Source: an optimization exercise on an open RTL-to-GDS flow (aim: small area). Production flows keep margins and buffers that such runs may drop. At most, simulation tests tie the RTL to the original design; equivalence was not proved. Some runs may be left out. An edit can pass the tests and still lose a function that they never use. Function not checked in runs 3 to 7: the RTL went through the layout flow alone. No activity file was given, so power comes from the tool's default toggle rates.

<file path="flow/design.v">
module gshare
	#(  parameter GH_WIDTH = 8,
		parameter PC_WIDTH = 32,
		parameter INDEX_W  = 8 
	)
	(
	input clk,ares,sync_reset,
	input [PC_WIDTH-1:0] instr_data,
	input instr_valid,
	input [INDEX_W-1:0] pred_result_idx,
	input pred_result_data,
	input pred_result_valid,
	output [INDEX_W+1-1:0] pred_data,
	output pred_valid
);
	localparam GHIST_W = GH_WIDTH < INDEX_W ? INDEX_W : GH_WIDTH;
	localparam INIT_PRED = 2'b10;  
	reg [1:0] pred_state_table [(1<<INDEX_W)-1:0] ;
	reg [1:0] pred_state_next ;
	reg [GHIST_W-1:0] ghist;
	wire [INDEX_W-1:0] idx ;
	wire [1:0] pred_state; 
	wire [1:0] current_pred;
	reg [1:0] pred_state_table_state_next;
	integer i;
	assign idx = instr_data[INDEX_W-1:0]^ghist[INDEX_W-1:0];
	assign pred_state = pred_state_table [idx];
	assign pred_data = {idx,pred_state[1]};
	assign pred_valid = instr_valid;
	assign current_pred = pred_state_table[pred_result_idx];
	always@* begin
		case({pred_result_data,current_pred})
			3'b0_00 : pred_state_table_state_next = 2'b00;
			3'b0_01 : pred_state_table_state_next = 2'b00;
			3'b0_10 : pred_state_table_state_next = 2'b01;
			3'b0_11 : pred_state_table_state_next = 2'b10;
			3'b1_00 : pred_state_table_state_next = 2'b01;
			3'b1_01 : pred_state_table_state_next = 2'b10;
			3'b1_10 : pred_state_table_state_next = 2'b11;
			3'b1_11 : pred_state_table_state_next = 2'b11;
		endcase
	end
	always@(posedge clk or posedge ares) begin
		if (ares) begin
			for (i=0; i< (1<<INDEX_W) ; i=i+1) pred_state_table[i] <= INIT_PRED;
		end
		else if (sync_reset) begin
			for (i=0; i< (1<<INDEX_W) ; i=i+1) pred_state_table[i] <= INIT_PRED;
		end
		else begin
			if (pred_result_valid) begin
				pred_state_table[pred_result_idx] <= pred_state_table_state_next; 
			end
			end
	end
	always@(posedge clk or posedge ares) begin
		if (ares) ghist <= 'd0;
		else if (sync_reset) ghist <= 'd0;
		else if (pred_result_valid) ghist <= {ghist[GHIST_W-2:0],pred_result_data};
	end
endmodule
</file>
<file path="flow/run.sh">
#!/bin/bash
# synth_recipe.tcl (not shown) runs the flow's synth.tcl, then flattens the netlist and writes it again
# the make line also repeats each setting of config.mk as NAME=value (left out here)
make -C /OpenROAD-flow-scripts/flow DESIGN_CONFIG=/design/flow/config.mk WORK_HOME=/design/flow/orfs CLKGATE_MAP_FILE= SYNTH_SCRIPT=/design/flow/synth_recipe.tcl finish
</file>
<file path="flow/config.mk">
export PLATFORM = sky130hd
export DESIGN_NAME = gshare
export DESIGN_NICKNAME = gshare
export VERILOG_FILES = /design/flow/design.v
export SDC_FILE = /design/flow/constraint.sdc
export NUM_CORES = 4
export LEC_CHECK = 0
export CAP_MARGIN = 20
export CORE_MARGIN = 2
export CORE_UTILIZATION = 30
export PLACE_DENSITY = 0.4
export SLEW_MARGIN = 20
</file>
<file path="flow/constraint.sdc">
create_clock -name core_clock -period 9.0 [get_ports {clk}]
set_input_delay 1.8000 -clock core_clock [delete_from_list [all_inputs] [get_ports {clk}]]
set_output_delay 1.8000 -clock core_clock [all_outputs]
set_load 0.01 [all_outputs]
</file>
run_1/util_map.png
The die is cut into 34 by 34 equal tiles; black is low, pale yellow is high, 0 to 100% covered.
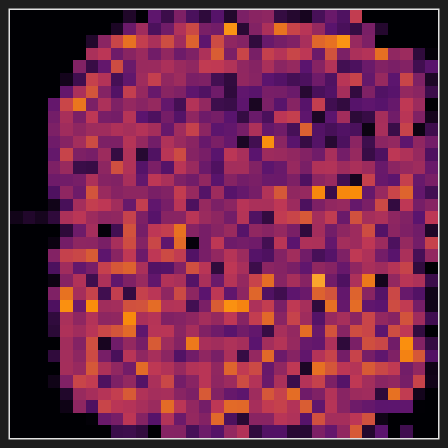
The mean over all tiles is 32%. 14% of the tiles are nearly empty. The emptiest ninth of the die: north-west. The fullest tile reaches 81%.

run_1/clock_wires.png
Scale bar: 100 um.
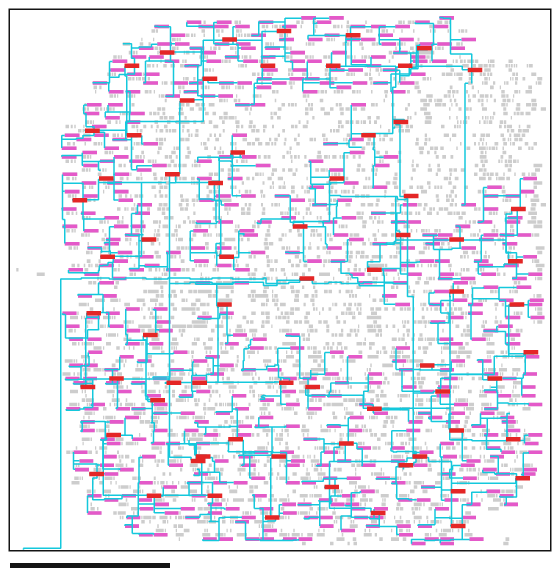
Key: cyan = clock wires [length 9480 um]; red = clock-net drivers [count 69]; magenta = flip-flops [count 520]
There are 70 routed clock nets. Position of the flops: all over the die.

run_1/port_trees.png
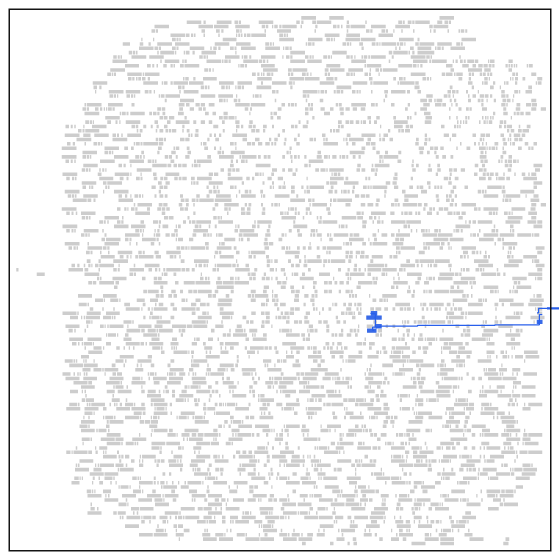
Key: blue = `pred_result_data` [direction input, edge east, end cells 5, buffers 1, wire 140 um]

==> reports/results.txt, run 1 <==
The simple-gate share of the synthesized area is 19.99%, and the top-level port count is 56. For this run, global-route usage on met1 was measured as 46.65%. For the worst setup path, the data required time is 7.20 ns. The tools report the global-route track usage on met3 as 8.479%. In the final routing, the length of wire on met1 measures 84.11 mm.

The tools report the number of buffers inserted during clock tree synthesis as 69. Detailed routing inserted a total of 34590 vias. The post-synthesis cell count is 3787, and the number of hold buffers added after cts is 0. The share of synthesized area in the top cell type comes to 20.08%. The length of the first detailed-routing pass in iterations is 6. The run gives 0 ns as the sum of negative setup slack. The run finished with no timing, DRC or antenna violations. Largest cell class by area: multi-input combinational cells. The critical path contains buffers and inverters numbering 6 combined.

The worst hold slack was 0.5601 ns; the worst-margin pin slew was 1.143 ns. The beginning of the worst hold path is pred_state_table[174][1]. Timing analysis after detailed placement gives a worst setup slack of 0.8869 ns. Across all setup checks in the final design, the least slack found is 0.5068 ns. Area share of xor/xnor cells in the synthesized design: 0.2354%. For the number of placement rows, the log shows 122. Sequential cells burn 36.4% of the power.

The final critical-path required period was 8.493 ns. The tools report the total count of hold-check failures in the final report as 0. Number of distinct library cell variants in the gate-level netlist after synthesis: 81.

Summed over all sequential cells, the power is 2.36 mW. The maximum fanout along the worst path is 18. Measured against the total synthesized area, the mux share comes to 1.341%.

Ranked by instance count, the synthesized netlist is headed by sky130_fd_sc_hd__nor2_1 (573), sky130_fd_sc_hd__nand2_1 (370), sky130_fd_sc_hd__a21oi_1 (294). After global routing, the most crowded layer is met1. Measured in cells, the most critical reg-to-reg path has a length of 9. In the routed layout, each cell is associated on average with a via count of 6.666. The die is 338.1 um tall.

In the global route stage, overall resource usage came out at 32.71%. For the total length of routed met3 wires, the log shows 20.20 mm. The run gives 30.26% as the effective utilization at floorplan. The warning count from the yosys run came out at 2. The count of state elements after synthesis works out to 520. Combinational family with the most area after synthesis: compound AO/OA/AOI/OAI gates.

The first global-routing pass estimated 270.6 mm of wire. A synthesized cell averages 8.844 um2. Summed over all cells, the static leakage comes to 12.18 nW.

Tracing the worst setup path back leads to its startpoint at instr_data[7]. The finished layout holds 5190 standard cells, fillers aside. Combinational cells consume a total of 1.19 mW. By area the synthesized netlist is led by sky130_fd_sc_hd__dfstp_2 (20%), sky130_fd_sc_hd__dfrtp_1 (20%), sky130_fd_sc_hd__a311oi_2 (9.3%), sky130_fd_sc_hd__nor2_1 (6.4%), sky130_fd_sc_hd__o31ai_1 (5.9%). Multi-input combinational cells in the finished layout were counted as 2804.
## Run 2: what changed since run 1
==> flow/design.v (replaced) <==
module gshare
	#(  parameter GH_WIDTH = 8,
		parameter PC_WIDTH = 32,
		parameter INDEX_W  = 8
	)
	(
	input clk,ares,sync_reset,
	input [PC_WIDTH-1:0] instr_data,
	input instr_valid,
	input [INDEX_W-1:0] pred_result_idx,
	input pred_result_data,
	input pred_result_valid,
	output [INDEX_W+1-1:0] pred_data,
	output pred_valid
);
	localparam N = 1<<INDEX_W;
	reg [N-1:0] dir_n;
	reg [N-1:0] str;
	reg [INDEX_W-1:0] ghist;
	wire [INDEX_W-1:0] idx = instr_data[INDEX_W-1:0] ^ ghist;
	assign pred_data = {idx, ~dir_n[idx]};
	assign pred_valid = instr_valid;
	wire cur_dir = ~dir_n[pred_result_idx];
	wire cur_str = str[pred_result_idx];
	wire new_dir_n = sync_reset ? 1'b0 : ~(cur_str ? cur_dir : pred_result_data);
	wire new_str   = sync_reset ? 1'b0 : (cur_dir == pred_result_data);
	wire [N-1:0] we = {N{sync_reset}} | ({{(N-1){1'b0}}, pred_result_valid} << pred_result_idx);
	integer i;
	always @(posedge clk or posedge ares) begin
		if (ares) begin
			dir_n <= {N{1'b0}};
			str <= {N{1'b0}};
		end else begin
			for (i = 0; i < N; i = i + 1)
				if (we[i]) begin
					dir_n[i] <= new_dir_n;
					str[i] <= new_str;
				end
		end
	end
	always @(posedge clk or posedge ares) begin
		if (ares) ghist <= {INDEX_W{1'b0}};
		else if (sync_reset) ghist <= {INDEX_W{1'b0}};
		else if (pred_result_valid) ghist <= {ghist[INDEX_W-2:0], pred_result_data};
	end
endmodule
--- a/flow/config.mk
+++ b/flow/config.mk
@@ -8,5 +8,6 @@
 export CAP_MARGIN = 20
 export CORE_MARGIN = 2
-export CORE_UTILIZATION = 30
-export PLACE_DENSITY = 0.4
+export CORE_UTILIZATION = 50
+export CTS_BUF_LIST = sky130_fd_sc_hd__clkbuf_4 sky130_fd_sc_hd__clkbuf_8
+export PLACE_DENSITY = 0.6
 export SLEW_MARGIN = 20
run_2/gates.png
Scale bar: 50 um.
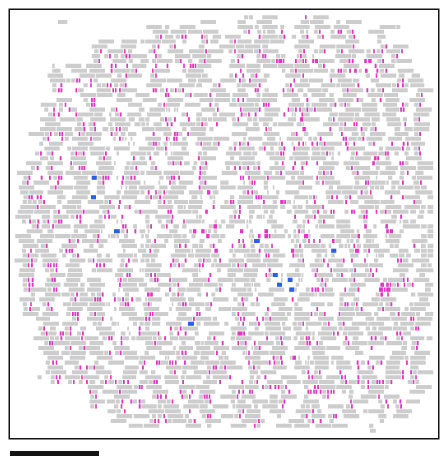
Key: magenta = nor cells [cells 836, where all over the die]; blue = non-inverting ao/oa cells [cells 10]

==> run 2 against run 1 <==
Effect of this change:
- synthesized area is 17% lower
- hold slack got worse by 0.0023 ns
- first-iteration DRC count down 53%
- utilization grew 20 points
- largest cell class unchanged
- sequential share of layout area rose by 8.2 points
==> reports/results.txt, run 2 <==
The run finished with no timing, DRC or antenna violations. Start of the worst register-to-register path: str[235]. The run gives 50.45% as the effective utilization at floorplan. In this run the biggest area consumer among cell types represents 47.00% of the synthesized area. The logs give 49 for the number of distinct library cell variants in the gate-level netlist after synthesis and 0 ns for the sum of negative setup slack. After detailed routing, the met3 layer carries 7.592 mm of wire. Synthesis inferred 520 register bits.

The met1 global-route usage was 43.58%. Among all cell classes, the greatest summed area belongs to multi-input combinational cells. 56 I/O pins were placed. The tools report the count of multi-input combinational gates as 1849. By area the synthesized netlist is led by sky130_fd_sc_hd__dfrtp_1 (47%), sky130_fd_sc_hd__mux4_2 (15%), sky130_fd_sc_hd__a211oi_1 (14%), sky130_fd_sc_hd__nor2_1 (11%), sky130_fd_sc_hd__mux2i_1 (2.7%). In the synthesized netlist, the cells that appear most often are sky130_fd_sc_hd__nor2_1 (798), sky130_fd_sc_hd__dfrtp_1 (520), sky130_fd_sc_hd__a211oi_1 (509).

After technology mapping, the gate count stands at 2585. The simple-gate share of the synthesized area was 13.88%; the setup slack after layout was 1.276 ns. Internal power comes to 3.752 mW. The tools report the global-route track usage on met3 as 6.765%.

The total count of hold-check failures in the final report was 0. The tools report the static leakage as 11.46 nW. The worst slack at placement is 1.282 ns, and the synthesized area per cell is 10.71 um2.

The final critical-path required period came out at 7.724 ns. Of the total power, the share spent switching nets is 27.73%. Worst-margin pin slew: 1.238 ns. The via count of the first global-routing pass is 21800, and the met2 layer usage reported by global route is 48.29%. The die is 239.3 um tall. Of the total power, registers draw 45.2%. After detailed routing, the total wire length is 88.88 mm. The critical path starts at instr_data[0]. The buffer and inverter count on the worst path is 3. The run gives 7.20 ns as the worst endpoint required time. The run gives 3327 as the number of standard cells in the final layout excluding fillers. The wire length the detailed router placed on met1 is 36.28 mm, and the total via count after detailed routing is 21860. In the final routed layout, each cell accounts on average for 26.71 um. The maximum fanout along the worst path is 14. The number of hold buffers added after cts was 0; the total global routing track utilization was 31.67%. In the synthesized netlist the dominant register cell turns out to be sky130_fd_sc_hd__dfrtp_1. The worst-case clock skew was 0.04048 ns; the length of the first detailed-routing pass in iterations was 5. In the routed layout, each cell is associated on average with a via count of 6.570.

Counting the buffers created by CTS gives 91. The clock reaches the later pin of the worst-skew pair after 0.71 ns. DRC violations left: 0. The logs give 86 for the number of placement rows and 135.6 mm for the global-route wire length before repair. The combinational family with the most area after synthesis is multiplexers. Summing the areas of all xor and xnor instances in the mapped netlist gives 0.2847% of the synthesized area.

The biggest slice of the total power is consumed by sequential cells. The sequential-cell power consumption is 2.35 mW, and the logic depth of the worst register-to-register path is 9. The warning count from the yosys run is 1. Hold timing on the final database bottoms out at a slack of 0.5578 ns. For this design the ratio of total power to cell area is 172.2 nW/um2.
run_2/clock_wires.png
Scale bar: 50 um.
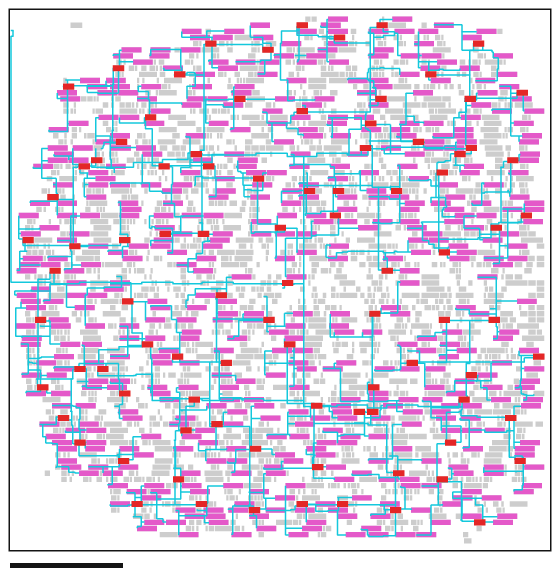
Key: red = clock-net drivers [count 91]; cyan = clock wires [length 7470 um]; magenta = flip-flops [count 520]
Position of the flops: all over the die.

## Run 3: what changed since run 2
--- a/flow/design.v
+++ b/flow/design.v
@@ -21,9 +21,8 @@
 	assign pred_data = {idx, ~dir_n[idx]};
 	assign pred_valid = instr_valid;
+	wire [N-1:0] sel = {{(N-1){1'b0}}, pred_result_valid} << pred_result_idx;
 	wire cur_dir = ~dir_n[pred_result_idx];
-	wire cur_str = str[pred_result_idx];
-	wire new_dir_n = sync_reset ? 1'b0 : ~(cur_str ? cur_dir : pred_result_data);
-	wire new_str   = sync_reset ? 1'b0 : (cur_dir == pred_result_data);
-	wire [N-1:0] we = {N{sync_reset}} | ({{(N-1){1'b0}}, pred_result_valid} << pred_result_idx);
+	wire new_str = ~sync_reset & (cur_dir == pred_result_data);
+	wire new_dir_n = ~sync_reset & ~pred_result_data;
 	integer i;
 	always @(posedge clk or posedge ares) begin
@@ -32,9 +31,8 @@
 			str <= {N{1'b0}};
 		end else begin
-			for (i = 0; i < N; i = i + 1)
-				if (we[i]) begin
-					dir_n[i] <= new_dir_n;
-					str[i] <= new_str;
-				end
+			for (i = 0; i < N; i = i + 1) begin
+				if (sel[i] | sync_reset) str[i] <= new_str;
+				if ((sel[i] & ~str[i]) | sync_reset) dir_n[i] <= new_dir_n;
+			end
 		end
 	end
==> flow/flow/run.sh (new file) <==
#!/bin/bash
set -euo pipefail
W=$(pwd)
# synthesis script: synth_recipe.tcl, sourcing a copy of ORFS synth.tcl whose
# abc call uses our script
sed "s#log_cmd abc {\*}\$abc_args#log_cmd abc -script $W/flow/abc.script {*}[lrange \$abc_args 2 end]#" \
  "$FLOW_HOME/scripts/synth.tcl" > "$W/area_synth_main.tcl"
grep -q "flow/abc.script" "$W/area_synth_main.tcl"
sed "s#\$::env(SCRIPTS_DIR)/synth.tcl#$W/area_synth_main.tcl#" "$W/synth_recipe.tcl" > "$W/area_synth.tcl"
grep -q "area_synth_main.tcl" "$W/area_synth.tcl"
sed "s#SYNTH_SCRIPT=[^ ]*#SYNTH_SCRIPT=$W/area_synth.tcl#" "$W/standard.sh" > "$W/area_standard.sh"
grep -q "area_synth.tcl" "$W/area_standard.sh"
bash "$W/area_standard.sh" finish > "$W/flow_make.log" 2>&1
==> flow/flow/abc.script (new file) <==
strash
&get -n
&st
&synch2
&nf -a -R 1000
&st
&synch2
&nf -a -R 1000
&put
==> flow/standard.sh (new file) <==
#!/bin/bash
# synth_recipe.tcl (not shown) runs the flow's synth.tcl, then flattens the netlist and writes it again
# the make line also repeats each setting of config.mk as NAME=value (left out here)
make -C /OpenROAD-flow-scripts/flow DESIGN_CONFIG=/design/flow/config.mk WORK_HOME=/design/flow/orfs CLKGATE_MAP_FILE= SYNTH_SCRIPT=/design/flow/synth_recipe.tcl "${@:-finish}"
removed: flow/run.sh
run_3/util_map.png
The die is cut into 23 by 23 equal tiles; black is low, pale yellow is high, 0 to 100% covered.
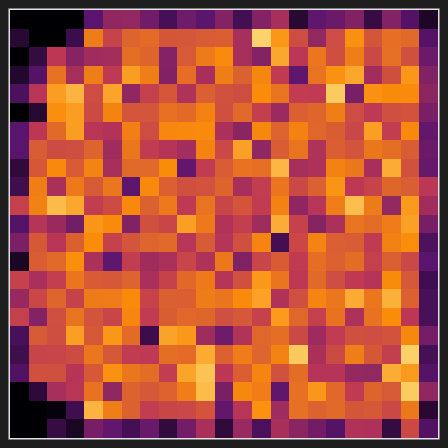
2.6% of the tiles are nearly empty. The mean over all tiles is 54%. The fullest tile reaches 91%. 10% of the tiles are over 75% full.

==> run 3 against run 2 <==
Effect of this change:
- largest power group unchanged
- still clean on timing, DRC and antenna
- highest routed layer unchanged
- combinational power is 38% lower
- power down 3.6%
- utilization is 3.2 points higher
- routed wire length shrank 14%
- critical path depth is the same
- hold slack got worse by 0.031 ns
- flip-flop and latch count stayed put
- non-clock buffer count shrank 10
- sequential power about the same
==> reports/results.txt, run 3 <==
The first detailed-routing pass ran for 6 iterations. The combinational family with the most area after synthesis was simple AND/OR/NAND/NOR gates. The tools report the met1 global-route usage as 39.31%. In the global route stage, met3 resource usage came out at 5.793%. The part of the power in registers was 46.9%. For the final database, setup skew stands at 0.03689 ns. After synthesis, the share of cell area in mux cells is 13.39%. Most common flop cell mapped by yosys: sky130_fd_sc_hd__dfrtp_1. The effective utilization at floorplan was 50.91%. The DRC violations left is 0. Tracing the worst setup path back leads to its startpoint at instr_data[0]. For this run, global-route usage on met2 was measured as 47.48%. Ranked by power, first place goes to sequential cells. Worst hold slack: 0.5265 ns.

Counting both buffers and inverters, the worst setup path holds a total of 3. For the number of slew-limit violations in the final report, the log shows 0. Count of multi-input combinational gates: 1841. Global routing finished with a remaining overflow of 0.

The number of placement rows was 82; the logic depth of the worst setup path including buffers was 9. Power attributed to sequential cells is 2.35 mW. Total via count after detailed routing: 21380. The internal power is 3.770 mW. For the pin with the worst max-slew slack, the measured transition is 1.156 ns. In this run the mean area of a mapped cell was 10.84 um2. The flow ran to the end and the layout has no timing, DRC or antenna violations. At the placement stage, the worst setup path has a slack of 1.093 ns. Summed over all combinational cells, the power is 0.343 mW.

After detailed routing, the met3 layer carries 5.093 mm of wire. The post-synthesis cell count is 2366. The average wire per standard cell is 23.38 um, and the simple-gate share of the synthesized area is 19.18%. Summed over all cells, the static leakage comes to 11.27 nW. In this run the worst path has a maximum fanout of 14. The number of buffers inserted during clock tree synthesis is 90, and the worst endpoint required time is 7.20 ns. The warning count from the yosys run was 1; the total wire length after detailed routing was 76.42 mm.

For this design the top-level I/O count stands at 56. For the worst flop-to-flop path, the logic depth is 11. For this design the ratio of total power to cell area is 171.0 nW/um2. For this run, the total global-route usage over all layers was measured as 29.34%.

After synthesis, the most frequently instantiated cells are sky130_fd_sc_hd__dfrtp_1 (520), sky130_fd_sc_hd__o21ai_0 (510), sky130_fd_sc_hd__nand2_1 (263). In the final routing, the length of wire on met1 measures 32.16 mm. TritonCTS built the clock tree.

Yosys mapped the design onto 25 distinct sky130hd cell types. The post-detailed-route via-to-cell ratio is 6.540, and the count of state elements after synthesis is 520. In this run the critical register-to-register path is launched from dir_n[237]. The top cell type's share of synthesized area was 50.74%. The largest cell class by area is sequential cells. The beginning of the worst hold path is str[253]. By area the synthesized netlist is led by sky130_fd_sc_hd__dfrtp_1 (51%), sky130_fd_sc_hd__mux4_2 (13%), sky130_fd_sc_hd__o21ai_0 (10%), sky130_fd_sc_hd__nand3b_1 (7.5%), sky130_fd_sc_hd__or3_1 (6.2%).

The area share of xor/xnor cells in the synthesized design is 0.3074%, and the clock latency on the worst-skew pair is 0.70 ns.
run_3/critical_path.png
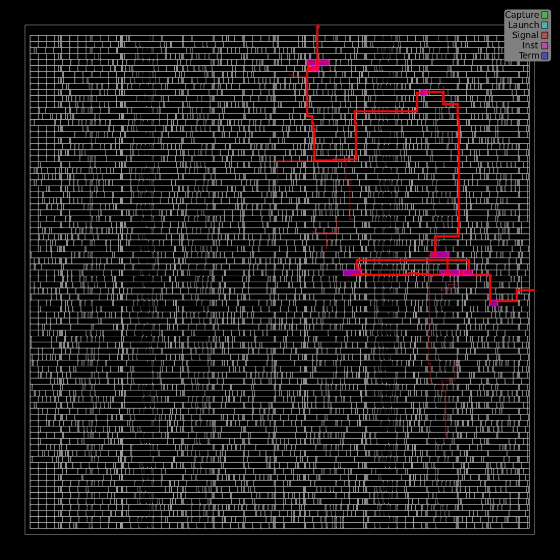
post-route minimum period: 7.887 ns
final setup TNS: 0 ns
post-layout utilization of the core: 58.10%
filler-free cell count of the finished design: 3269
Final Worst Setup Slack: 1.113 ns

## Run 4: what changed since run 3
==> flow/design.v (replaced) <==
module gshare
	#(  parameter GH_WIDTH = 8,
		parameter PC_WIDTH = 32,
		parameter INDEX_W  = 8
	)
	(
	input clk,ares,sync_reset,
	input [PC_WIDTH-1:0] instr_data,
	input instr_valid,
	input [INDEX_W-1:0] pred_result_idx,
	input pred_result_data,
	input pred_result_valid,
	output [INDEX_W+1-1:0] pred_data,
	output pred_valid
);
	localparam N = 256;
	reg [N-1:0] dir_n;
	reg [N-1:0] str;
	reg [7:0] ghist;
	wire [7:0] idx = instr_data[7:0] ^ ghist;
	wire [7:0] lo_sel = 8'd1 << idx[2:0];
	wire [31:0] grp;
	genvar g, k;
	generate for (g = 0; g < 32; g = g + 1) begin : prd
		assign grp[g] = |(lo_sel & dir_n[g*8 +: 8]);
	end endgenerate
	assign pred_data = {idx, ~grp[idx[7:3]]};
	assign pred_valid = instr_valid;
	wire [15:0] row = {15'd0, pred_result_valid} << pred_result_idx[7:4];
	wire [15:0] col = 16'd1 << pred_result_idx[3:0];
	wire [15:0] row_s = row | {16{sync_reset}};
	wire [15:0] col_s = col | {16{sync_reset}};
	wire [N-1:0] we;
	generate for (g = 0; g < 16; g = g + 1) begin : r
		for (k = 0; k < 16; k = k + 1) begin : c
			assign we[g*16+k] = row_s[g] & col_s[k];
		end
	end endgenerate
	wire cur_dir = |(we & ~dir_n);
	wire new_str = ~sync_reset & (cur_dir ~^ pred_result_data);
	wire new_dir_n = ~sync_reset & ~pred_result_data;
	integer i;
	always @(posedge clk or posedge ares) begin
		if (ares) begin
			dir_n <= {N{1'b0}};
			str <= {N{1'b0}};
		end else begin
			for (i = 0; i < N; i = i + 1) begin
				if (we[i]) str[i] <= new_str;
				if (we[i] & ~(str[i] & ~sync_reset)) dir_n[i] <= new_dir_n;
			end
		end
	end
	always @(posedge clk or posedge ares) begin
		if (ares) ghist <= 8'd0;
		else if (sync_reset) ghist <= 8'd0;
		else if (pred_result_valid) ghist <= {ghist[6:0], pred_result_data};
	end
endmodule
--- a/flow/config.mk
+++ b/flow/config.mk
@@ -9,5 +9,7 @@
 export CORE_MARGIN = 2
 export CORE_UTILIZATION = 50
-export CTS_BUF_LIST = sky130_fd_sc_hd__clkbuf_4 sky130_fd_sc_hd__clkbuf_8
+export CTS_BUF_LIST = sky130_fd_sc_hd__clkbuf_8
+export CTS_CLUSTER_DIAMETER = 60
+export CTS_CLUSTER_SIZE = 14
 export PLACE_DENSITY = 0.6
 export SLEW_MARGIN = 20
run_4/clock_wires.png
Scale bar: 50 um.
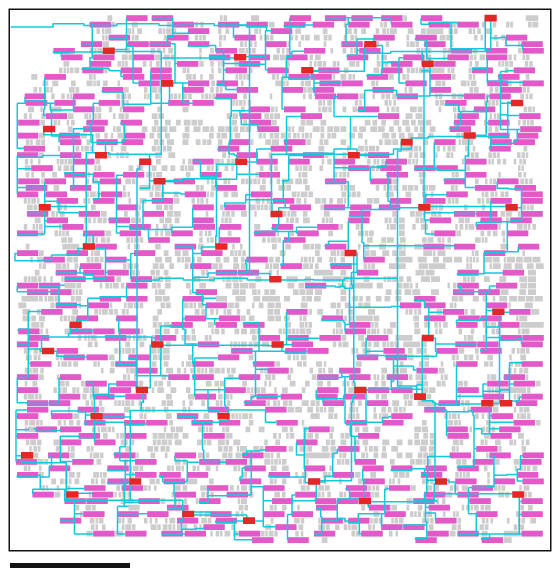
Key: cyan = clock wires [length 6820 um]; red = clock-net drivers [count 46]; magenta = flip-flops [count 520]
There are 47 routed clock nets.

==> run 4 against run 3 <==
Effect of this change:
- routed wire length up 12%
- still clean
- critical path type unchanged
- hold slack worse by 0.068 ns
- power is 6.7% higher
- flip-flop and latch count did not move
==> reports/results.txt, run 4 <==
TritonCTS built the clock tree. The number of standard cells in the final layout excluding fillers was 3394; the top-level port count was 56. The worst hold path begins at str[242]. Setup total negative slack on the finished layout was measured at 0 ns. The number of buffers inserted during clock tree synthesis was 46. The flow ran to the end and the layout has no timing, DRC or antenna violations.

Subtracting the final worst setup slack from the clock period gives 8.354 ns. Prior to clock tree synthesis, the placed netlist has a worst setup slack of 0.7887 ns. The internal power is 3.594 mW. Dividing the detail-routed via count by the number of cells gives 6.556. The via count of the first global-routing pass is 21050. The post-synthesis mux area share is 0.6042%. The start of the worst register-to-register path is dir_n[87]. The routed layout has 22250 vias. For this run, the total global-route usage over all layers was measured as 34.14%. Combinational cells consume a total of 0.946 mW.

Worst hold slack: 0.4582 ns. Of the total synthesized cell area, the portion taken by XOR and XNOR cells is 0.3226%. The run gives 7.20 ns as the worst endpoint required time.

The tools report the start point of the critical path as instr_data[1]. The total length of routed met3 wires is 8.350 mm. In the synthesized netlist, the cells that appear most often are sky130_fd_sc_hd__nand2_1 (559), sky130_fd_sc_hd__o21ai_0 (555), sky130_fd_sc_hd__dfrtp_1 (520). The buffer and inverter count on the worst path is 4. Worst-margin pin slew: 1.200 ns. The effective utilization at floorplan came out at 50.33%. The tools report the global-route wire length before repair as 130.4 mm. For this block, wires on met1 add up to 37.85 mm. Hold repair after CTS inserted 0 buffers.

The largest cell class by area is sequential cells. The floorplan has 81 rows. Measured along the y axis, the die boundary spans 225.1 um. For the sequential group, total power comes out at 2.91 mW. The first detailed-routing pass took 8 iterations.

The synthesized area per cell is 9.384 um2, and the switching share of power is 32.67%. The later pin in the worst-skew pair is clocked with a latency of 0.68 ns. The simple-gate share of the synthesized area is 17.00%, and the setup slack after layout is 0.6461 ns.
run_4/gates.png
Scale bar: 50 um.
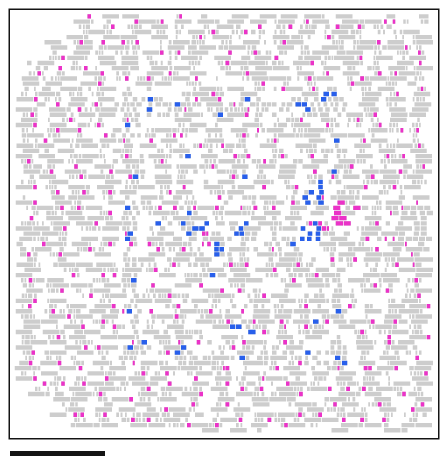
Key: blue = non-inverting ao/oa cells [cells 68]; magenta = nor cells [cells 308, where all over the die]

## Run 5: what changed since run 4
--- a/flow/config.mk
+++ b/flow/config.mk
@@ -9,7 +9,7 @@
 export CORE_MARGIN = 2
 export CORE_UTILIZATION = 50
-export CTS_BUF_LIST = sky130_fd_sc_hd__clkbuf_8
-export CTS_CLUSTER_DIAMETER = 60
-export CTS_CLUSTER_SIZE = 14
+export CTS_BUF_LIST = sky130_fd_sc_hd__clkbuf_16
+export CTS_CLUSTER_DIAMETER = 80
+export CTS_CLUSTER_SIZE = 28
 export PLACE_DENSITY = 0.6
 export SLEW_MARGIN = 20
run_5/clock_wires.png
Scale bar: 50 um.
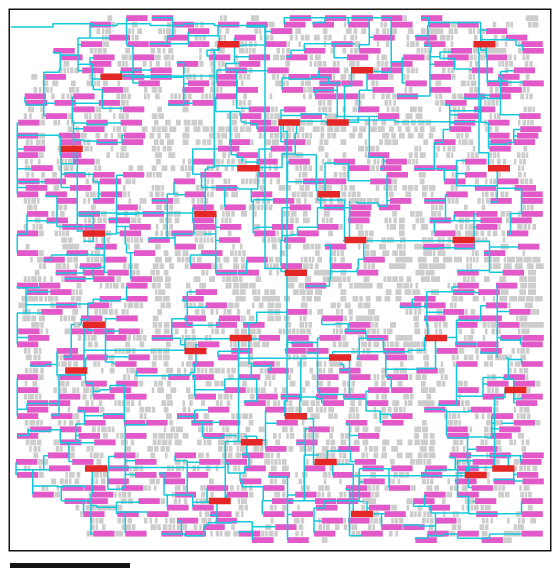
Key: cyan = clock wires [length 6230 um]; red = clock-net drivers [count 30]; magenta = flip-flops [count 520]
There are 31 routed clock nets. Position of the flops: all over the die.

==> run 5 against run 4 <==
Effect of this change:
- still clean on timing, DRC and antenna
- synthesized cell count unchanged
- non-clock buffer count unchanged
- power up 4.0%
- clock-buffer cell count down 24
- utilization up 0.44 points
- clock power up 14%
- largest cell class unchanged
==> reports/results.txt, run 5 <==
The flow ran to the end and the layout has no timing, DRC or antenna violations. The average wire per standard cell came out at 25.14 um. The finished layout holds 3380 standard cells, fillers aside. In this run the worst setup path begins at instr_data[1].

The die span in y was 225.1 um; the sequential-cell power consumption was 2.91 mW. For the worst setup path, the data required time is 7.20 ns. The later pin in the worst-skew pair is clocked with a latency of 0.64 ns. The switching share of power was 33.31%; the number of buffers inserted during clock tree synthesis was 30. In this run the worst path has a maximum fanout of 19.

After detailed routing, the wire length on met1 is 38.36 mm. Summed over all layers, the global routing overflow is 0. In the synthesized netlist the dominant register cell turns out to be sky130_fd_sc_hd__dfrtp_1. The run gives 84.97 mm as the total wire length after detailed routing. For the total length of routed met3 wires, the log shows 7.465 mm. TritonCTS built the clock tree. Total global routing track utilization: 33.68%.

Together, buffers and inverters on the worst path number 4. After synthesis, the share of cell area in mux cells is 0.6042%. The tools report the count of multi-input combinational gates as 2077.

The part of the power in registers was 52.5%. In this run, synthesis produced a sequential element count of 520. The initialized floorplan defines 81 standard-cell rows.

The top cell type by area accounts for 53.25% of the synthesized area. Across all hold checks on the routed design, the worst slack comes to 0.4696 ns. Pin placement for this block handled 56 I/O pins. Total count of hold-check failures in the final report: 0.

In this run the most used layer during global routing was met1. In this run the mean area of a mapped cell was 9.384 um2.
run_5/port_trees.png
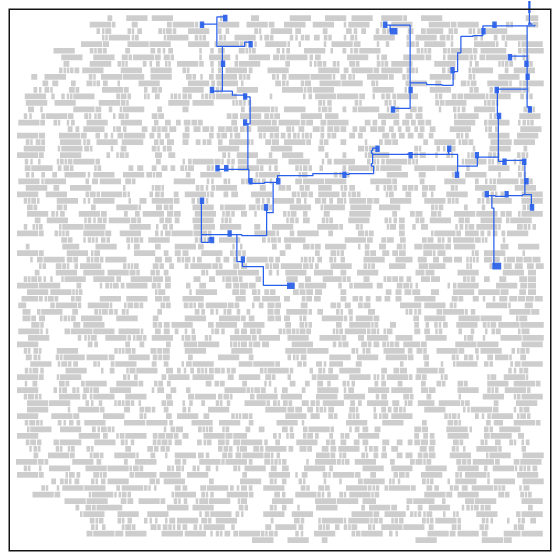
Key: blue = `pred_result_data` [direction input, edge north, end cells 43, buffers 2, wire 701 um]

## Run 6: what changed since run 5
--- a/flow/design.v
+++ b/flow/design.v
@@ -38,6 +38,7 @@
 	end endgenerate
 	wire cur_dir = |(we & ~dir_n);
+	wire cur_str = |(we & str);
 	wire new_str = ~sync_reset & (cur_dir ~^ pred_result_data);
-	wire new_dir_n = ~sync_reset & ~pred_result_data;
+	wire new_dir_n = ~sync_reset & ~(cur_str ? cur_dir : pred_result_data);
 	integer i;
 	always @(posedge clk or posedge ares) begin
@@ -47,6 +48,8 @@
 		end else begin
 			for (i = 0; i < N; i = i + 1) begin
-				if (we[i]) str[i] <= new_str;
-				if (we[i] & ~(str[i] & ~sync_reset)) dir_n[i] <= new_dir_n;
+				if (we[i]) begin
+					str[i] <= new_str;
+					dir_n[i] <= new_dir_n;
+				end
 			end
 		end
--- a/flow/config.mk
+++ b/flow/config.mk
@@ -9,7 +9,7 @@
 export CORE_MARGIN = 2
 export CORE_UTILIZATION = 50
-export CTS_BUF_LIST = sky130_fd_sc_hd__clkbuf_16
-export CTS_CLUSTER_DIAMETER = 80
-export CTS_CLUSTER_SIZE = 28
+export CTS_BUF_LIST = sky130_fd_sc_hd__clkbuf_8
+export CTS_CLUSTER_DIAMETER = 60
+export CTS_CLUSTER_SIZE = 16
 export PLACE_DENSITY = 0.6
 export SLEW_MARGIN = 20
run_6/critical_path.png
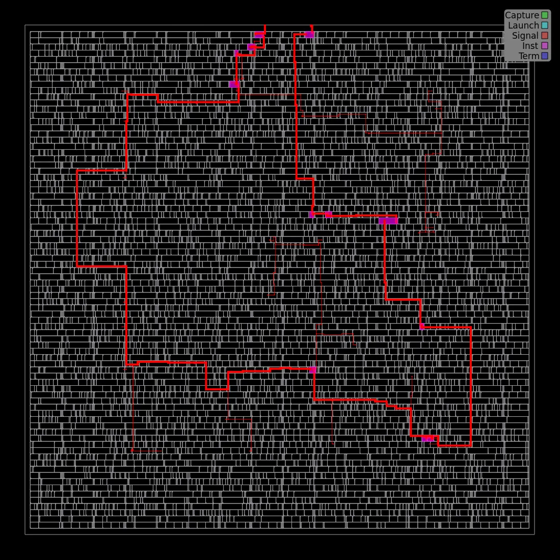
post-layout utilization of the core: 56.85%
filler-free cell count of the finished design: 3327
Final Worst Setup Slack: 1.146 ns

==> run 6 against run 5 <==
Effect of this change:
- utilization rose by 0.35 points
- synthesized area down 1.7%
- non-clock buffer count is 17 higher
- worst setup slack better by 0.50 ns
- routed wire length up 14%
- register-to-register slack got worse by 0.95 ns
==> reports/results.txt, run 6 <==
The synthesized area per cell came out at 9.529 um2. Measured in cells, the most critical reg-to-reg path has a length of 12. The buffer and inverter count on the worst path works out to 3. The total count of hold-check failures in the final report was 0; the worst-case clock skew was 0.03356 ns. By area the synthesized netlist is led by sky130_fd_sc_hd__dfrtp_1 (54%), sky130_fd_sc_hd__nand2_1 (12%), sky130_fd_sc_hd__o31ai_1 (8.2%), sky130_fd_sc_hd__o21ai_0 (6.2%), sky130_fd_sc_hd__a22oi_1 (5.2%).

The critical path runs through a total of 12 cells. The tools report the number of buffers inserted during clock tree synthesis as 45. Summed over all failing endpoints, the final setup total negative slack is 0 ns.

Detailed routing inserted a total of 22980 vias. Largest cell class by area: sequential cells. The static leakage is 11.41 nW. Part of the power in registers: 51.9%. The DRC violations left is 0. The largest share of the power goes to sequential cells.

In the final routed layout, each cell accounts on average for 29.16 um. Wires add up to 97.01 mm. The flow ran to the end and the layout has no timing, DRC or antenna violations. The tools report the top-level port count as 56.

After detailed routing, the wire length on met1 is 38.79 mm. The worst-margin pin slew came out at 1.203 ns. The total grt overflow was 0. The run gives 59.12% as the met2 layer usage reported by global route.

The busiest metal layer after global routing is met2. Counting instances in the post-synthesis netlist gives the leading cell types as sky130_fd_sc_hd__nand2_1 (777), sky130_fd_sc_hd__dfrtp_1 (520), sky130_fd_sc_hd__o21ai_0 (298). Top cell type's share of synthesized area: 54.17%.

The worst path in the final design needs a cycle of 7.854 ns, including I/O delays and setup. The run gives 6 as the length of the first detailed-routing pass in iterations. The die is 223.2 um tall.

For met1 alone, demand over resource in global routing was 52.81%. The count of state elements after synthesis came out at 520. Cell internal power was estimated by the tool at 3.338 mW. In this run switching power makes up 31.74% of total power. Sequential cells consume a total of 2.54 mW.

The power per unit of standard cell area works out to 180.9 nW/um2. Summing the areas of all and, or, nand and nor instances in the mapped netlist gives 15.22% of the synthesized area. Global routing consumed, over all layers together, 39.22% of the routing resources. After synthesis, the largest family of logic cells by area is compound AO/OA/AOI/OAI gates.

The worst hold path begins at str[123]. The critical path starts at instr_data[2]. The most common flop cell mapped by yosys is sky130_fd_sc_hd__dfrtp_1.

Multi-input combinational cells in the finished layout were counted as 1996. The post-synthesis mux area share is 0.6979%. Global-route track usage on met3: 7.006%. For the number of slew-limit violations in the final report, the log shows 0.

The worst endpoint required time is 7.20 ns. In this run the worst path has a maximum fanout of 24. For the via count of the first global-routing pass, the log shows 21810.
run_6/clock_wires.png
Scale bar: 50 um.
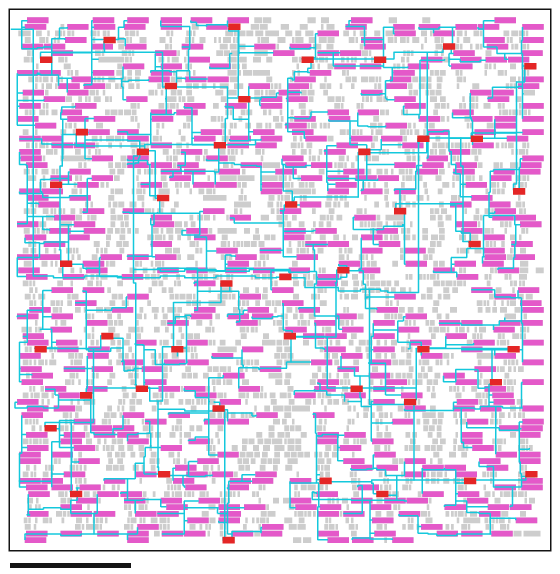
Key: magenta = flip-flops [count 520]; cyan = clock wires [length 6800 um]; red = clock-net drivers [count 45]
Position of the flops: all over the die. There are 46 routed clock nets.

## Run 7: what changed since run 6
--- a/flow/flow/run.sh
+++ b/flow/flow/run.sh
@@ -11,3 +11,4 @@
 sed "s#SYNTH_SCRIPT=[^ ]*#SYNTH_SCRIPT=$W/area_synth.tcl#" "$W/standard.sh" > "$W/area_standard.sh"
 grep -q "area_synth.tcl" "$W/area_standard.sh"
+export BUFFER_PORTS_ARGS="-buffer_cell sky130_fd_sc_hd__buf_1"
 bash "$W/area_standard.sh" finish > "$W/flow_make.log" 2>&1
--- a/flow/config.mk
+++ b/flow/config.mk
@@ -6,5 +6,5 @@
 export NUM_CORES = 4
 export LEC_CHECK = 0
-export CAP_MARGIN = 20
+export CAP_MARGIN = 10
 export CORE_MARGIN = 2
 export CORE_UTILIZATION = 50
@@ -13,3 +13,3 @@
 export CTS_CLUSTER_SIZE = 16
 export PLACE_DENSITY = 0.6
-export SLEW_MARGIN = 20
+export SLEW_MARGIN = 10
run_7/gates.png
Scale bar: 50 um.
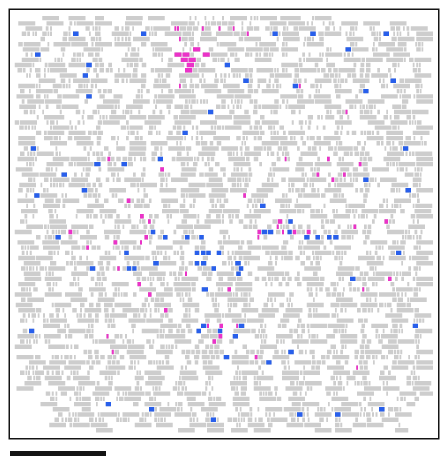
Key: blue = non-inverting ao/oa cells [cells 75, where all over the die]; magenta = nor cells [cells 61]

==> run 7 against run 6 <==
Effect of this change:
- die area unchanged
- flip-flop and latch count stayed put
- highest routed layer unchanged
- clock skew shrank 0.011 ns
- utilization decreased by 0.42 points
- global-route usage fell by 0.50 points
- critical path depth grew 1
- synthesized area stayed put
- non-clock buffer count fell by 8
- clock power grew 5%
- synthesized cell count stayed put
- sequential share of layout area grew 0.36 points
==> reports/results.txt, run 7 <==
The flow ran to the end and the layout has no timing, DRC or antenna violations. In the final routed layout, each cell accounts on average for 28.99 um. The post-synthesis mux area share is 0.6979%.

At the pin with the least slew margin, the transition time is 1.274 ns. In this run the number of cells on the critical path is 13. After synthesis, the share of flip-flops with an asynchronous set or reset is 100.0%.

The initial utilization of the core area, before any placement, comes to 50.53%. In this run the core area contains 80 standard-cell rows. The analysis attributes to cell leakage a power of 11.28 nW. The total length of routed met3 wires was 9.071 mm.

The detailed router put a total of 37.12 mm of wire on met1. Using the TritonRoute via totals, the vias-per-cell ratio works out to 6.870. The first detailed-routing pass took 6 iterations. The tools report the global-route track usage on met3 as 7.915%.

The run gives 2.54 mW as the sequential-cell power consumption. For the number of nets with antenna violations after routing, the log shows 0. The switching share of power is 31.79%. After synthesis the netlist holds a flip-flop and latch count of 520. The via count of the first global-routing pass is 21910.

At the worst endpoint, the required time is 7.20 ns. The tools report the beginning of the worst hold path as str[57]. By area, the combinational part of the netlist is dominated by compound AO/OA/AOI/OAI gates. The worst-case clock skew came out at 0.02283 ns. The synthesized area is 24020 um2. For the top-level port count, the log shows 56. Global routing finished with a remaining overflow of 0. TritonCTS built the clock tree.

The tools report the post-synthesis cell count as 2521. Busiest metal layer after global routing: met2. Dividing total power by cell area gives a power density of 184.6 nW/um2. After detailed routing, the number of remaining DRC violations is 0. The global-route wire length before repair is 142.6 mm, and the die span in y is 223.2 um. The simple-gate share of the synthesized area is 15.22%.

The warning count from the yosys run was 1; the worst slack at placement was 1.386 ns. Global routing consumed, on the met1 layer, 50.49% of the routing resources. The worst hold slack was 0.4816 ns; the area share of xor/xnor cells in the synthesized design was 0.3281%.

The synthesized area per cell was 9.529 um2. The start of the worst register-to-register path was dir_n[89]. After routing, the total negative slack on setup checks comes to 0 ns. The total chip power was 4.952 mW; the buffer and inverter count on the worst path was 4.

Power attributed to combinational cells is 0.799 mW. The most used flip-flop cell after synthesis is sky130_fd_sc_hd__dfrtp_1. For this design, the CTS-stage hold fixing added 0 buffers.

Part of the power in registers: 51.3%. After synthesis, the most frequently instantiated cells are sky130_fd_sc_hd__nand2_1 (777), sky130_fd_sc_hd__dfrtp_1 (520), sky130_fd_sc_hd__o21ai_0 (298). The run gives 1.61 mW as the reported clock group power. Final number of setup-violating endpoints: 0.

After synthesis, the cell types taking the most area are sky130_fd_sc_hd__dfrtp_1 (54%), sky130_fd_sc_hd__nand2_1 (12%), sky130_fd_sc_hd__o31ai_1 (8.2%), sky130_fd_sc_hd__o21ai_0 (6.2%), sky130_fd_sc_hd__a22oi_1 (5.2%). The total global routing track utilization is 38.72%. Cell internal power was estimated by the tool at 3.377 mW.

The number of slew-limit violations in the final report was 0; the number of distinct library cell variants in the gate-level netlist after synthesis was 38. The number of multi-input combinational cells in the layout is 1996. Wires add up to 96.42 mm.

The worst register-to-register path has a depth of 11.
run_7/critical_path.png
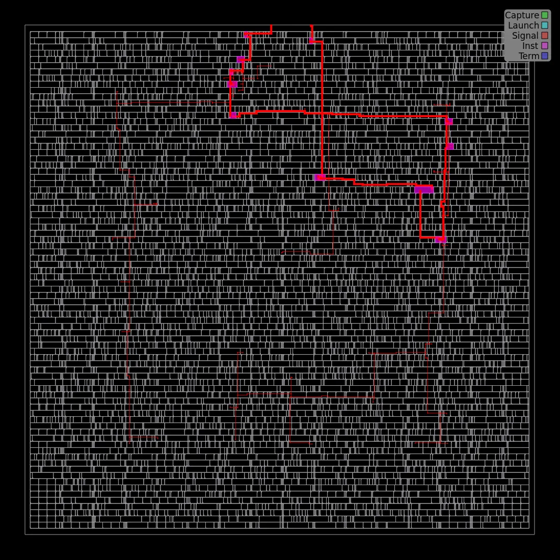
filler-free cell count of the finished design: 3326
post-layout utilization of the core: 56.43%
Final Worst Setup Slack: 1.322 ns
post-route minimum period: 7.679 ns

## Run 8: what changed since run 7
==> flow/design.v (replaced) <==
module gshare
	#(  parameter GH_WIDTH = 8,
		parameter PC_WIDTH = 32,
		parameter INDEX_W  = 8
	)
	(
	input clk,ares,sync_reset,
	input [PC_WIDTH-1:0] instr_data,
	input instr_valid,
	input [INDEX_W-1:0] pred_result_idx,
	input pred_result_data,
	input pred_result_valid,
	output [INDEX_W+1-1:0] pred_data,
	output pred_valid
);
	localparam N = 256;
	reg [N-1:0] dir_n;      
	reg [N-1:0] str;        
	reg [7:0] ghist;
	reg clr_pend;           
	reg wb_valid;           
	reg [7:0] wb_idx;
	reg wb_dir, wb_str;
	genvar g, k;
	wire [7:0] idx = instr_data[7:0] ^ ghist;
	wire [7:0] lo_sel = 8'd1 << idx[2:0];
	wire [31:0] grp;
	generate for (g = 0; g < 32; g = g + 1) begin : prd
		assign grp[g] = |(lo_sel & dir_n[g*8 +: 8]);
	end endgenerate
	wire tbl_dir_n = grp[idx[7:3]];
	wire p_hit = wb_valid & (wb_idx == idx);
	assign pred_data = {idx, p_hit ? wb_dir : (clr_pend | ~tbl_dir_n)};
	assign pred_valid = instr_valid;
	wire [15:0] u_row = 16'd1 << pred_result_idx[7:4];
	wire [15:0] u_col = 16'd1 << pred_result_idx[3:0];
	wire [15:0] row_dir, row_str;
	generate for (g = 0; g < 16; g = g + 1) begin : rd
		assign row_dir[g] = |(u_col & ~dir_n[g*16 +: 16]);
		assign row_str[g] = |(u_col & str[g*16 +: 16]);
	end endgenerate
	wire u_hit = wb_valid & (wb_idx == pred_result_idx);
	wire cur_dir = u_hit ? wb_dir : (clr_pend | (|(u_row & row_dir)));
	wire cur_str = u_hit ? wb_str : (~clr_pend & (|(u_row & row_str)));
	wire new_dir = cur_str ? cur_dir : pred_result_data;
	wire new_str = cur_dir ~^ pred_result_data;
	wire clear = clr_pend | sync_reset;
	wire [15:0] w_row = ({15'd0, wb_valid} << wb_idx[7:4]) | {16{clear}};
	wire [15:0] w_col = (16'd1 << wb_idx[3:0]) | {16{clear}};
	wire w_dir_n = ~clear & ~wb_dir;
	wire w_str = ~clear & wb_str;
	wire [N-1:0] we_n;    
	generate for (g = 0; g < 16; g = g + 1) begin : r
		for (k = 0; k < 16; k = k + 1) begin : c
			assign we_n[g*16+k] = ~(w_row[g] & w_col[k]);
		end
	end endgenerate
	integer i;
	always @(posedge clk) begin
		for (i = 0; i < N; i = i + 1)
			if (~we_n[i]) begin
				dir_n[i] <= w_dir_n;
				str[i] <= w_str;
			end
	end
	always @(posedge clk or posedge ares) begin
		if (ares) begin
			clr_pend <= 1'b1;
			wb_valid <= 1'b0;
		end else begin
			clr_pend <= 1'b0;
			wb_valid <= pred_result_valid & ~sync_reset;
		end
	end
	always @(posedge clk) begin
		wb_idx <= pred_result_idx;
		wb_dir <= new_dir;
		wb_str <= new_str;
	end
	always @(posedge clk or posedge ares) begin
		if (ares) ghist <= 8'd0;
		else if (sync_reset) ghist <= 8'd0;
		else if (pred_result_valid) ghist <= {ghist[6:0], pred_result_data};
	end
endmodule
==> flow/config.mk (replaced) <==
export PLATFORM = sky130hd
export DESIGN_NAME = gshare
export DESIGN_NICKNAME = gshare
export VERILOG_FILES = /design/flow/design.v
export SDC_FILE = /design/flow/constraint.sdc
export NUM_CORES = 4
export LEC_CHECK = 0
export CAP_MARGIN = 20
export CORE_MARGIN = 2
export CORE_UTILIZATION = 50
export CTS_BUF_LIST = sky130_fd_sc_hd__clkbuf_4
export CTS_CLUSTER_DIAMETER = 40
export CTS_CLUSTER_SIZE = 8
export PLACE_DENSITY = 0.6
export SLEW_MARGIN = 20
run_8/critical_path.png
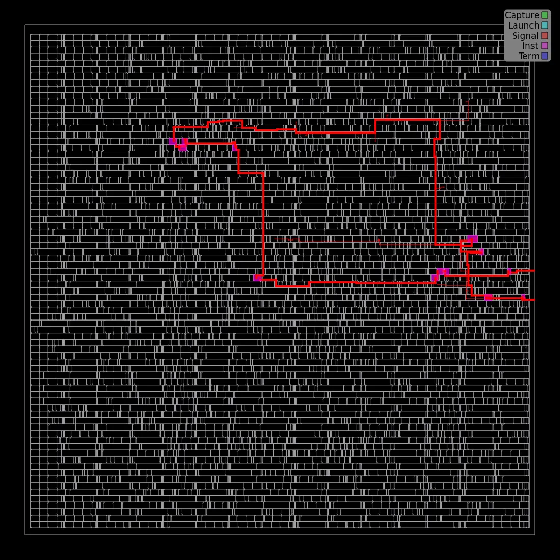
filler-free cell count of the finished design: 2395
Final Worst Setup Slack: 1.313 ns
post-route minimum period: 7.687 ns
post-layout utilization of the core: 56.72%

==> run 8 against run 7 <==
Effect of this change:
- hold slack better by 0.10 ns
- fmax is 0.11% lower
- clock skew is 0.027 ns higher
- routed wire length is 13% lower
- synthesized area is 8.9% lower
- utilization is 0.29 points higher
- critical path depth stayed put
- critical endpoint unchanged
- largest power group unchanged
==> reports/results.txt, run 8 <==
The run gives 3.12 mW as the sequential-cell power consumption. The post-synthesis mux area share works out to 0.4171%. The detailed router placed 17060 vias in this run.

In this run the critical register-to-register path is launched from str[50]. Global routing consumed, on the met2 layer, 50.67% of the routing resources. The largest cell class by area was sequential cells. The number of distinct library cell variants in the gate-level netlist after synthesis was 42; the logic depth of the worst register-to-register path was 10. After Yosys synthesis, and, or, nand and nor cells account for 10.20% of the synthesized area. The total count of hold-check failures in the final report was 0; the sum of negative setup slack was 0 ns.

Cell internal power was estimated by the tool at 3.733 mW. Summing internal, switching and leakage power gives 5.129 mW. The routed design uses 12.93 mm of met3 wire.

The static leakage is 8.464 nW. The buffer and inverter count on the worst path works out to 3. Dividing total power by cell area gives a power density of 209.5 nW/um2. Pin placement for this block handled 56 I/O pins. By area, the combinational part of the netlist is dominated by compound AO/OA/AOI/OAI gates. After detailed routing, the total wire length is 83.48 mm. For the worst slack at placement, the log shows 1.559 ns. Hold repair after CTS inserted 0 buffers. The run finished with no timing, DRC or antenna violations. STA classifies the critical path endpoint as an output pin. The beginning of the worst hold path is ghist[7]. The tools report the worst endpoint required time as 7.20 ns. The biggest area contributor in the post-synthesis netlist is sky130_fd_sc_hd__edfxtp_1. The tools report the reported clock group power as 1.43 mW.

The via count of the first global-routing pass is 16190. The number of setup buffers added after CTS is 0. The clock latency on the worst-skew pair is 0.81 ns, and the count of maximum capacitance violations is 0. For this block, wires on met1 add up to 30.96 mm.

In the synthesized netlist the async set-or-reset flop fraction comes to 1.880%. Length of the first detailed-routing pass in iterations: 6. Among all flip-flop cells after synthesis, the most frequent one is sky130_fd_sc_hd__edfxtp_1.

The tools report the effective utilization at floorplan as 50.72%. In the post-synthesis netlist, the biggest area contributors are sky130_fd_sc_hd__edfxtp_1 (70%), sky130_fd_sc_hd__nor2_1 (5.6%), sky130_fd_sc_hd__a22oi_1 (3.8%), sky130_fd_sc_hd__o22ai_1 (3.5%), sky130_fd_sc_hd__a22o_1 (2.9%). The total grt overflow came out at 0.

Sequential cells account for 60.9% of the total power. Tracing the worst setup path back leads to its startpoint at instr_data[1]. Of the post-synthesis cell area, the dominant cell type holds 70.22%. For the number of nets with antenna violations after routing, the log shows 0. The cell count after synthesis came out at 1578. The floorplan has 76 rows.

Along the worst path, the maximum fanout reaches 15. For the global-route wire length before repair, the log shows 115.0 mm. Summed over all combinational cells, the power is 0.575 mW. After Yosys synthesis, XOR and XNOR cells account for 1.000% of the synthesized area.

The worst hold slack is 0.5820 ns. Counting instances in the post-synthesis netlist gives the leading cell types as sky130_fd_sc_hd__edfxtp_1 (512), sky130_fd_sc_hd__nor2_1 (327), sky130_fd_sc_hd__o22ai_1 (122). At the pin with the least slew margin, the transition time is 1.123 ns.

The tools report the number of buffers inserted during clock tree synthesis as 84. From bottom edge to top edge, the die measures 213.3 um. The average wire per standard cell is 34.86 um. The busiest metal layer after global routing was met2. The logs give 12.68% for the global-route track usage on met3 and 0 for the final number of setup-violating endpoints.
run_8/port_trees.png
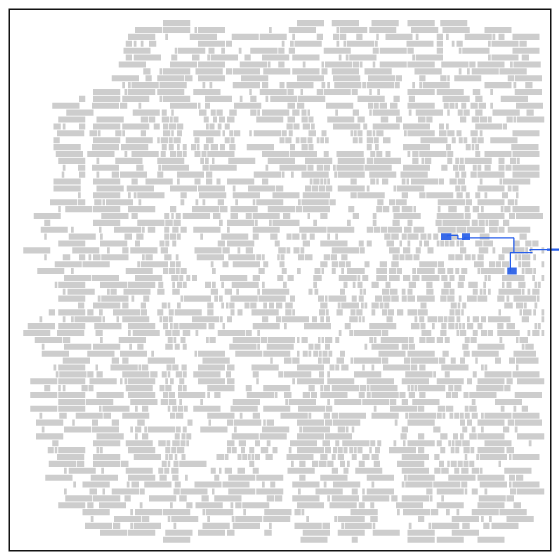
Key: blue = `pred_result_data` [direction input, edge east, end cells 3, buffers 1, wire 58.7 um]

## Run 9: what changed since run 8
--- a/flow/config.mk
+++ b/flow/config.mk
@@ -9,7 +9,7 @@
 export CORE_MARGIN = 2
 export CORE_UTILIZATION = 50
-export CTS_BUF_LIST = sky130_fd_sc_hd__clkbuf_4
-export CTS_CLUSTER_DIAMETER = 40
-export CTS_CLUSTER_SIZE = 8
+export CTS_BUF_LIST = sky130_fd_sc_hd__clkbuf_8
+export CTS_CLUSTER_DIAMETER = 60
+export CTS_CLUSTER_SIZE = 16
 export PLACE_DENSITY = 0.6
 export SLEW_MARGIN = 20
run_9/util_map.png
The die is cut into 21 by 21 equal tiles; black is low, pale yellow is high, 0 to 100% covered.
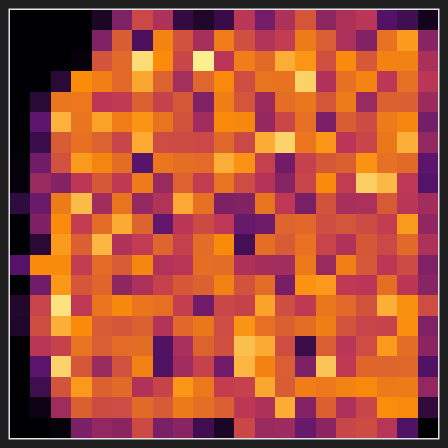
11% of the tiles are over 75% full. The mean over all tiles is 52%. 6.8% of the tiles are nearly empty. The emptiest ninth of the die: north-west. The fullest tile reaches 97%.

==> run 9 against run 8 <==
Effect of this change:
- largest power group unchanged
- critical path type unchanged
- still clean on timing, DRC and antenna
- largest cell class unchanged
- die area is the same
- global-route usage is 0.26 points lower
- via count is 1.4% lower
- register-to-register slack got worse by 0.09 ns
==> reports/results.txt, run 9 <==
The tools report the warning count from the yosys run as 1. The proportion of register bits with asynchronous set or reset after synthesis is 1.880%, and the combinational logic power is 0.574 mW. After synthesis, the cell types taking the most area are sky130_fd_sc_hd__edfxtp_1 (70%), sky130_fd_sc_hd__nor2_1 (5.6%), sky130_fd_sc_hd__a22oi_1 (3.8%), sky130_fd_sc_hd__o22ai_1 (3.5%), sky130_fd_sc_hd__a22o_1 (2.9%). The design draws 5.065 mW. In the routed design, unresolved DRC markers number 0. Maximum fanout along the worst path: 15.

Summed over all layers, the routed wires come to 82.94 mm. The average wire per standard cell works out to 35.49 um. The via count of the first global-routing pass is 15780. 56 I/O pins were placed. The post-synthesis cell count is 1578, and the count of state elements after synthesis is 532.

For the total length of routed met3 wires, the log shows 12.97 mm. The worst-case clock skew is 0.03335 ns. The worst hold slack is 0.5867 ns, and the internal power is 3.704 mW. In this run the remaining antenna-violating nets after routing total 0. Row generation in the floorplan step produced 76 rows. Once the clock tree was built, the setup fixing pass inserted 0 buffers. By count the netlist is led by sky130_fd_sc_hd__edfxtp_1 (512), sky130_fd_sc_hd__nor2_1 (327), sky130_fd_sc_hd__o22ai_1 (122).

Clock tree synthesis inserted a total of 43 buffers. At the worst endpoint, the required time is 7.20 ns. The critical path starts at instr_data[1]. In the synthesized netlist, mux cells make up 0.4171% of the area.

The run gives 0 as the total count of hold-check failures in the final report. The global routing stage identified its most utilized layer as met2. In this run the power density over the cells is 207.8 nW/um2. For the static leakage, the log shows 8.340 nW. Synthesis instantiated 42 different standard cells from the library. Prior to clock tree synthesis, the placed netlist has a worst setup slack of 1.559 ns. The first global-routing pass estimated 114.2 mm of wire.

Simple-gate share of the synthesized area: 10.20%. Global routing consumed, on the met1 layer, 50.54% of the routing resources. For the met2 layer usage reported by global route, the log shows 50.97%.

The length of the first detailed-routing pass in iterations was 6; the synthesized area per cell was 13.88 um2. The start of the worst register-to-register path was str[50]. In this run the most critical hold path is launched from ghist[2]. Of the total synthesized cell area, the portion taken by XOR and XNOR cells is 1.000%.

The synthesized design devotes to its leading area cell type 70.22% of total area. For the number of hold buffers added after cts, the log shows 0. Per report_power, the Sequential row totals 3.12 mW.

Of all cell types, the one taking the most synthesized area is sky130_fd_sc_hd__edfxtp_1. The logic depth of the worst register-to-register path is 10. The buffer and inverter count on the worst path was 3. The largest cell class by area is sequential cells. Among all flip-flop cells after synthesis, the most frequent one is sky130_fd_sc_hd__edfxtp_1.

TritonCTS built the clock tree. Total global routing track utilization: 36.79%. The tools report the effective utilization at floorplan as 50.72%.

STA classifies the critical path endpoint as an output pin. Per report_power, the sequential group accounts for 61.6% of the total. The run finished with no timing, DRC or antenna violations. The critical path runs through a total of 13 cells. Per report_power, the Clock row totals 1.37 mW.

The dominant power group in this design is sequential cells. The count of maximum capacitance violations is 0.
run_9/critical_path.png
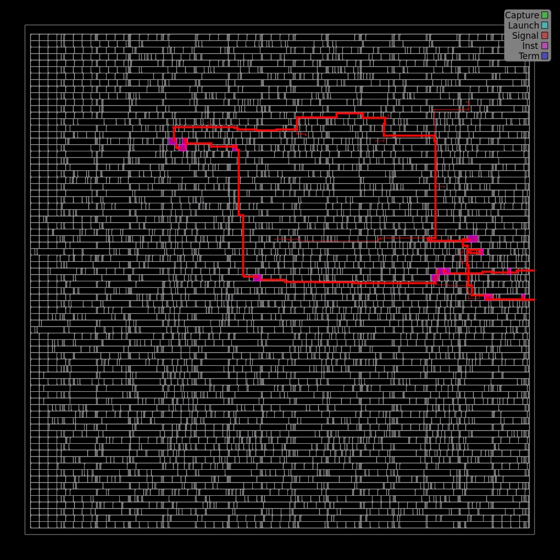
post-route minimum period: 7.701 ns
post-layout utilization of the core: 56.46%
Final Worst Setup Slack: 1.299 ns
filler-free cell count of the finished design: 2337

## Run 10: what changed since run 9
--- a/flow/design.v
+++ b/flow/design.v
@@ -56,11 +56,9 @@
 		end
 	end endgenerate
-	integer i;
+	wire [N-1:0] dir_n_d = ~(({N{~w_dir_n}} | we_n) & ~(dir_n & we_n));
+	wire [N-1:0] str_d = ~(({N{~w_str}} | we_n) & ~(str & we_n));
 	always @(posedge clk) begin
-		for (i = 0; i < N; i = i + 1)
-			if (~we_n[i]) begin
-				dir_n[i] <= w_dir_n;
-				str[i] <= w_str;
-			end
+		dir_n <= dir_n_d;
+		str <= str_d;
 	end
 	always @(posedge clk or posedge ares) begin
==> flow/run.sh (new file) <==
#!/bin/bash
# synth_recipe.tcl (not shown) runs the flow's synth.tcl, then flattens the netlist and writes it again
# the make line also repeats each setting of config.mk as NAME=value (left out here)
make -C /OpenROAD-flow-scripts/flow DESIGN_CONFIG=/design/flow/config.mk WORK_HOME=/design/flow/orfs CLKGATE_MAP_FILE= SYNTH_SCRIPT=/design/flow/synth_recipe.tcl finish
--- a/flow/config.mk
+++ b/flow/config.mk
@@ -6,5 +6,5 @@
 export NUM_CORES = 4
 export LEC_CHECK = 0
-export CAP_MARGIN = 20
+export CAP_MARGIN = 10
 export CORE_MARGIN = 2
 export CORE_UTILIZATION = 50
@@ -13,3 +13,3 @@
 export CTS_CLUSTER_SIZE = 16
 export PLACE_DENSITY = 0.6
-export SLEW_MARGIN = 20
+export SLEW_MARGIN = 10
removed: flow/flow/run.sh
removed: flow/flow/abc.script
removed: flow/standard.sh
run_10/port_trees.png
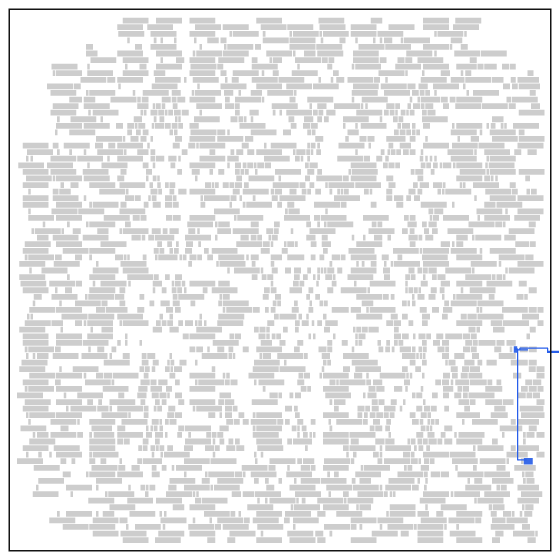
Key: blue = `pred_result_data` [direction input, edge east, end cells 2, buffers 1, wire 69.2 um]

==> run 10 against run 9 <==
Effect of this change:
- via count is 11% higher
- synthesized area increased by 9.9%
- non-clock buffer count grew 4
- clock power is essentially flat
- design area grew 7.1%
- utilization down 1.7 points
- now fails the layout checks on max-slew violations
- die area up 9.7%
- largest power group unchanged
- combinational power rose by 31%
- global-route usage increased by 3.5 points
- clock-buffer cell count increased by 2
- highest routed layer unchanged
- register-to-register slack gained 0.14 ns
- cell count up 7.3%
==> reports/results.txt, run 10 <==
Global routing used 12.23% of the available met3 tracks. The number of buffers inserted during clock tree synthesis is 44. 1166 cells are multi-input combinational gates.

The switching share of power was 28.92%; the total grt overflow was 0. The worst register-to-register path has a depth of 8. For this design the top-level I/O count stands at 56. Once detail routing completed, the nets flagged for antenna violations numbered 0. Across every metal layer, demand over resource in global routing totals 40.27%. Sequential cells consume a total of 3.13 mW. The effective utilization at floorplan is 50.49%. Of the post-synthesis cell area, the dominant cell type holds 63.91%.

The count of state elements after synthesis works out to 532. The cell taking the most area after synthesis was sky130_fd_sc_hd__edfxtp_1. For the met2 layer usage reported by global route, the log shows 58.63%. Max-cap violations in this run came to 0.

The clock latency on the worst-skew pair is 0.70 ns. The tightest hold path in the finished design has a slack of 0.5873 ns. Yosys mapped the design onto 90 distinct sky130hd cell types. The simple-gate share of the synthesized area was 11.12%. The tools report the start point of the critical path as instr_data[1].

Power spread over the standard cell area amounts to 201.8 nW/um2. Counting every instance in the synthesized netlist gives 1857. Counting both buffers and inverters, the worst setup path holds a total of 4. For this design, the CTS-stage hold fixing added 0 buffers.

Sum of negative setup slack: 0 ns. The synthesized area per cell was 12.95 um2. The logs give 24060 um2 for the synthesized area and 17870 for the via count of the first global-routing pass.

Wire length the detailed router placed on met1: 36.69 mm. In the post-synthesis netlist, the biggest area contributors are sky130_fd_sc_hd__edfxtp_1 (64%), sky130_fd_sc_hd__nor2_1 (5.3%), sky130_fd_sc_hd__o22ai_1 (3.1%), sky130_fd_sc_hd__a22oi_1 (2.1%), sky130_fd_sc_hd__mux2i_1 (1.8%). The largest cell class by area was sequential cells. The die is 223.4 um tall. By count the netlist is led by sky130_fd_sc_hd__edfxtp_1 (512), sky130_fd_sc_hd__nor2_1 (338), sky130_fd_sc_hd__o22ai_1 (118). In this run the static leakage power is 9.118 nW. The first global-routing pass estimated 138.2 mm of wire. The run finished, with violations left. The final layout contains routed wiring with a total length of 100.7 mm. The most common flop cell mapped by yosys is sky130_fd_sc_hd__edfxtp_1. The logs give 0.754 mW for the combinational logic power and 87 for the number of slew-limit violations in the final report.

In the routed layout, each cell is associated on average with a via count of 7.458. The reasons given for failing layout checks are max-slew violations. Global routing used 54.16% of the available met1 tracks.
run_10/critical_path.png
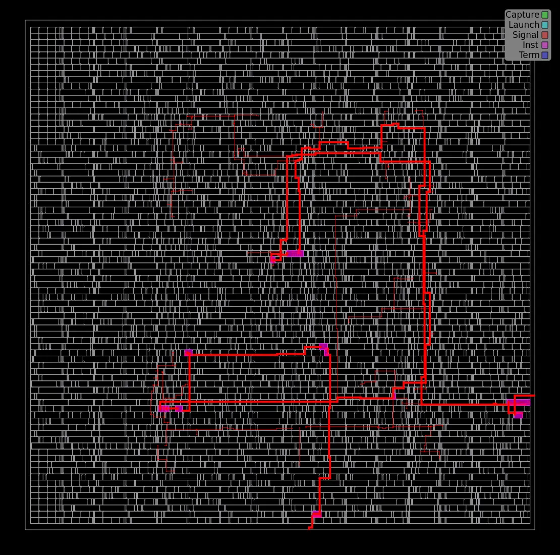
post-layout utilization of the core: 54.79%
Final Worst Setup Slack: 0.9969 ns
filler-free cell count of the finished design: 2507
post-route minimum period: 8.003 ns

## Run 11: what changed since run 10
==> flow/design.v (replaced) <==
module gshare
	#(  parameter GH_WIDTH = 8,
		parameter PC_WIDTH = 32,
		parameter INDEX_W  = 8
	)
	(
	input clk,ares,sync_reset,
	input [PC_WIDTH-1:0] instr_data,
	input instr_valid,
	input [INDEX_W-1:0] pred_result_idx,
	input pred_result_data,
	input pred_result_valid,
	output [INDEX_W+1-1:0] pred_data,
	output pred_valid
);
	localparam N = 256;
	reg [N-1:0] dir_n;      
	reg [N-1:0] str;        
	reg [7:0] ghist;
	reg clr_pend;           
	reg wb_valid;           
	reg [7:0] wb_idx;
	reg wb_taken;
	genvar g, k;
	wire clear = clr_pend | sync_reset;
	wire [15:0] b_row = 16'd1 << wb_idx[7:4];
	wire [15:0] b_col = 16'd1 << wb_idx[3:0];
	wire [15:0] row_dir, row_str;
	generate for (g = 0; g < 16; g = g + 1) begin : rd
		assign row_dir[g] = |(b_col & ~dir_n[g*16 +: 16]);
		assign row_str[g] = |(b_col & str[g*16 +: 16]);
	end endgenerate
	wire cur_dir = |(b_row & row_dir);
	wire cur_str = |(b_row & row_str);
	wire new_dir = cur_str ? cur_dir : wb_taken;
	wire new_str = cur_dir ~^ wb_taken;
	wire [7:0] idx = instr_data[7:0] ^ ghist;
	wire [7:0] lo_sel = 8'd1 << idx[2:0];
	wire [31:0] grp;
	generate for (g = 0; g < 32; g = g + 1) begin : prd
		assign grp[g] = |(lo_sel & dir_n[g*8 +: 8]);
	end endgenerate
	wire tbl_dir_n = grp[idx[7:3]];
	wire p_hit = wb_valid & (wb_idx == idx);
	assign pred_data = {idx, p_hit ? new_dir : (clr_pend | ~tbl_dir_n)};
	assign pred_valid = instr_valid;
	wire [15:0] w_row = (b_row & {16{wb_valid}}) | {16{clear}};
	wire [15:0] w_col = b_col | {16{clear}};
	wire w_dir_n = ~clear & ~new_dir;
	wire w_str = ~clear & new_str;
	integer i;
	always @(posedge clk) begin
		for (i = 0; i < N; i = i + 1)
			if (w_row[i/16] & w_col[i%16]) begin
				dir_n[i] <= w_dir_n;
				str[i] <= w_str;
			end
	end
	always @(posedge clk or posedge ares) begin
		if (ares) begin
			clr_pend <= 1'b1;
			wb_valid <= 1'b0;
		end else begin
			clr_pend <= 1'b0;
			wb_valid <= pred_result_valid & ~sync_reset;
		end
	end
	always @(posedge clk) begin
		wb_idx <= pred_result_idx;
		wb_taken <= pred_result_data;
	end
	always @(posedge clk or posedge ares) begin
		if (ares) ghist <= 8'd0;
		else if (sync_reset) ghist <= 8'd0;
		else if (pred_result_valid) ghist <= {ghist[6:0], pred_result_data};
	end
endmodule
==> flow/flow/run.sh (new file) <==
#!/bin/bash
set -euo pipefail
W=$(pwd)
# synthesis script: synth_recipe.tcl, sourcing a copy of ORFS synth.tcl whose
# abc call uses our script
sed "s#log_cmd abc {\*}\$abc_args#log_cmd abc -script $W/flow/abc.script {*}[lrange \$abc_args 2 end]#" \
  "$FLOW_HOME/scripts/synth.tcl" > "$W/area_synth_main.tcl"
grep -q "flow/abc.script" "$W/area_synth_main.tcl"
sed "s#\$::env(SCRIPTS_DIR)/synth.tcl#$W/area_synth_main.tcl#" "$W/synth_recipe.tcl" > "$W/area_synth.tcl"
grep -q "area_synth_main.tcl" "$W/area_synth.tcl"
sed "s#SYNTH_SCRIPT=[^ ]*#SYNTH_SCRIPT=$W/area_synth.tcl#" "$W/standard.sh" > "$W/area_standard.sh"
grep -q "area_synth.tcl" "$W/area_standard.sh"
export BUFFER_PORTS_ARGS="-buffer_cell sky130_fd_sc_hd__buf_1"
bash "$W/area_standard.sh" finish > "$W/flow_make.log" 2>&1
==> flow/flow/abc.script (new file) <==
strash
&get -n
&st
&synch2
&nf -a -R 1000
&st
&synch2
&nf -a -R 1000
&put
==> flow/standard.sh (new file) <==
#!/bin/bash
# synth_recipe.tcl (not shown) runs the flow's synth.tcl, then flattens the netlist and writes it again
# the make line also repeats each setting of config.mk as NAME=value (left out here)
make -C /OpenROAD-flow-scripts/flow DESIGN_CONFIG=/design/flow/config.mk WORK_HOME=/design/flow/orfs CLKGATE_MAP_FILE= SYNTH_SCRIPT=/design/flow/synth_recipe.tcl "${@:-finish}"
--- a/flow/config.mk
+++ b/flow/config.mk
@@ -6,5 +6,5 @@
 export NUM_CORES = 4
 export LEC_CHECK = 0
-export CAP_MARGIN = 10
+export CAP_MARGIN = 20
 export CORE_MARGIN = 2
 export CORE_UTILIZATION = 50
@@ -13,3 +13,3 @@
 export CTS_CLUSTER_SIZE = 16
 export PLACE_DENSITY = 0.6
-export SLEW_MARGIN = 10
+export SLEW_MARGIN = 20
removed: flow/run.sh
run_11/critical_path.png
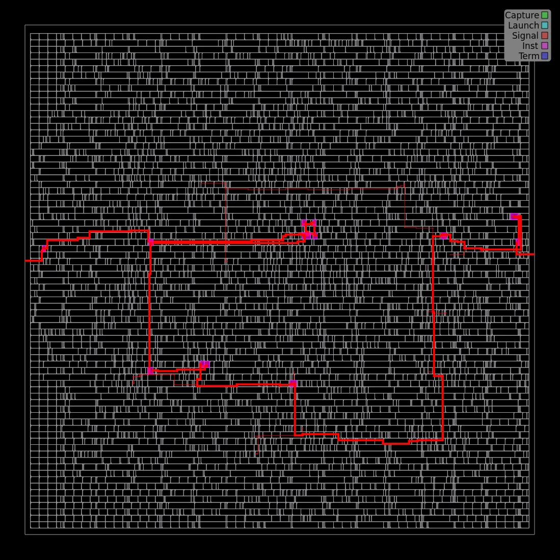
filler-free cell count of the finished design: 2422
post-route minimum period: 7.540 ns
Final Worst Setup Slack: 1.460 ns
post-layout utilization of the core: 56.29%

==> run 11 against run 10 <==
Effect of this change:
- now clean on timing, DRC and antenna
- combinational power fell by 12%
- non-clock buffer count is 21 lower
- clock power up 5%
- design area down 4.7%
- cell count is 3.4% lower
- synthesized area down 6.8%
- synthesized cell count fell by 11%
- flip-flop and latch count fell by 1
- critical endpoint unchanged
- largest power group unchanged
- highest routed layer is now met4
==> reports/results.txt, run 11 <==
Of the post-synthesis cell area, the part taken by muxes is 5.224%. TritonCTS built the clock tree. Setup violations remaining at the end of the flow were counted as 0.

OpenSTA, run right after detailed placement, puts the worst setup slack at 1.707 ns. Along the worst path, the maximum fanout reaches 14. Yosys attributes the largest share of cell area to sky130_fd_sc_hd__edfxtp_1 (69%), sky130_fd_sc_hd__nor2_1 (5.4%), sky130_fd_sc_hd__mux2i_1 (4.4%), sky130_fd_sc_hd__o22ai_1 (2.9%), sky130_fd_sc_hd__nand2_1 (2.6%). The busiest metal layer after global routing was met2.

Synthesis inferred 531 register bits. In this run the biggest area consumer among cell types represents 68.58% of the synthesized area. The total global routing track utilization is 34.64%, and the worst-margin pin slew is 1.227 ns. For the worst-case clock skew, the log shows 0.04287 ns. The floorplan has 77 rows. The effective utilization at floorplan was 50.70%.

In this run the cell area of the synthesized design comes to 22420 um2. Count of maximum capacitance violations: 0. By area, sequential cells come first. The logs give 0.667 mW for the combinational logic power and 113.6 mm for the global-route wire length before repair.

The logs give 38 for the number of distinct library cell variants in the gate-level netlist after synthesis and 56 for the top-level port count. The clock latency on the worst-skew pair came out at 0.69 ns. Sorting the synthesized cells by how often they occur yields sky130_fd_sc_hd__edfxtp_1 (512), sky130_fd_sc_hd__nor2_1 (324), sky130_fd_sc_hd__nand2_1 (158). The total wire length after detailed routing is 80.89 mm.

The number of hold buffers added after CTS was 0. The detail route stage leaves a number of antenna-violating nets equal to 0. Final hold analysis gives a worst-case slack of 0.5960 ns. Power attributed to the clock group is 1.45 mW. The flow ran to the end and the layout has no timing, DRC or antenna violations. The beginning of the worst hold path is ghist[6]. The power per unit of standard cell area was 213.2 nW/um2; the warning count from the yosys run was 1. Global routing consumed, on the met1 layer, 48.50% of the routing resources. In the final routing, the length of wire on met1 measures 30.81 mm. The synthesized area per cell is 13.51 um2, and the post-synthesis cell count is 1660.
run_11/clock_wires.png
Scale bar: 50 um.
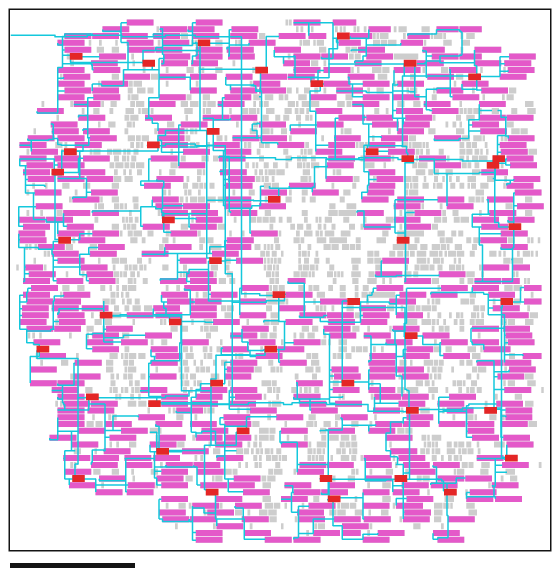
Key: magenta = flip-flops [count 531]; red = clock-net drivers [count 45]; cyan = clock wires [length 6000 um]
There are 46 routed clock nets. Position of the flops: all over the die.

## Run 12: what changed since run 11
--- a/flow/config.mk
+++ b/flow/config.mk
@@ -6,10 +6,10 @@
 export NUM_CORES = 4
 export LEC_CHECK = 0
-export CAP_MARGIN = 20
+export CAP_MARGIN = 10
 export CORE_MARGIN = 2
-export CORE_UTILIZATION = 50
+export CORE_UTILIZATION = 65
 export CTS_BUF_LIST = sky130_fd_sc_hd__clkbuf_8
 export CTS_CLUSTER_DIAMETER = 60
 export CTS_CLUSTER_SIZE = 16
-export PLACE_DENSITY = 0.6
-export SLEW_MARGIN = 20
+export PLACE_DENSITY = 0.75
+export SLEW_MARGIN = 10
run_12/port_trees.png
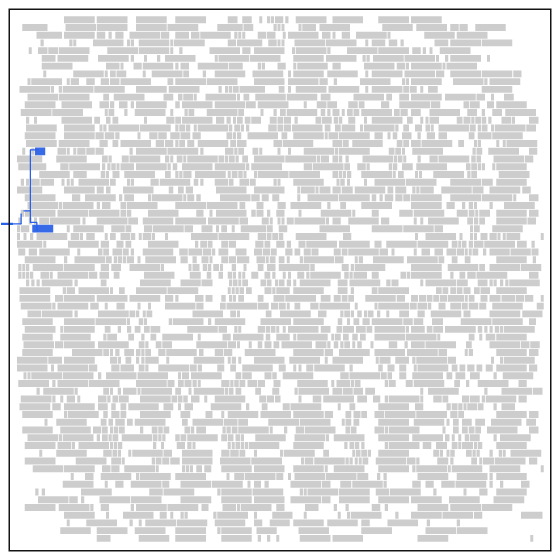
Key: blue = `pred_result_data` [direction input, edge west, end cells 2, buffers 1, wire 42.6 um]

==> run 12 against run 11 <==
Effect of this change:
- flip-flop and latch count unchanged
- worst setup slack improved by 0.065 ns
- power decreased by 4.5%
- fmax increased by 0.87%
- combinational power decreased by 1%
- register-to-register slack got worse by 1.4 ns
- clock-buffer cell count decreased by 9
- sequential power about the same
- synthesized cell count unchanged
- clock power decreased by 15%
- sequential share of layout area increased by 1.0 points
- critical endpoint unchanged
- largest power group unchanged
==> reports/results.txt, run 12 <==
After synthesis, the cell types taking the most area are sky130_fd_sc_hd__edfxtp_1 (69%), sky130_fd_sc_hd__nor2_1 (5.4%), sky130_fd_sc_hd__mux2i_1 (4.4%), sky130_fd_sc_hd__o22ai_1 (2.9%), sky130_fd_sc_hd__nand2_1 (2.6%). After detailed routing, the met3 layer carries 12.25 mm of wire. The tools report the count of multi-input combinational gates as 1123. In the synthesized netlist, the cells that appear most often are sky130_fd_sc_hd__edfxtp_1 (512), sky130_fd_sc_hd__nor2_1 (324), sky130_fd_sc_hd__nand2_1 (158). The largest cell class by area is sequential cells. The flow ran to the end and the layout has no timing, DRC or antenna violations. For this run, the leading register cell type out of synthesis is sky130_fd_sc_hd__edfxtp_1.

Power attributed to the clock group is 1.23 mW. In this run the biggest area consumer among cell types represents 68.58% of the synthesized area. Biggest power consumer among the groups: sequential cells. STA puts the critical path data required time at 7.20 ns. Between clock sinks in the finished design, the worst skew comes to 0.04064 ns. The warning count from the yosys run was 1; the logic depth of the worst register-to-register path was 13.

After clock tree synthesis, the flow added hold-fix buffers numbering 0. Start point of the critical path: instr_data[1]. The static leakage is 8.763 nW.

Dividing the detail-routed wire length by the instance count gives 33.00 um. The first detailed-routing pass took 7 iterations. The tools report the beginning of the worst hold path as ghist[7]. The DRC violations left is 0. The buffer and inverter count on the worst path works out to 3. The busiest metal layer after global routing is met2. The logic depth of the worst setup path including buffers was 13. The worst setup path is captured at an output pin.

The run gives 0 as the count of maximum capacitance violations. Summing the areas of all and, or, nand and nor instances in the mapped netlist gives 11.50% of the synthesized area. In the routed layout, each cell is associated on average with a via count of 7.478. In the synthesized netlist, mux cells make up 5.224% of the area.

For the clock latency on the worst-skew pair, the log shows 0.64 ns. The run gives 3.18 mW as the sequential-cell power consumption. For this run the aggregate overflow at the end of global routing stands at 0.

The tools report the top-level port count as 56. The internal portion of the total power is 3.693 mW. Of all nets on the critical path, the largest fanout is 13. Setup violations remaining at the end of the flow were counted as 0. Per report_power, the sequential group accounts for 62.8% of the total. Once the clock tree was built, the setup fixing pass inserted 0 buffers. Number of distinct library cell variants in the gate-level netlist after synthesis: 38.

The met1 global-route usage is 56.84%, and the switching share of power is 27.17%. The total count of hold-check failures in the final report was 0; the worst-margin pin slew was 1.416 ns. The cell taking the most area after synthesis was sky130_fd_sc_hd__edfxtp_1.

The first global-routing pass estimated 106.4 mm of wire. Synthesized area per cell: 13.51 um2. For met3 alone, demand over resource in global routing was 12.01%.

The area share of xor/xnor cells in the synthesized design came out at 0.6641%. Synthesis produced 1660 cells.
run_12/critical_path.png
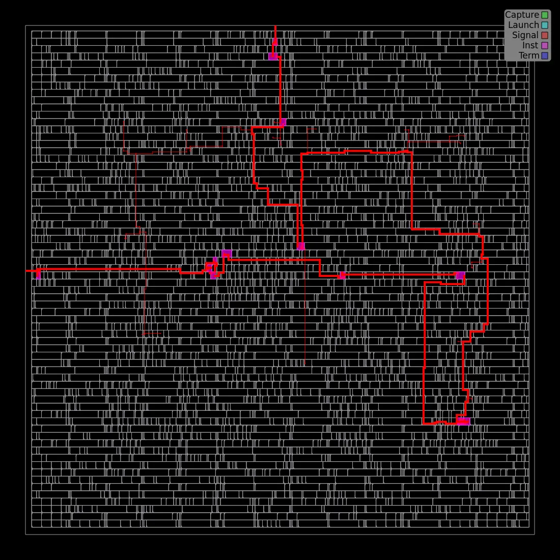
filler-free cell count of the finished design: 2279
Final Worst Setup Slack: 1.525 ns
post-layout utilization of the core: 71.41%

## Run 13: what changed since run 12
==> flow/flow/abc.script (replaced) <==
strash
&get -n
&st
&dch -f
&nf -a -R 1000
&put
strash
&get -n
&st
&dch -f
&nf -a -R 1000
&put
strash
&get -n
&st
&dch -f
&nf -a -R 1000
&put
run_13/clock_wires.png
Scale bar: 50 um.
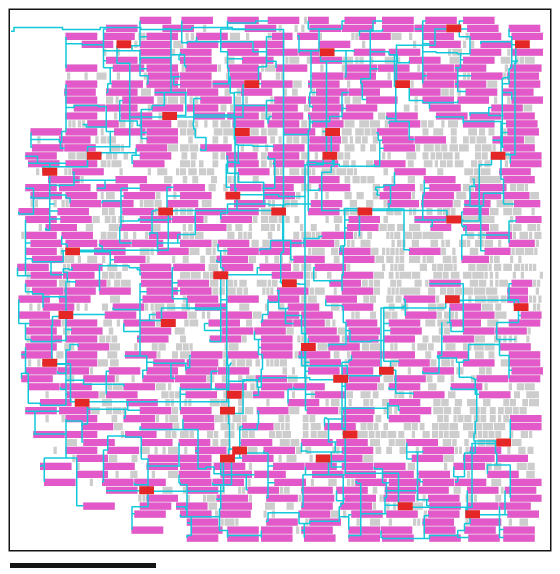
Key: cyan = clock wires [length 5210 um]; red = clock-net drivers [count 40]; magenta = flip-flops [count 531]
Position of the flops: all over the die.

==> run 13 against run 12 <==
Effect of this change:
- utilization up 0.87 points
- synthesized cell count down 13%
- hold slack got worse by 0.033 ns
- combinational power is 16% lower
- global-route usage rose by 3.6 points
- highest routed layer is now met5
==> reports/results.txt, run 13 <==
The logs give 14 for the length of the first detailed-routing pass in iterations and 45.57% for the total global routing track utilization. Of the total power, registers draw 63.9%. The cell taking the most area after synthesis was sky130_fd_sc_hd__edfxtp_1. On the final layout, the worst hold slack is 0.5517 ns.

The worst-margin pin slew is 1.320 ns. The average wire per standard cell is 37.44 um, and the met1 global-route usage is 57.92%. The via count of the first global-routing pass is 16160. After synthesis the netlist holds a flip-flop and latch count of 531.

Setup slack closes at 1.213 ns. The power per unit of standard cell area was 213.9 nW/um2; the number of placement rows was 66. The simple-gate share of the synthesized area is 9.513%, and the final core utilization is 72.29%. The warning count from the yosys run is 1. Wire length the detailed router placed on met1: 23.76 mm. The top cell type by area accounts for 72.65% of the synthesized area. The static leakage is 8.035 nW. The run gives 76.80 mm as the total wire length after detailed routing.

The smallest clock period supported by the final layout is computed as 7.787 ns. The logic depth of the worst register-to-register path works out to 15. Sorting the synthesized cells by area gives the leading types as sky130_fd_sc_hd__edfxtp_1 (73%), sky130_fd_sc_hd__a222oi_1 (5.7%), sky130_fd_sc_hd__nor2_1 (5.5%), sky130_fd_sc_hd__o22ai_1 (3.5%), sky130_fd_sc_hd__a221oi_1 (1.7%). TritonCTS built the clock tree. The netlist uses 39 different library cells. The capturing element type of the critical path was an output pin. The switching share of power was 26.45%; the logic depth of the worst setup path including buffers was 15. The total via count after detailed routing is 16860. In this run the most critical hold path is launched from ghist[7]. The run gives 0 as the number of slew-limit violations in the final report. The commonest cells after synthesis are sky130_fd_sc_hd__edfxtp_1 (512), sky130_fd_sc_hd__nor2_1 (311), sky130_fd_sc_hd__a222oi_1 (121).

Wire segments on met3 add up to 15.35 mm in the final route. The run finished with no timing, DRC or antenna violations. 900 cells are multi-input combinational gates. The largest part of the power goes to sequential cells.

Together, buffers and inverters on the worst path number 5. Ranked by total area, the top cell class in this layout is sequential cells. The synthesized netlist devotes 0.5380% of its cell area to XOR and XNOR gates. The average instance in the mapped netlist occupies 14.71 um2. The post-detailed-route via-to-cell ratio works out to 8.221.

The logs give 1439 for the post-synthesis cell count and 0 for the total grt overflow. The first global-routing pass estimated 107.7 mm of wire.
run_13/util_map.png
The die is cut into 18 by 18 equal tiles; black is low, pale yellow is high, 0 to 100% covered.
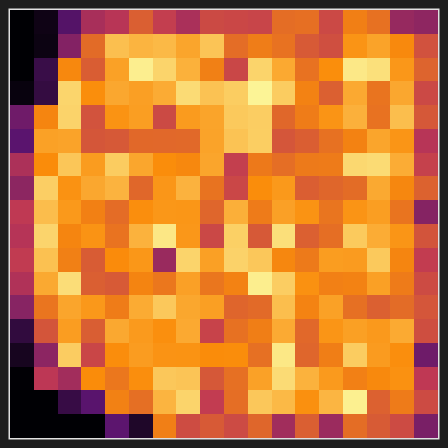
44% of the tiles are over 75% full. The fullest tile reaches 98%. The emptiest ninth of the die: south-west. The mean over all tiles is 67%. 3.1% of the tiles are nearly empty.

## Run 14: what changed since run 13
==> flow/config.mk (replaced) <==
export PLATFORM = sky130hd
export DESIGN_NAME = gshare
export DESIGN_NICKNAME = gshare
export VERILOG_FILES = /design/flow/design.v
export SDC_FILE = /design/flow/constraint.sdc
export NUM_CORES = 4
export LEC_CHECK = 0
export CAP_MARGIN = 5
export CORE_MARGIN = 2
export CORE_UTILIZATION = 72
export CTS_BUF_LIST = sky130_fd_sc_hd__clkbuf_8
export CTS_CLUSTER_DIAMETER = 60
export CTS_CLUSTER_SIZE = 16
export PLACE_DENSITY = 0.82
export SLEW_MARGIN = 5
run_14/critical_path.png
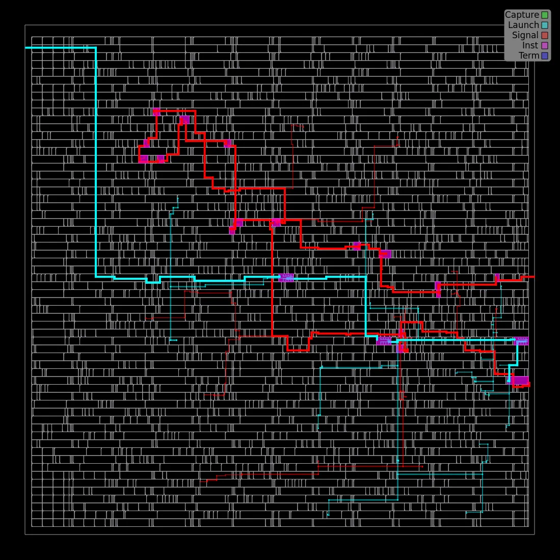
post-layout utilization of the core: 80.46%
filler-free cell count of the finished design: 1985
Final Worst Setup Slack: 1.311 ns
post-route minimum period: 7.689 ns

==> run 14 against run 13 <==
Effect of this change:
- power down 0.94%
- fmax increased by 1.3%
- via count up 1.2%
- flip-flop and latch count unchanged
- largest power group unchanged
- die area fell by 9.5%
- critical path depth is 1 higher
- non-clock buffer count up 4
- hold slack worse by 0.0071 ns
- sequential share of layout area rose by 0.35 points
- combinational power up 1%
- utilization up 8.2 points
==> reports/results.txt, run 14 <==
The largest cell class by area was sequential cells. The simple-gate share of the synthesized area works out to 9.513%. Across the run, the number of max-cap violations was 0. Once detail routing completed, the nets flagged for antenna violations numbered 0. The number of setup buffers added after CTS is 0. Cell taking the most area after synthesis: sky130_fd_sc_hd__edfxtp_1.

In the synthesized netlist, the cells that appear most often are sky130_fd_sc_hd__edfxtp_1 (512), sky130_fd_sc_hd__nor2_1 (311), sky130_fd_sc_hd__a222oi_1 (121). In the synthesized netlist, mux cells make up 0.05321% of the area. The via count of the first global-routing pass was 16590; the length of the first detailed-routing pass in iterations was 13. The worst slack at placement was 1.916 ns. The global-route track usage on met3 is 22.94%, and the reported clock group power is 1.20 mW.

Tracing the worst setup path back leads to its startpoint at wb_idx[1]. The total length of routed met3 wires is 16.19 mm, and the worst-case clock skew is 0.04874 ns. In this run the most critical hold path is launched from ghist[7].

The number of buffers inserted during clock tree synthesis is 39. The area share of xor/xnor cells in the synthesized design is 0.5380%. The run gives 0 ns as the sum of negative setup slack. The die span in y works out to 175.4 um. Yosys attributes the largest share of cell area to sky130_fd_sc_hd__edfxtp_1 (73%), sky130_fd_sc_hd__a222oi_1 (5.7%), sky130_fd_sc_hd__nor2_1 (5.5%), sky130_fd_sc_hd__o22ai_1 (3.5%), sky130_fd_sc_hd__a221oi_1 (1.7%). The logs give 0 for the total grt overflow and 0 for the number of hold buffers added after cts. For the global-route wire length before repair, the log shows 107.0 mm. For met2 alone, demand over resource in global routing was 67.29%. Post-detailed-route via-to-cell ratio: 8.596. The startpoint identified for the worst register-to-register timing path is wb_idx[1].

The design draws 4.946 mW. The total count of hold-check failures in the final report came out at 0. After detailed routing, the average wire length per cell comes to 38.14 um. For this configuration, the core starts out at a cell density of 73.34%.

Combinational family with the most area after synthesis: compound AO/OA/AOI/OAI gates. The layer flagged by global routing as most heavily used is met2. The flow ran to the end and the layout has no timing, DRC or antenna violations. The logic depth of the worst setup path including buffers was 16; the synthesized area per cell was 14.71 um2. In the synthesized netlist the dominant register cell turns out to be sky130_fd_sc_hd__edfxtp_1. For the pin with the worst max-slew slack, the measured transition is 1.300 ns. In the routed design, unresolved DRC markers number 0.

In the final routing, the length of wire on met1 measures 21.54 mm. The part of the power in registers is 64.4%.
run_14/gates.png
Scale bar: 50 um.
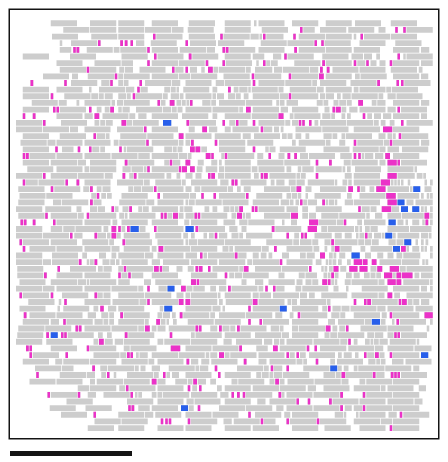
Key: magenta = nor cells [cells 359, where all over the die]; blue = non-inverting ao/oa cells [cells 20]

## Run 15: what changed since run 14
--- a/flow/flow/run.sh
+++ b/flow/flow/run.sh
@@ -12,3 +12,4 @@
 grep -q "area_synth.tcl" "$W/area_standard.sh"
 export BUFFER_PORTS_ARGS="-buffer_cell sky130_fd_sc_hd__buf_1"
+export CTS_ARGS="-sink_clustering_enable -repair_clock_nets -dont_use_dummy_load -buf_list sky130_fd_sc_hd__clkbuf_8 -sink_clustering_size 16 -sink_clustering_max_diameter 60"
 bash "$W/area_standard.sh" finish > "$W/flow_make.log" 2>&1
==> flow/config.mk (replaced) <==
export PLATFORM = sky130hd
export DESIGN_NAME = gshare
export DESIGN_NICKNAME = gshare
export VERILOG_FILES = /design/flow/design.v
export SDC_FILE = /design/flow/constraint.sdc
export NUM_CORES = 4
export LEC_CHECK = 0
export CAP_MARGIN = 10
export CORE_MARGIN = 2
export CORE_UTILIZATION = 72
export PLACE_DENSITY = 0.82
export SLEW_MARGIN = 10
run_15/util_map.png
The die is cut into 18 by 18 equal tiles; black is low, pale yellow is high, 0 to 100% covered.
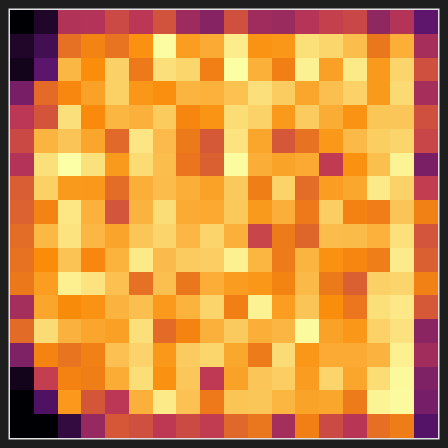
The mean over all tiles is 74%. 60% of the tiles are over 75% full. The fullest tile reaches 100%. 1.2% of the tiles are nearly empty.

==> run 15 against run 14 <==
Effect of this change:
- combinational power barely moved
- largest cell class unchanged
- cell count fell by 0.71%
- still clean
- register-to-register slack barely moved
- global-route usage fell by 0.23 points
==> reports/results.txt, run 15 <==
Combinational family with the most area after synthesis: compound AO/OA/AOI/OAI gates. For the count of maximum capacitance violations, the log shows 0. By count the netlist is led by sky130_fd_sc_hd__edfxtp_1 (512), sky130_fd_sc_hd__nor2_1 (311), sky130_fd_sc_hd__a222oi_1 (121).

By area the synthesized netlist is led by sky130_fd_sc_hd__edfxtp_1 (73%), sky130_fd_sc_hd__a222oi_1 (5.7%), sky130_fd_sc_hd__nor2_1 (5.5%), sky130_fd_sc_hd__o22ai_1 (3.5%), sky130_fd_sc_hd__a221oi_1 (1.7%). The switching share of power is 26.39%, and the number of distinct library cell variants in the gate-level netlist after synthesis is 39. Subtracting the final worst setup slack from the clock period gives 7.658 ns. The tightest hold path in the finished design has a slack of 0.5396 ns. The count of multi-input combinational gates came out at 900. Global routing consumed, over all layers together, 49.08% of the routing resources.

The number of placement rows is 62, and the sequential-cell power consumption is 3.19 mW. The average wire per standard cell works out to 38.29 um. The design draws 4.866 mW. The flow ran to the end and the layout has no timing, DRC or antenna violations. The total count of hold-check failures in the final report was 0; the total wire length after detailed routing was 75.46 mm. Along the worst path, the maximum fanout reaches 16. Of the post-synthesis cell area, the part taken by muxes is 0.05321%. In this run, flip-flops and latches consume 65.5% of the power. The worst-margin pin slew is 1.203 ns. The global-route wire length before repair is 106.6 mm, and the synthesized area per cell is 14.71 um2. Of all cell types, the one taking the most synthesized area is sky130_fd_sc_hd__edfxtp_1. The tools report the number of slew-limit violations in the final report as 0. Of all power groups, the one with the highest power is sequential cells. For this run, global-route usage on met2 was measured as 66.52%.

The critical path runs through a total of 16 cells.
run_15/gates.png
Scale bar: 50 um.
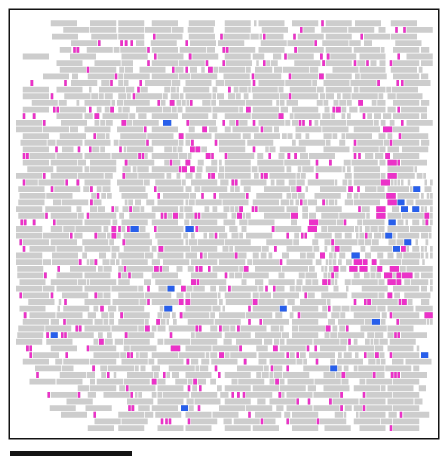
Key: magenta = nor cells [cells 359, where all over the die]; blue = non-inverting ao/oa cells [cells 20]

## Run 16: what changed since run 15
--- a/flow/design.v
+++ b/flow/design.v
@@ -15,5 +15,5 @@
 );
 	localparam N = 256;
-	reg [N-1:0] dir_n;      
+	reg [N-1:0] dir;        
 	reg [N-1:0] str;        
 	reg [7:0] ghist;
@@ -28,5 +28,5 @@
 	wire [15:0] row_dir, row_str;
 	generate for (g = 0; g < 16; g = g + 1) begin : rd
-		assign row_dir[g] = |(b_col & ~dir_n[g*16 +: 16]);
+		assign row_dir[g] = |(b_col & dir[g*16 +: 16]);
 		assign row_str[g] = |(b_col & str[g*16 +: 16]);
 	end endgenerate
@@ -39,13 +39,13 @@
 	wire [31:0] grp;
 	generate for (g = 0; g < 32; g = g + 1) begin : prd
-		assign grp[g] = |(lo_sel & dir_n[g*8 +: 8]);
+		assign grp[g] = |(lo_sel & dir[g*8 +: 8]);
 	end endgenerate
-	wire tbl_dir_n = grp[idx[7:3]];
+	wire tbl_dir = grp[idx[7:3]];
 	wire p_hit = wb_valid & (wb_idx == idx);
-	assign pred_data = {idx, p_hit ? new_dir : (clr_pend | ~tbl_dir_n)};
+	assign pred_data = {idx, p_hit ? new_dir : (clr_pend | tbl_dir)};
 	assign pred_valid = instr_valid;
 	wire [15:0] w_row = (b_row & {16{wb_valid}}) | {16{clear}};
 	wire [15:0] w_col = b_col | {16{clear}};
-	wire w_dir_n = ~clear & ~new_dir;
+	wire w_dir = clear | new_dir;
 	wire w_str = ~clear & new_str;
 	integer i;
@@ -53,5 +53,5 @@
 		for (i = 0; i < N; i = i + 1)
 			if (w_row[i/16] & w_col[i%16]) begin
-				dir_n[i] <= w_dir_n;
+				dir[i] <= w_dir;
 				str[i] <= w_str;
 			end
run_16/util_map.png
The die is cut into 17 by 17 equal tiles; black is low, pale yellow is high, 0 to 100% covered.
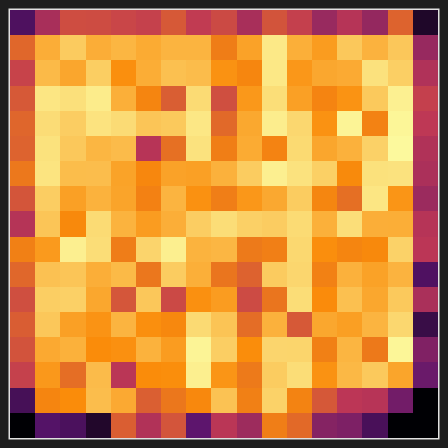
The fullest tile reaches 99%. The mean over all tiles is 73%. 60% of the tiles are over 75% full. 1.4% of the tiles are nearly empty.

==> run 16 against run 15 <==
Effect of this change:
- critical path depth down 2
- first-iteration DRC count shrank 21%
- clock-buffer cell count unchanged
- design area shrank 1.2%
- global-route usage shrank 4.3 points
- utilization down 0.50 points
- largest cell class unchanged
- largest power group unchanged
==> reports/results.txt, run 16 <==
Once layout is complete, the utilization of the core stands at 79.63%. The busiest metal layer after global routing is met2. In this run the worst path has a maximum fanout of 25.

At the later pin of the worst-skew pair, clock insertion delay measures 0.59 ns. Warning count from the yosys run: 1. After synthesis, the largest area contributor takes up 73.06% of total cell area.

The setup slack after layout was 1.654 ns. The count of maximum capacitance violations was 0. The switching share of power is 25.48%, and the proportion of register bits with asynchronous set or reset after synthesis is 1.883%. The length of the first detailed-routing pass in iterations came out at 11. The first global-routing pass estimated 98.24 mm of wire.

For the synthesized area, the log shows 21040 um2. The area share of xor/xnor cells in the synthesized design was 0.4578%; the number of placement rows was 62. For the static leakage, the log shows 7.307 nW. The worst-margin pin slew is 1.327 ns, and the met1 global-route usage is 58.35%.

Worst-case clock skew: 0.03146 ns. Global routing finished with a remaining overflow of 0. Sorting the synthesized cells by area gives the leading types as sky130_fd_sc_hd__edfxtp_1 (73%), sky130_fd_sc_hd__a222oi_1 (8.9%), sky130_fd_sc_hd__nor2_1 (5.4%), sky130_fd_sc_hd__a221oi_1 (2.2%), sky130_fd_sc_hd__nand3_1 (1.6%).

56 I/O pins were placed. A synthesized cell averages 15.26 um2. The number of slew-limit violations in the final report was 0. Sequential-cell power consumption: 3.09 mW.

The combinational logic power is 0.546 mW. The number of distinct library cell variants in the gate-level netlist after synthesis was 32. For the via count of the first global-routing pass, the log shows 15770. Dividing the detail-routed via count by the number of cells gives 8.520.

For this block, the via count after detailed routing is 16100. For this run, design rule violations remaining after detail routing come to 0. Sum of negative setup slack: 0 ns. Cell internal power was estimated by the tool at 3.529 mW. Measured in cells, the most critical reg-to-reg path has a length of 14. The count of state elements after synthesis is 531. The average wire per standard cell works out to 36.05 um. Power spread over the standard cell area amounts to 207.2 nW/um2.

TritonCTS built the clock tree. The logs give 7.20 ns for the worst endpoint required time and 839 for the count of multi-input combinational gates. The biggest power consumer among the groups was sequential cells.

The worst path in the final design needs a cycle of 7.346 ns, including I/O delays and setup. In the global route stage, overall resource usage came out at 44.76%. The number of setup buffers added after CTS is 0. Global routing used 64.95% of the available met2 tracks.

For this run, the leading register cell type out of synthesis is sky130_fd_sc_hd__edfxtp_1. The worst hold path begins at ghist[7]. After synthesis, the largest family of logic cells by area is compound AO/OA/AOI/OAI gates.

The flow ran to the end and the layout has no timing, DRC or antenna violations. The total wire length after detailed routing was 68.13 mm. The capturing element type of the critical path was an output pin. From bottom edge to top edge, the die measures 175.0 um. The tools report the number of nets with antenna violations after routing as 0. The simple-gate share of the synthesized area came out at 9.157%. After detailed routing, the wire length on met1 is 20.44 mm. The number of buffers and inverters on the critical path is 4. The run gives 4.736 mW as the total chip power.
run_16/port_trees.png
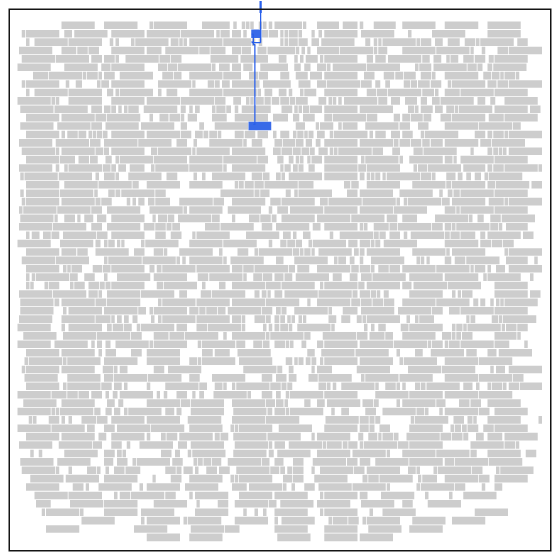
Key: blue = `pred_result_data` [direction input, edge north, end cells 2, buffers 1, wire 44.1 um]


==> gallery <==
Selected gate families.
Scale bar: 50 um.
panel A
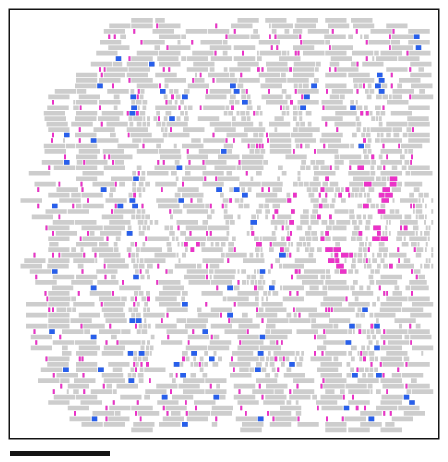
panel B
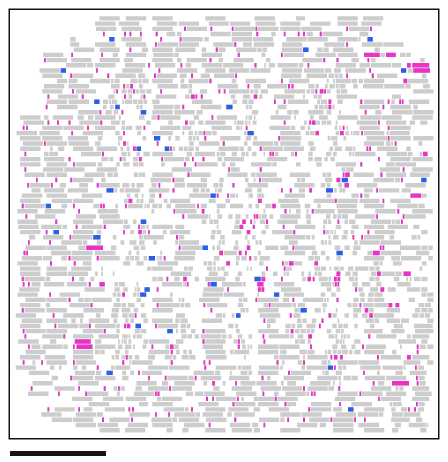
panel C
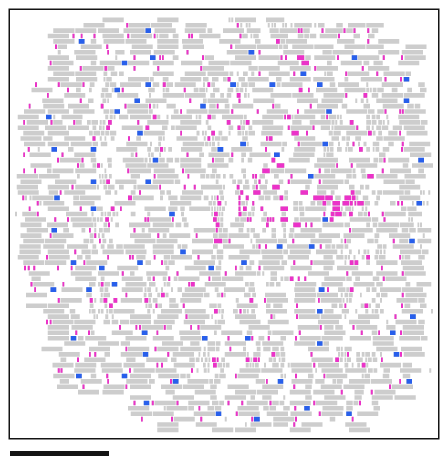
panel D
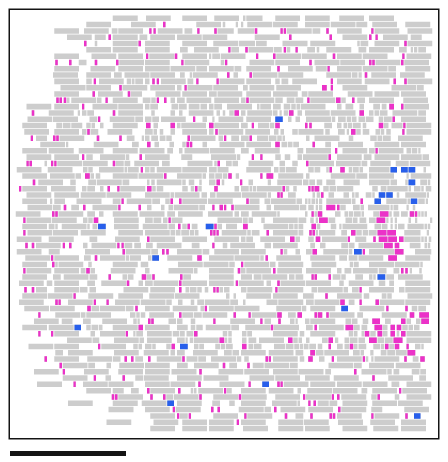
panel E
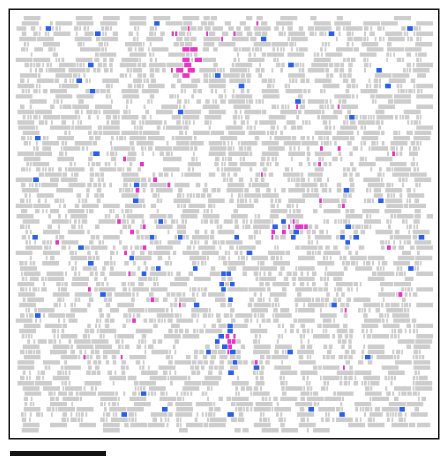
panel F
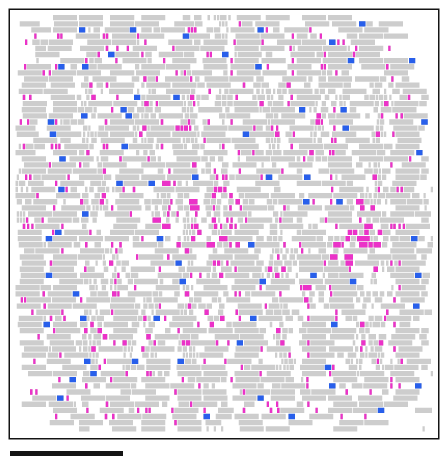
Of these, most cells: panel E
For run 12, see panel F.
For run 6, see panel E.
For run 10, see panel B.
For run 9, see panel A.
For run 11, see panel C.
For run 13, see panel D.


==> layout pictures side by side <==
Critical path on the layout.
Plate I
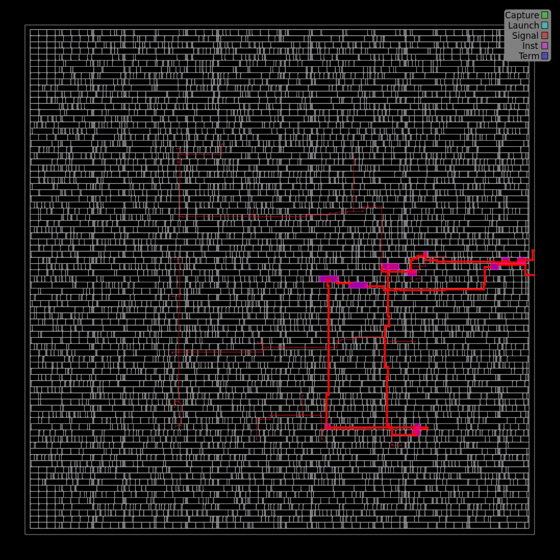
Plate II
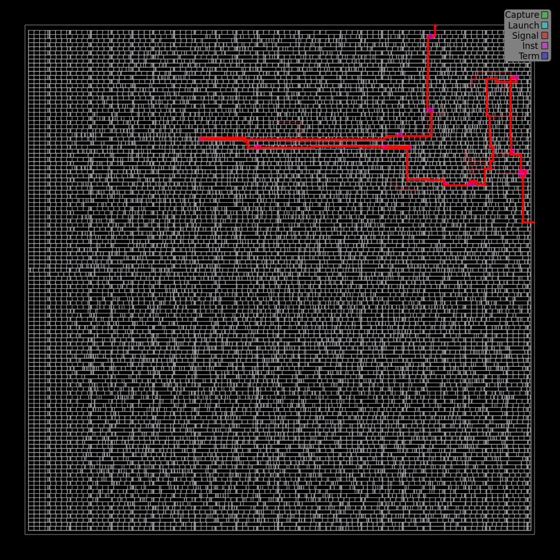
Of these, most cells: Plate II
Of these, highest utilization: Plate I
run 4 -> Plate I
run 1 -> Plate II

## re-timing with driven ports
In the flow no input, the clock included, has a driving cell. The finished layouts below were timed again as built, in two steps.
Step 1, drivers: a clkbuf_16 drives clk and a buf_2 each remaining input, both assumed.
Step 2 moves the port delays by t, midway between the first and last clock arrival at a register: inputs arrive t later, outputs are due t later. That takes back most of the time a late clock gives input paths.
a / b / c = no drivers / after step 1 / after step 2; a / b = the first two.
| run | t (ns) | setup slack, ns | slew at the worst register clock pin (ns) |
|---|---|---|---|
| run 1 | 0.733 | 0.507 / 0.466 / 0.466 | 0.07 / 0.07 |
| run 2 | 0.743 | 1.276 / 1.244 / 1.244 | 0.07 / 0.07 |
| run 3 | 0.734 | 1.113 / 1.075 / 1.075 | 0.07 / 0.07 |
| run 4 | 0.718 | 0.646 / 0.622 / 0.622 | 0.11 / 0.11 |
| run 5 | 0.686 | 0.647 / 0.622 / 0.622 | 0.11 / 0.11 |
| run 6 | 0.740 | 1.146 / 1.121 / 0.844 | 0.11 / 0.11 |
| run 7 | 0.736 | 1.322 / 1.293 / 1.227 | 0.11 / 0.11 |
| run 8 | 0.845 | 1.313 / 1.291 / 1.291 | 0.10 / 0.10 |
| run 9 | 0.703 | 1.299 / 1.277 / 1.277 | 0.10 / 0.10 |
| run 10 | 0.744 | 0.997 / 0.968 / 0.968 | 0.12 / 0.12 |
| run 11 | 0.720 | 1.460 / 1.430 / 1.430 | 0.11 / 0.11 |
| run 12 | 0.670 | 1.525 / 1.501 / 1.501 | 0.11 / 0.11 |
| run 13 | 0.639 | 1.213 / 1.190 / 1.190 | 0.11 / 0.11 |
| run 14 | 0.653 | 1.311 / 1.258 / 1.517 | 0.11 / 0.11 |
| run 15 | 0.636 | 1.342 / 1.291 / 1.540 | 0.11 / 0.11 |
| run 16 | 0.625 | 1.654 / 1.627 / 1.627 | 0.11 / 0.11 |
For run 6, which loses most, drivers alone change the setup slack by -0.025 ns; drivers and shift together by -0.302 ns.
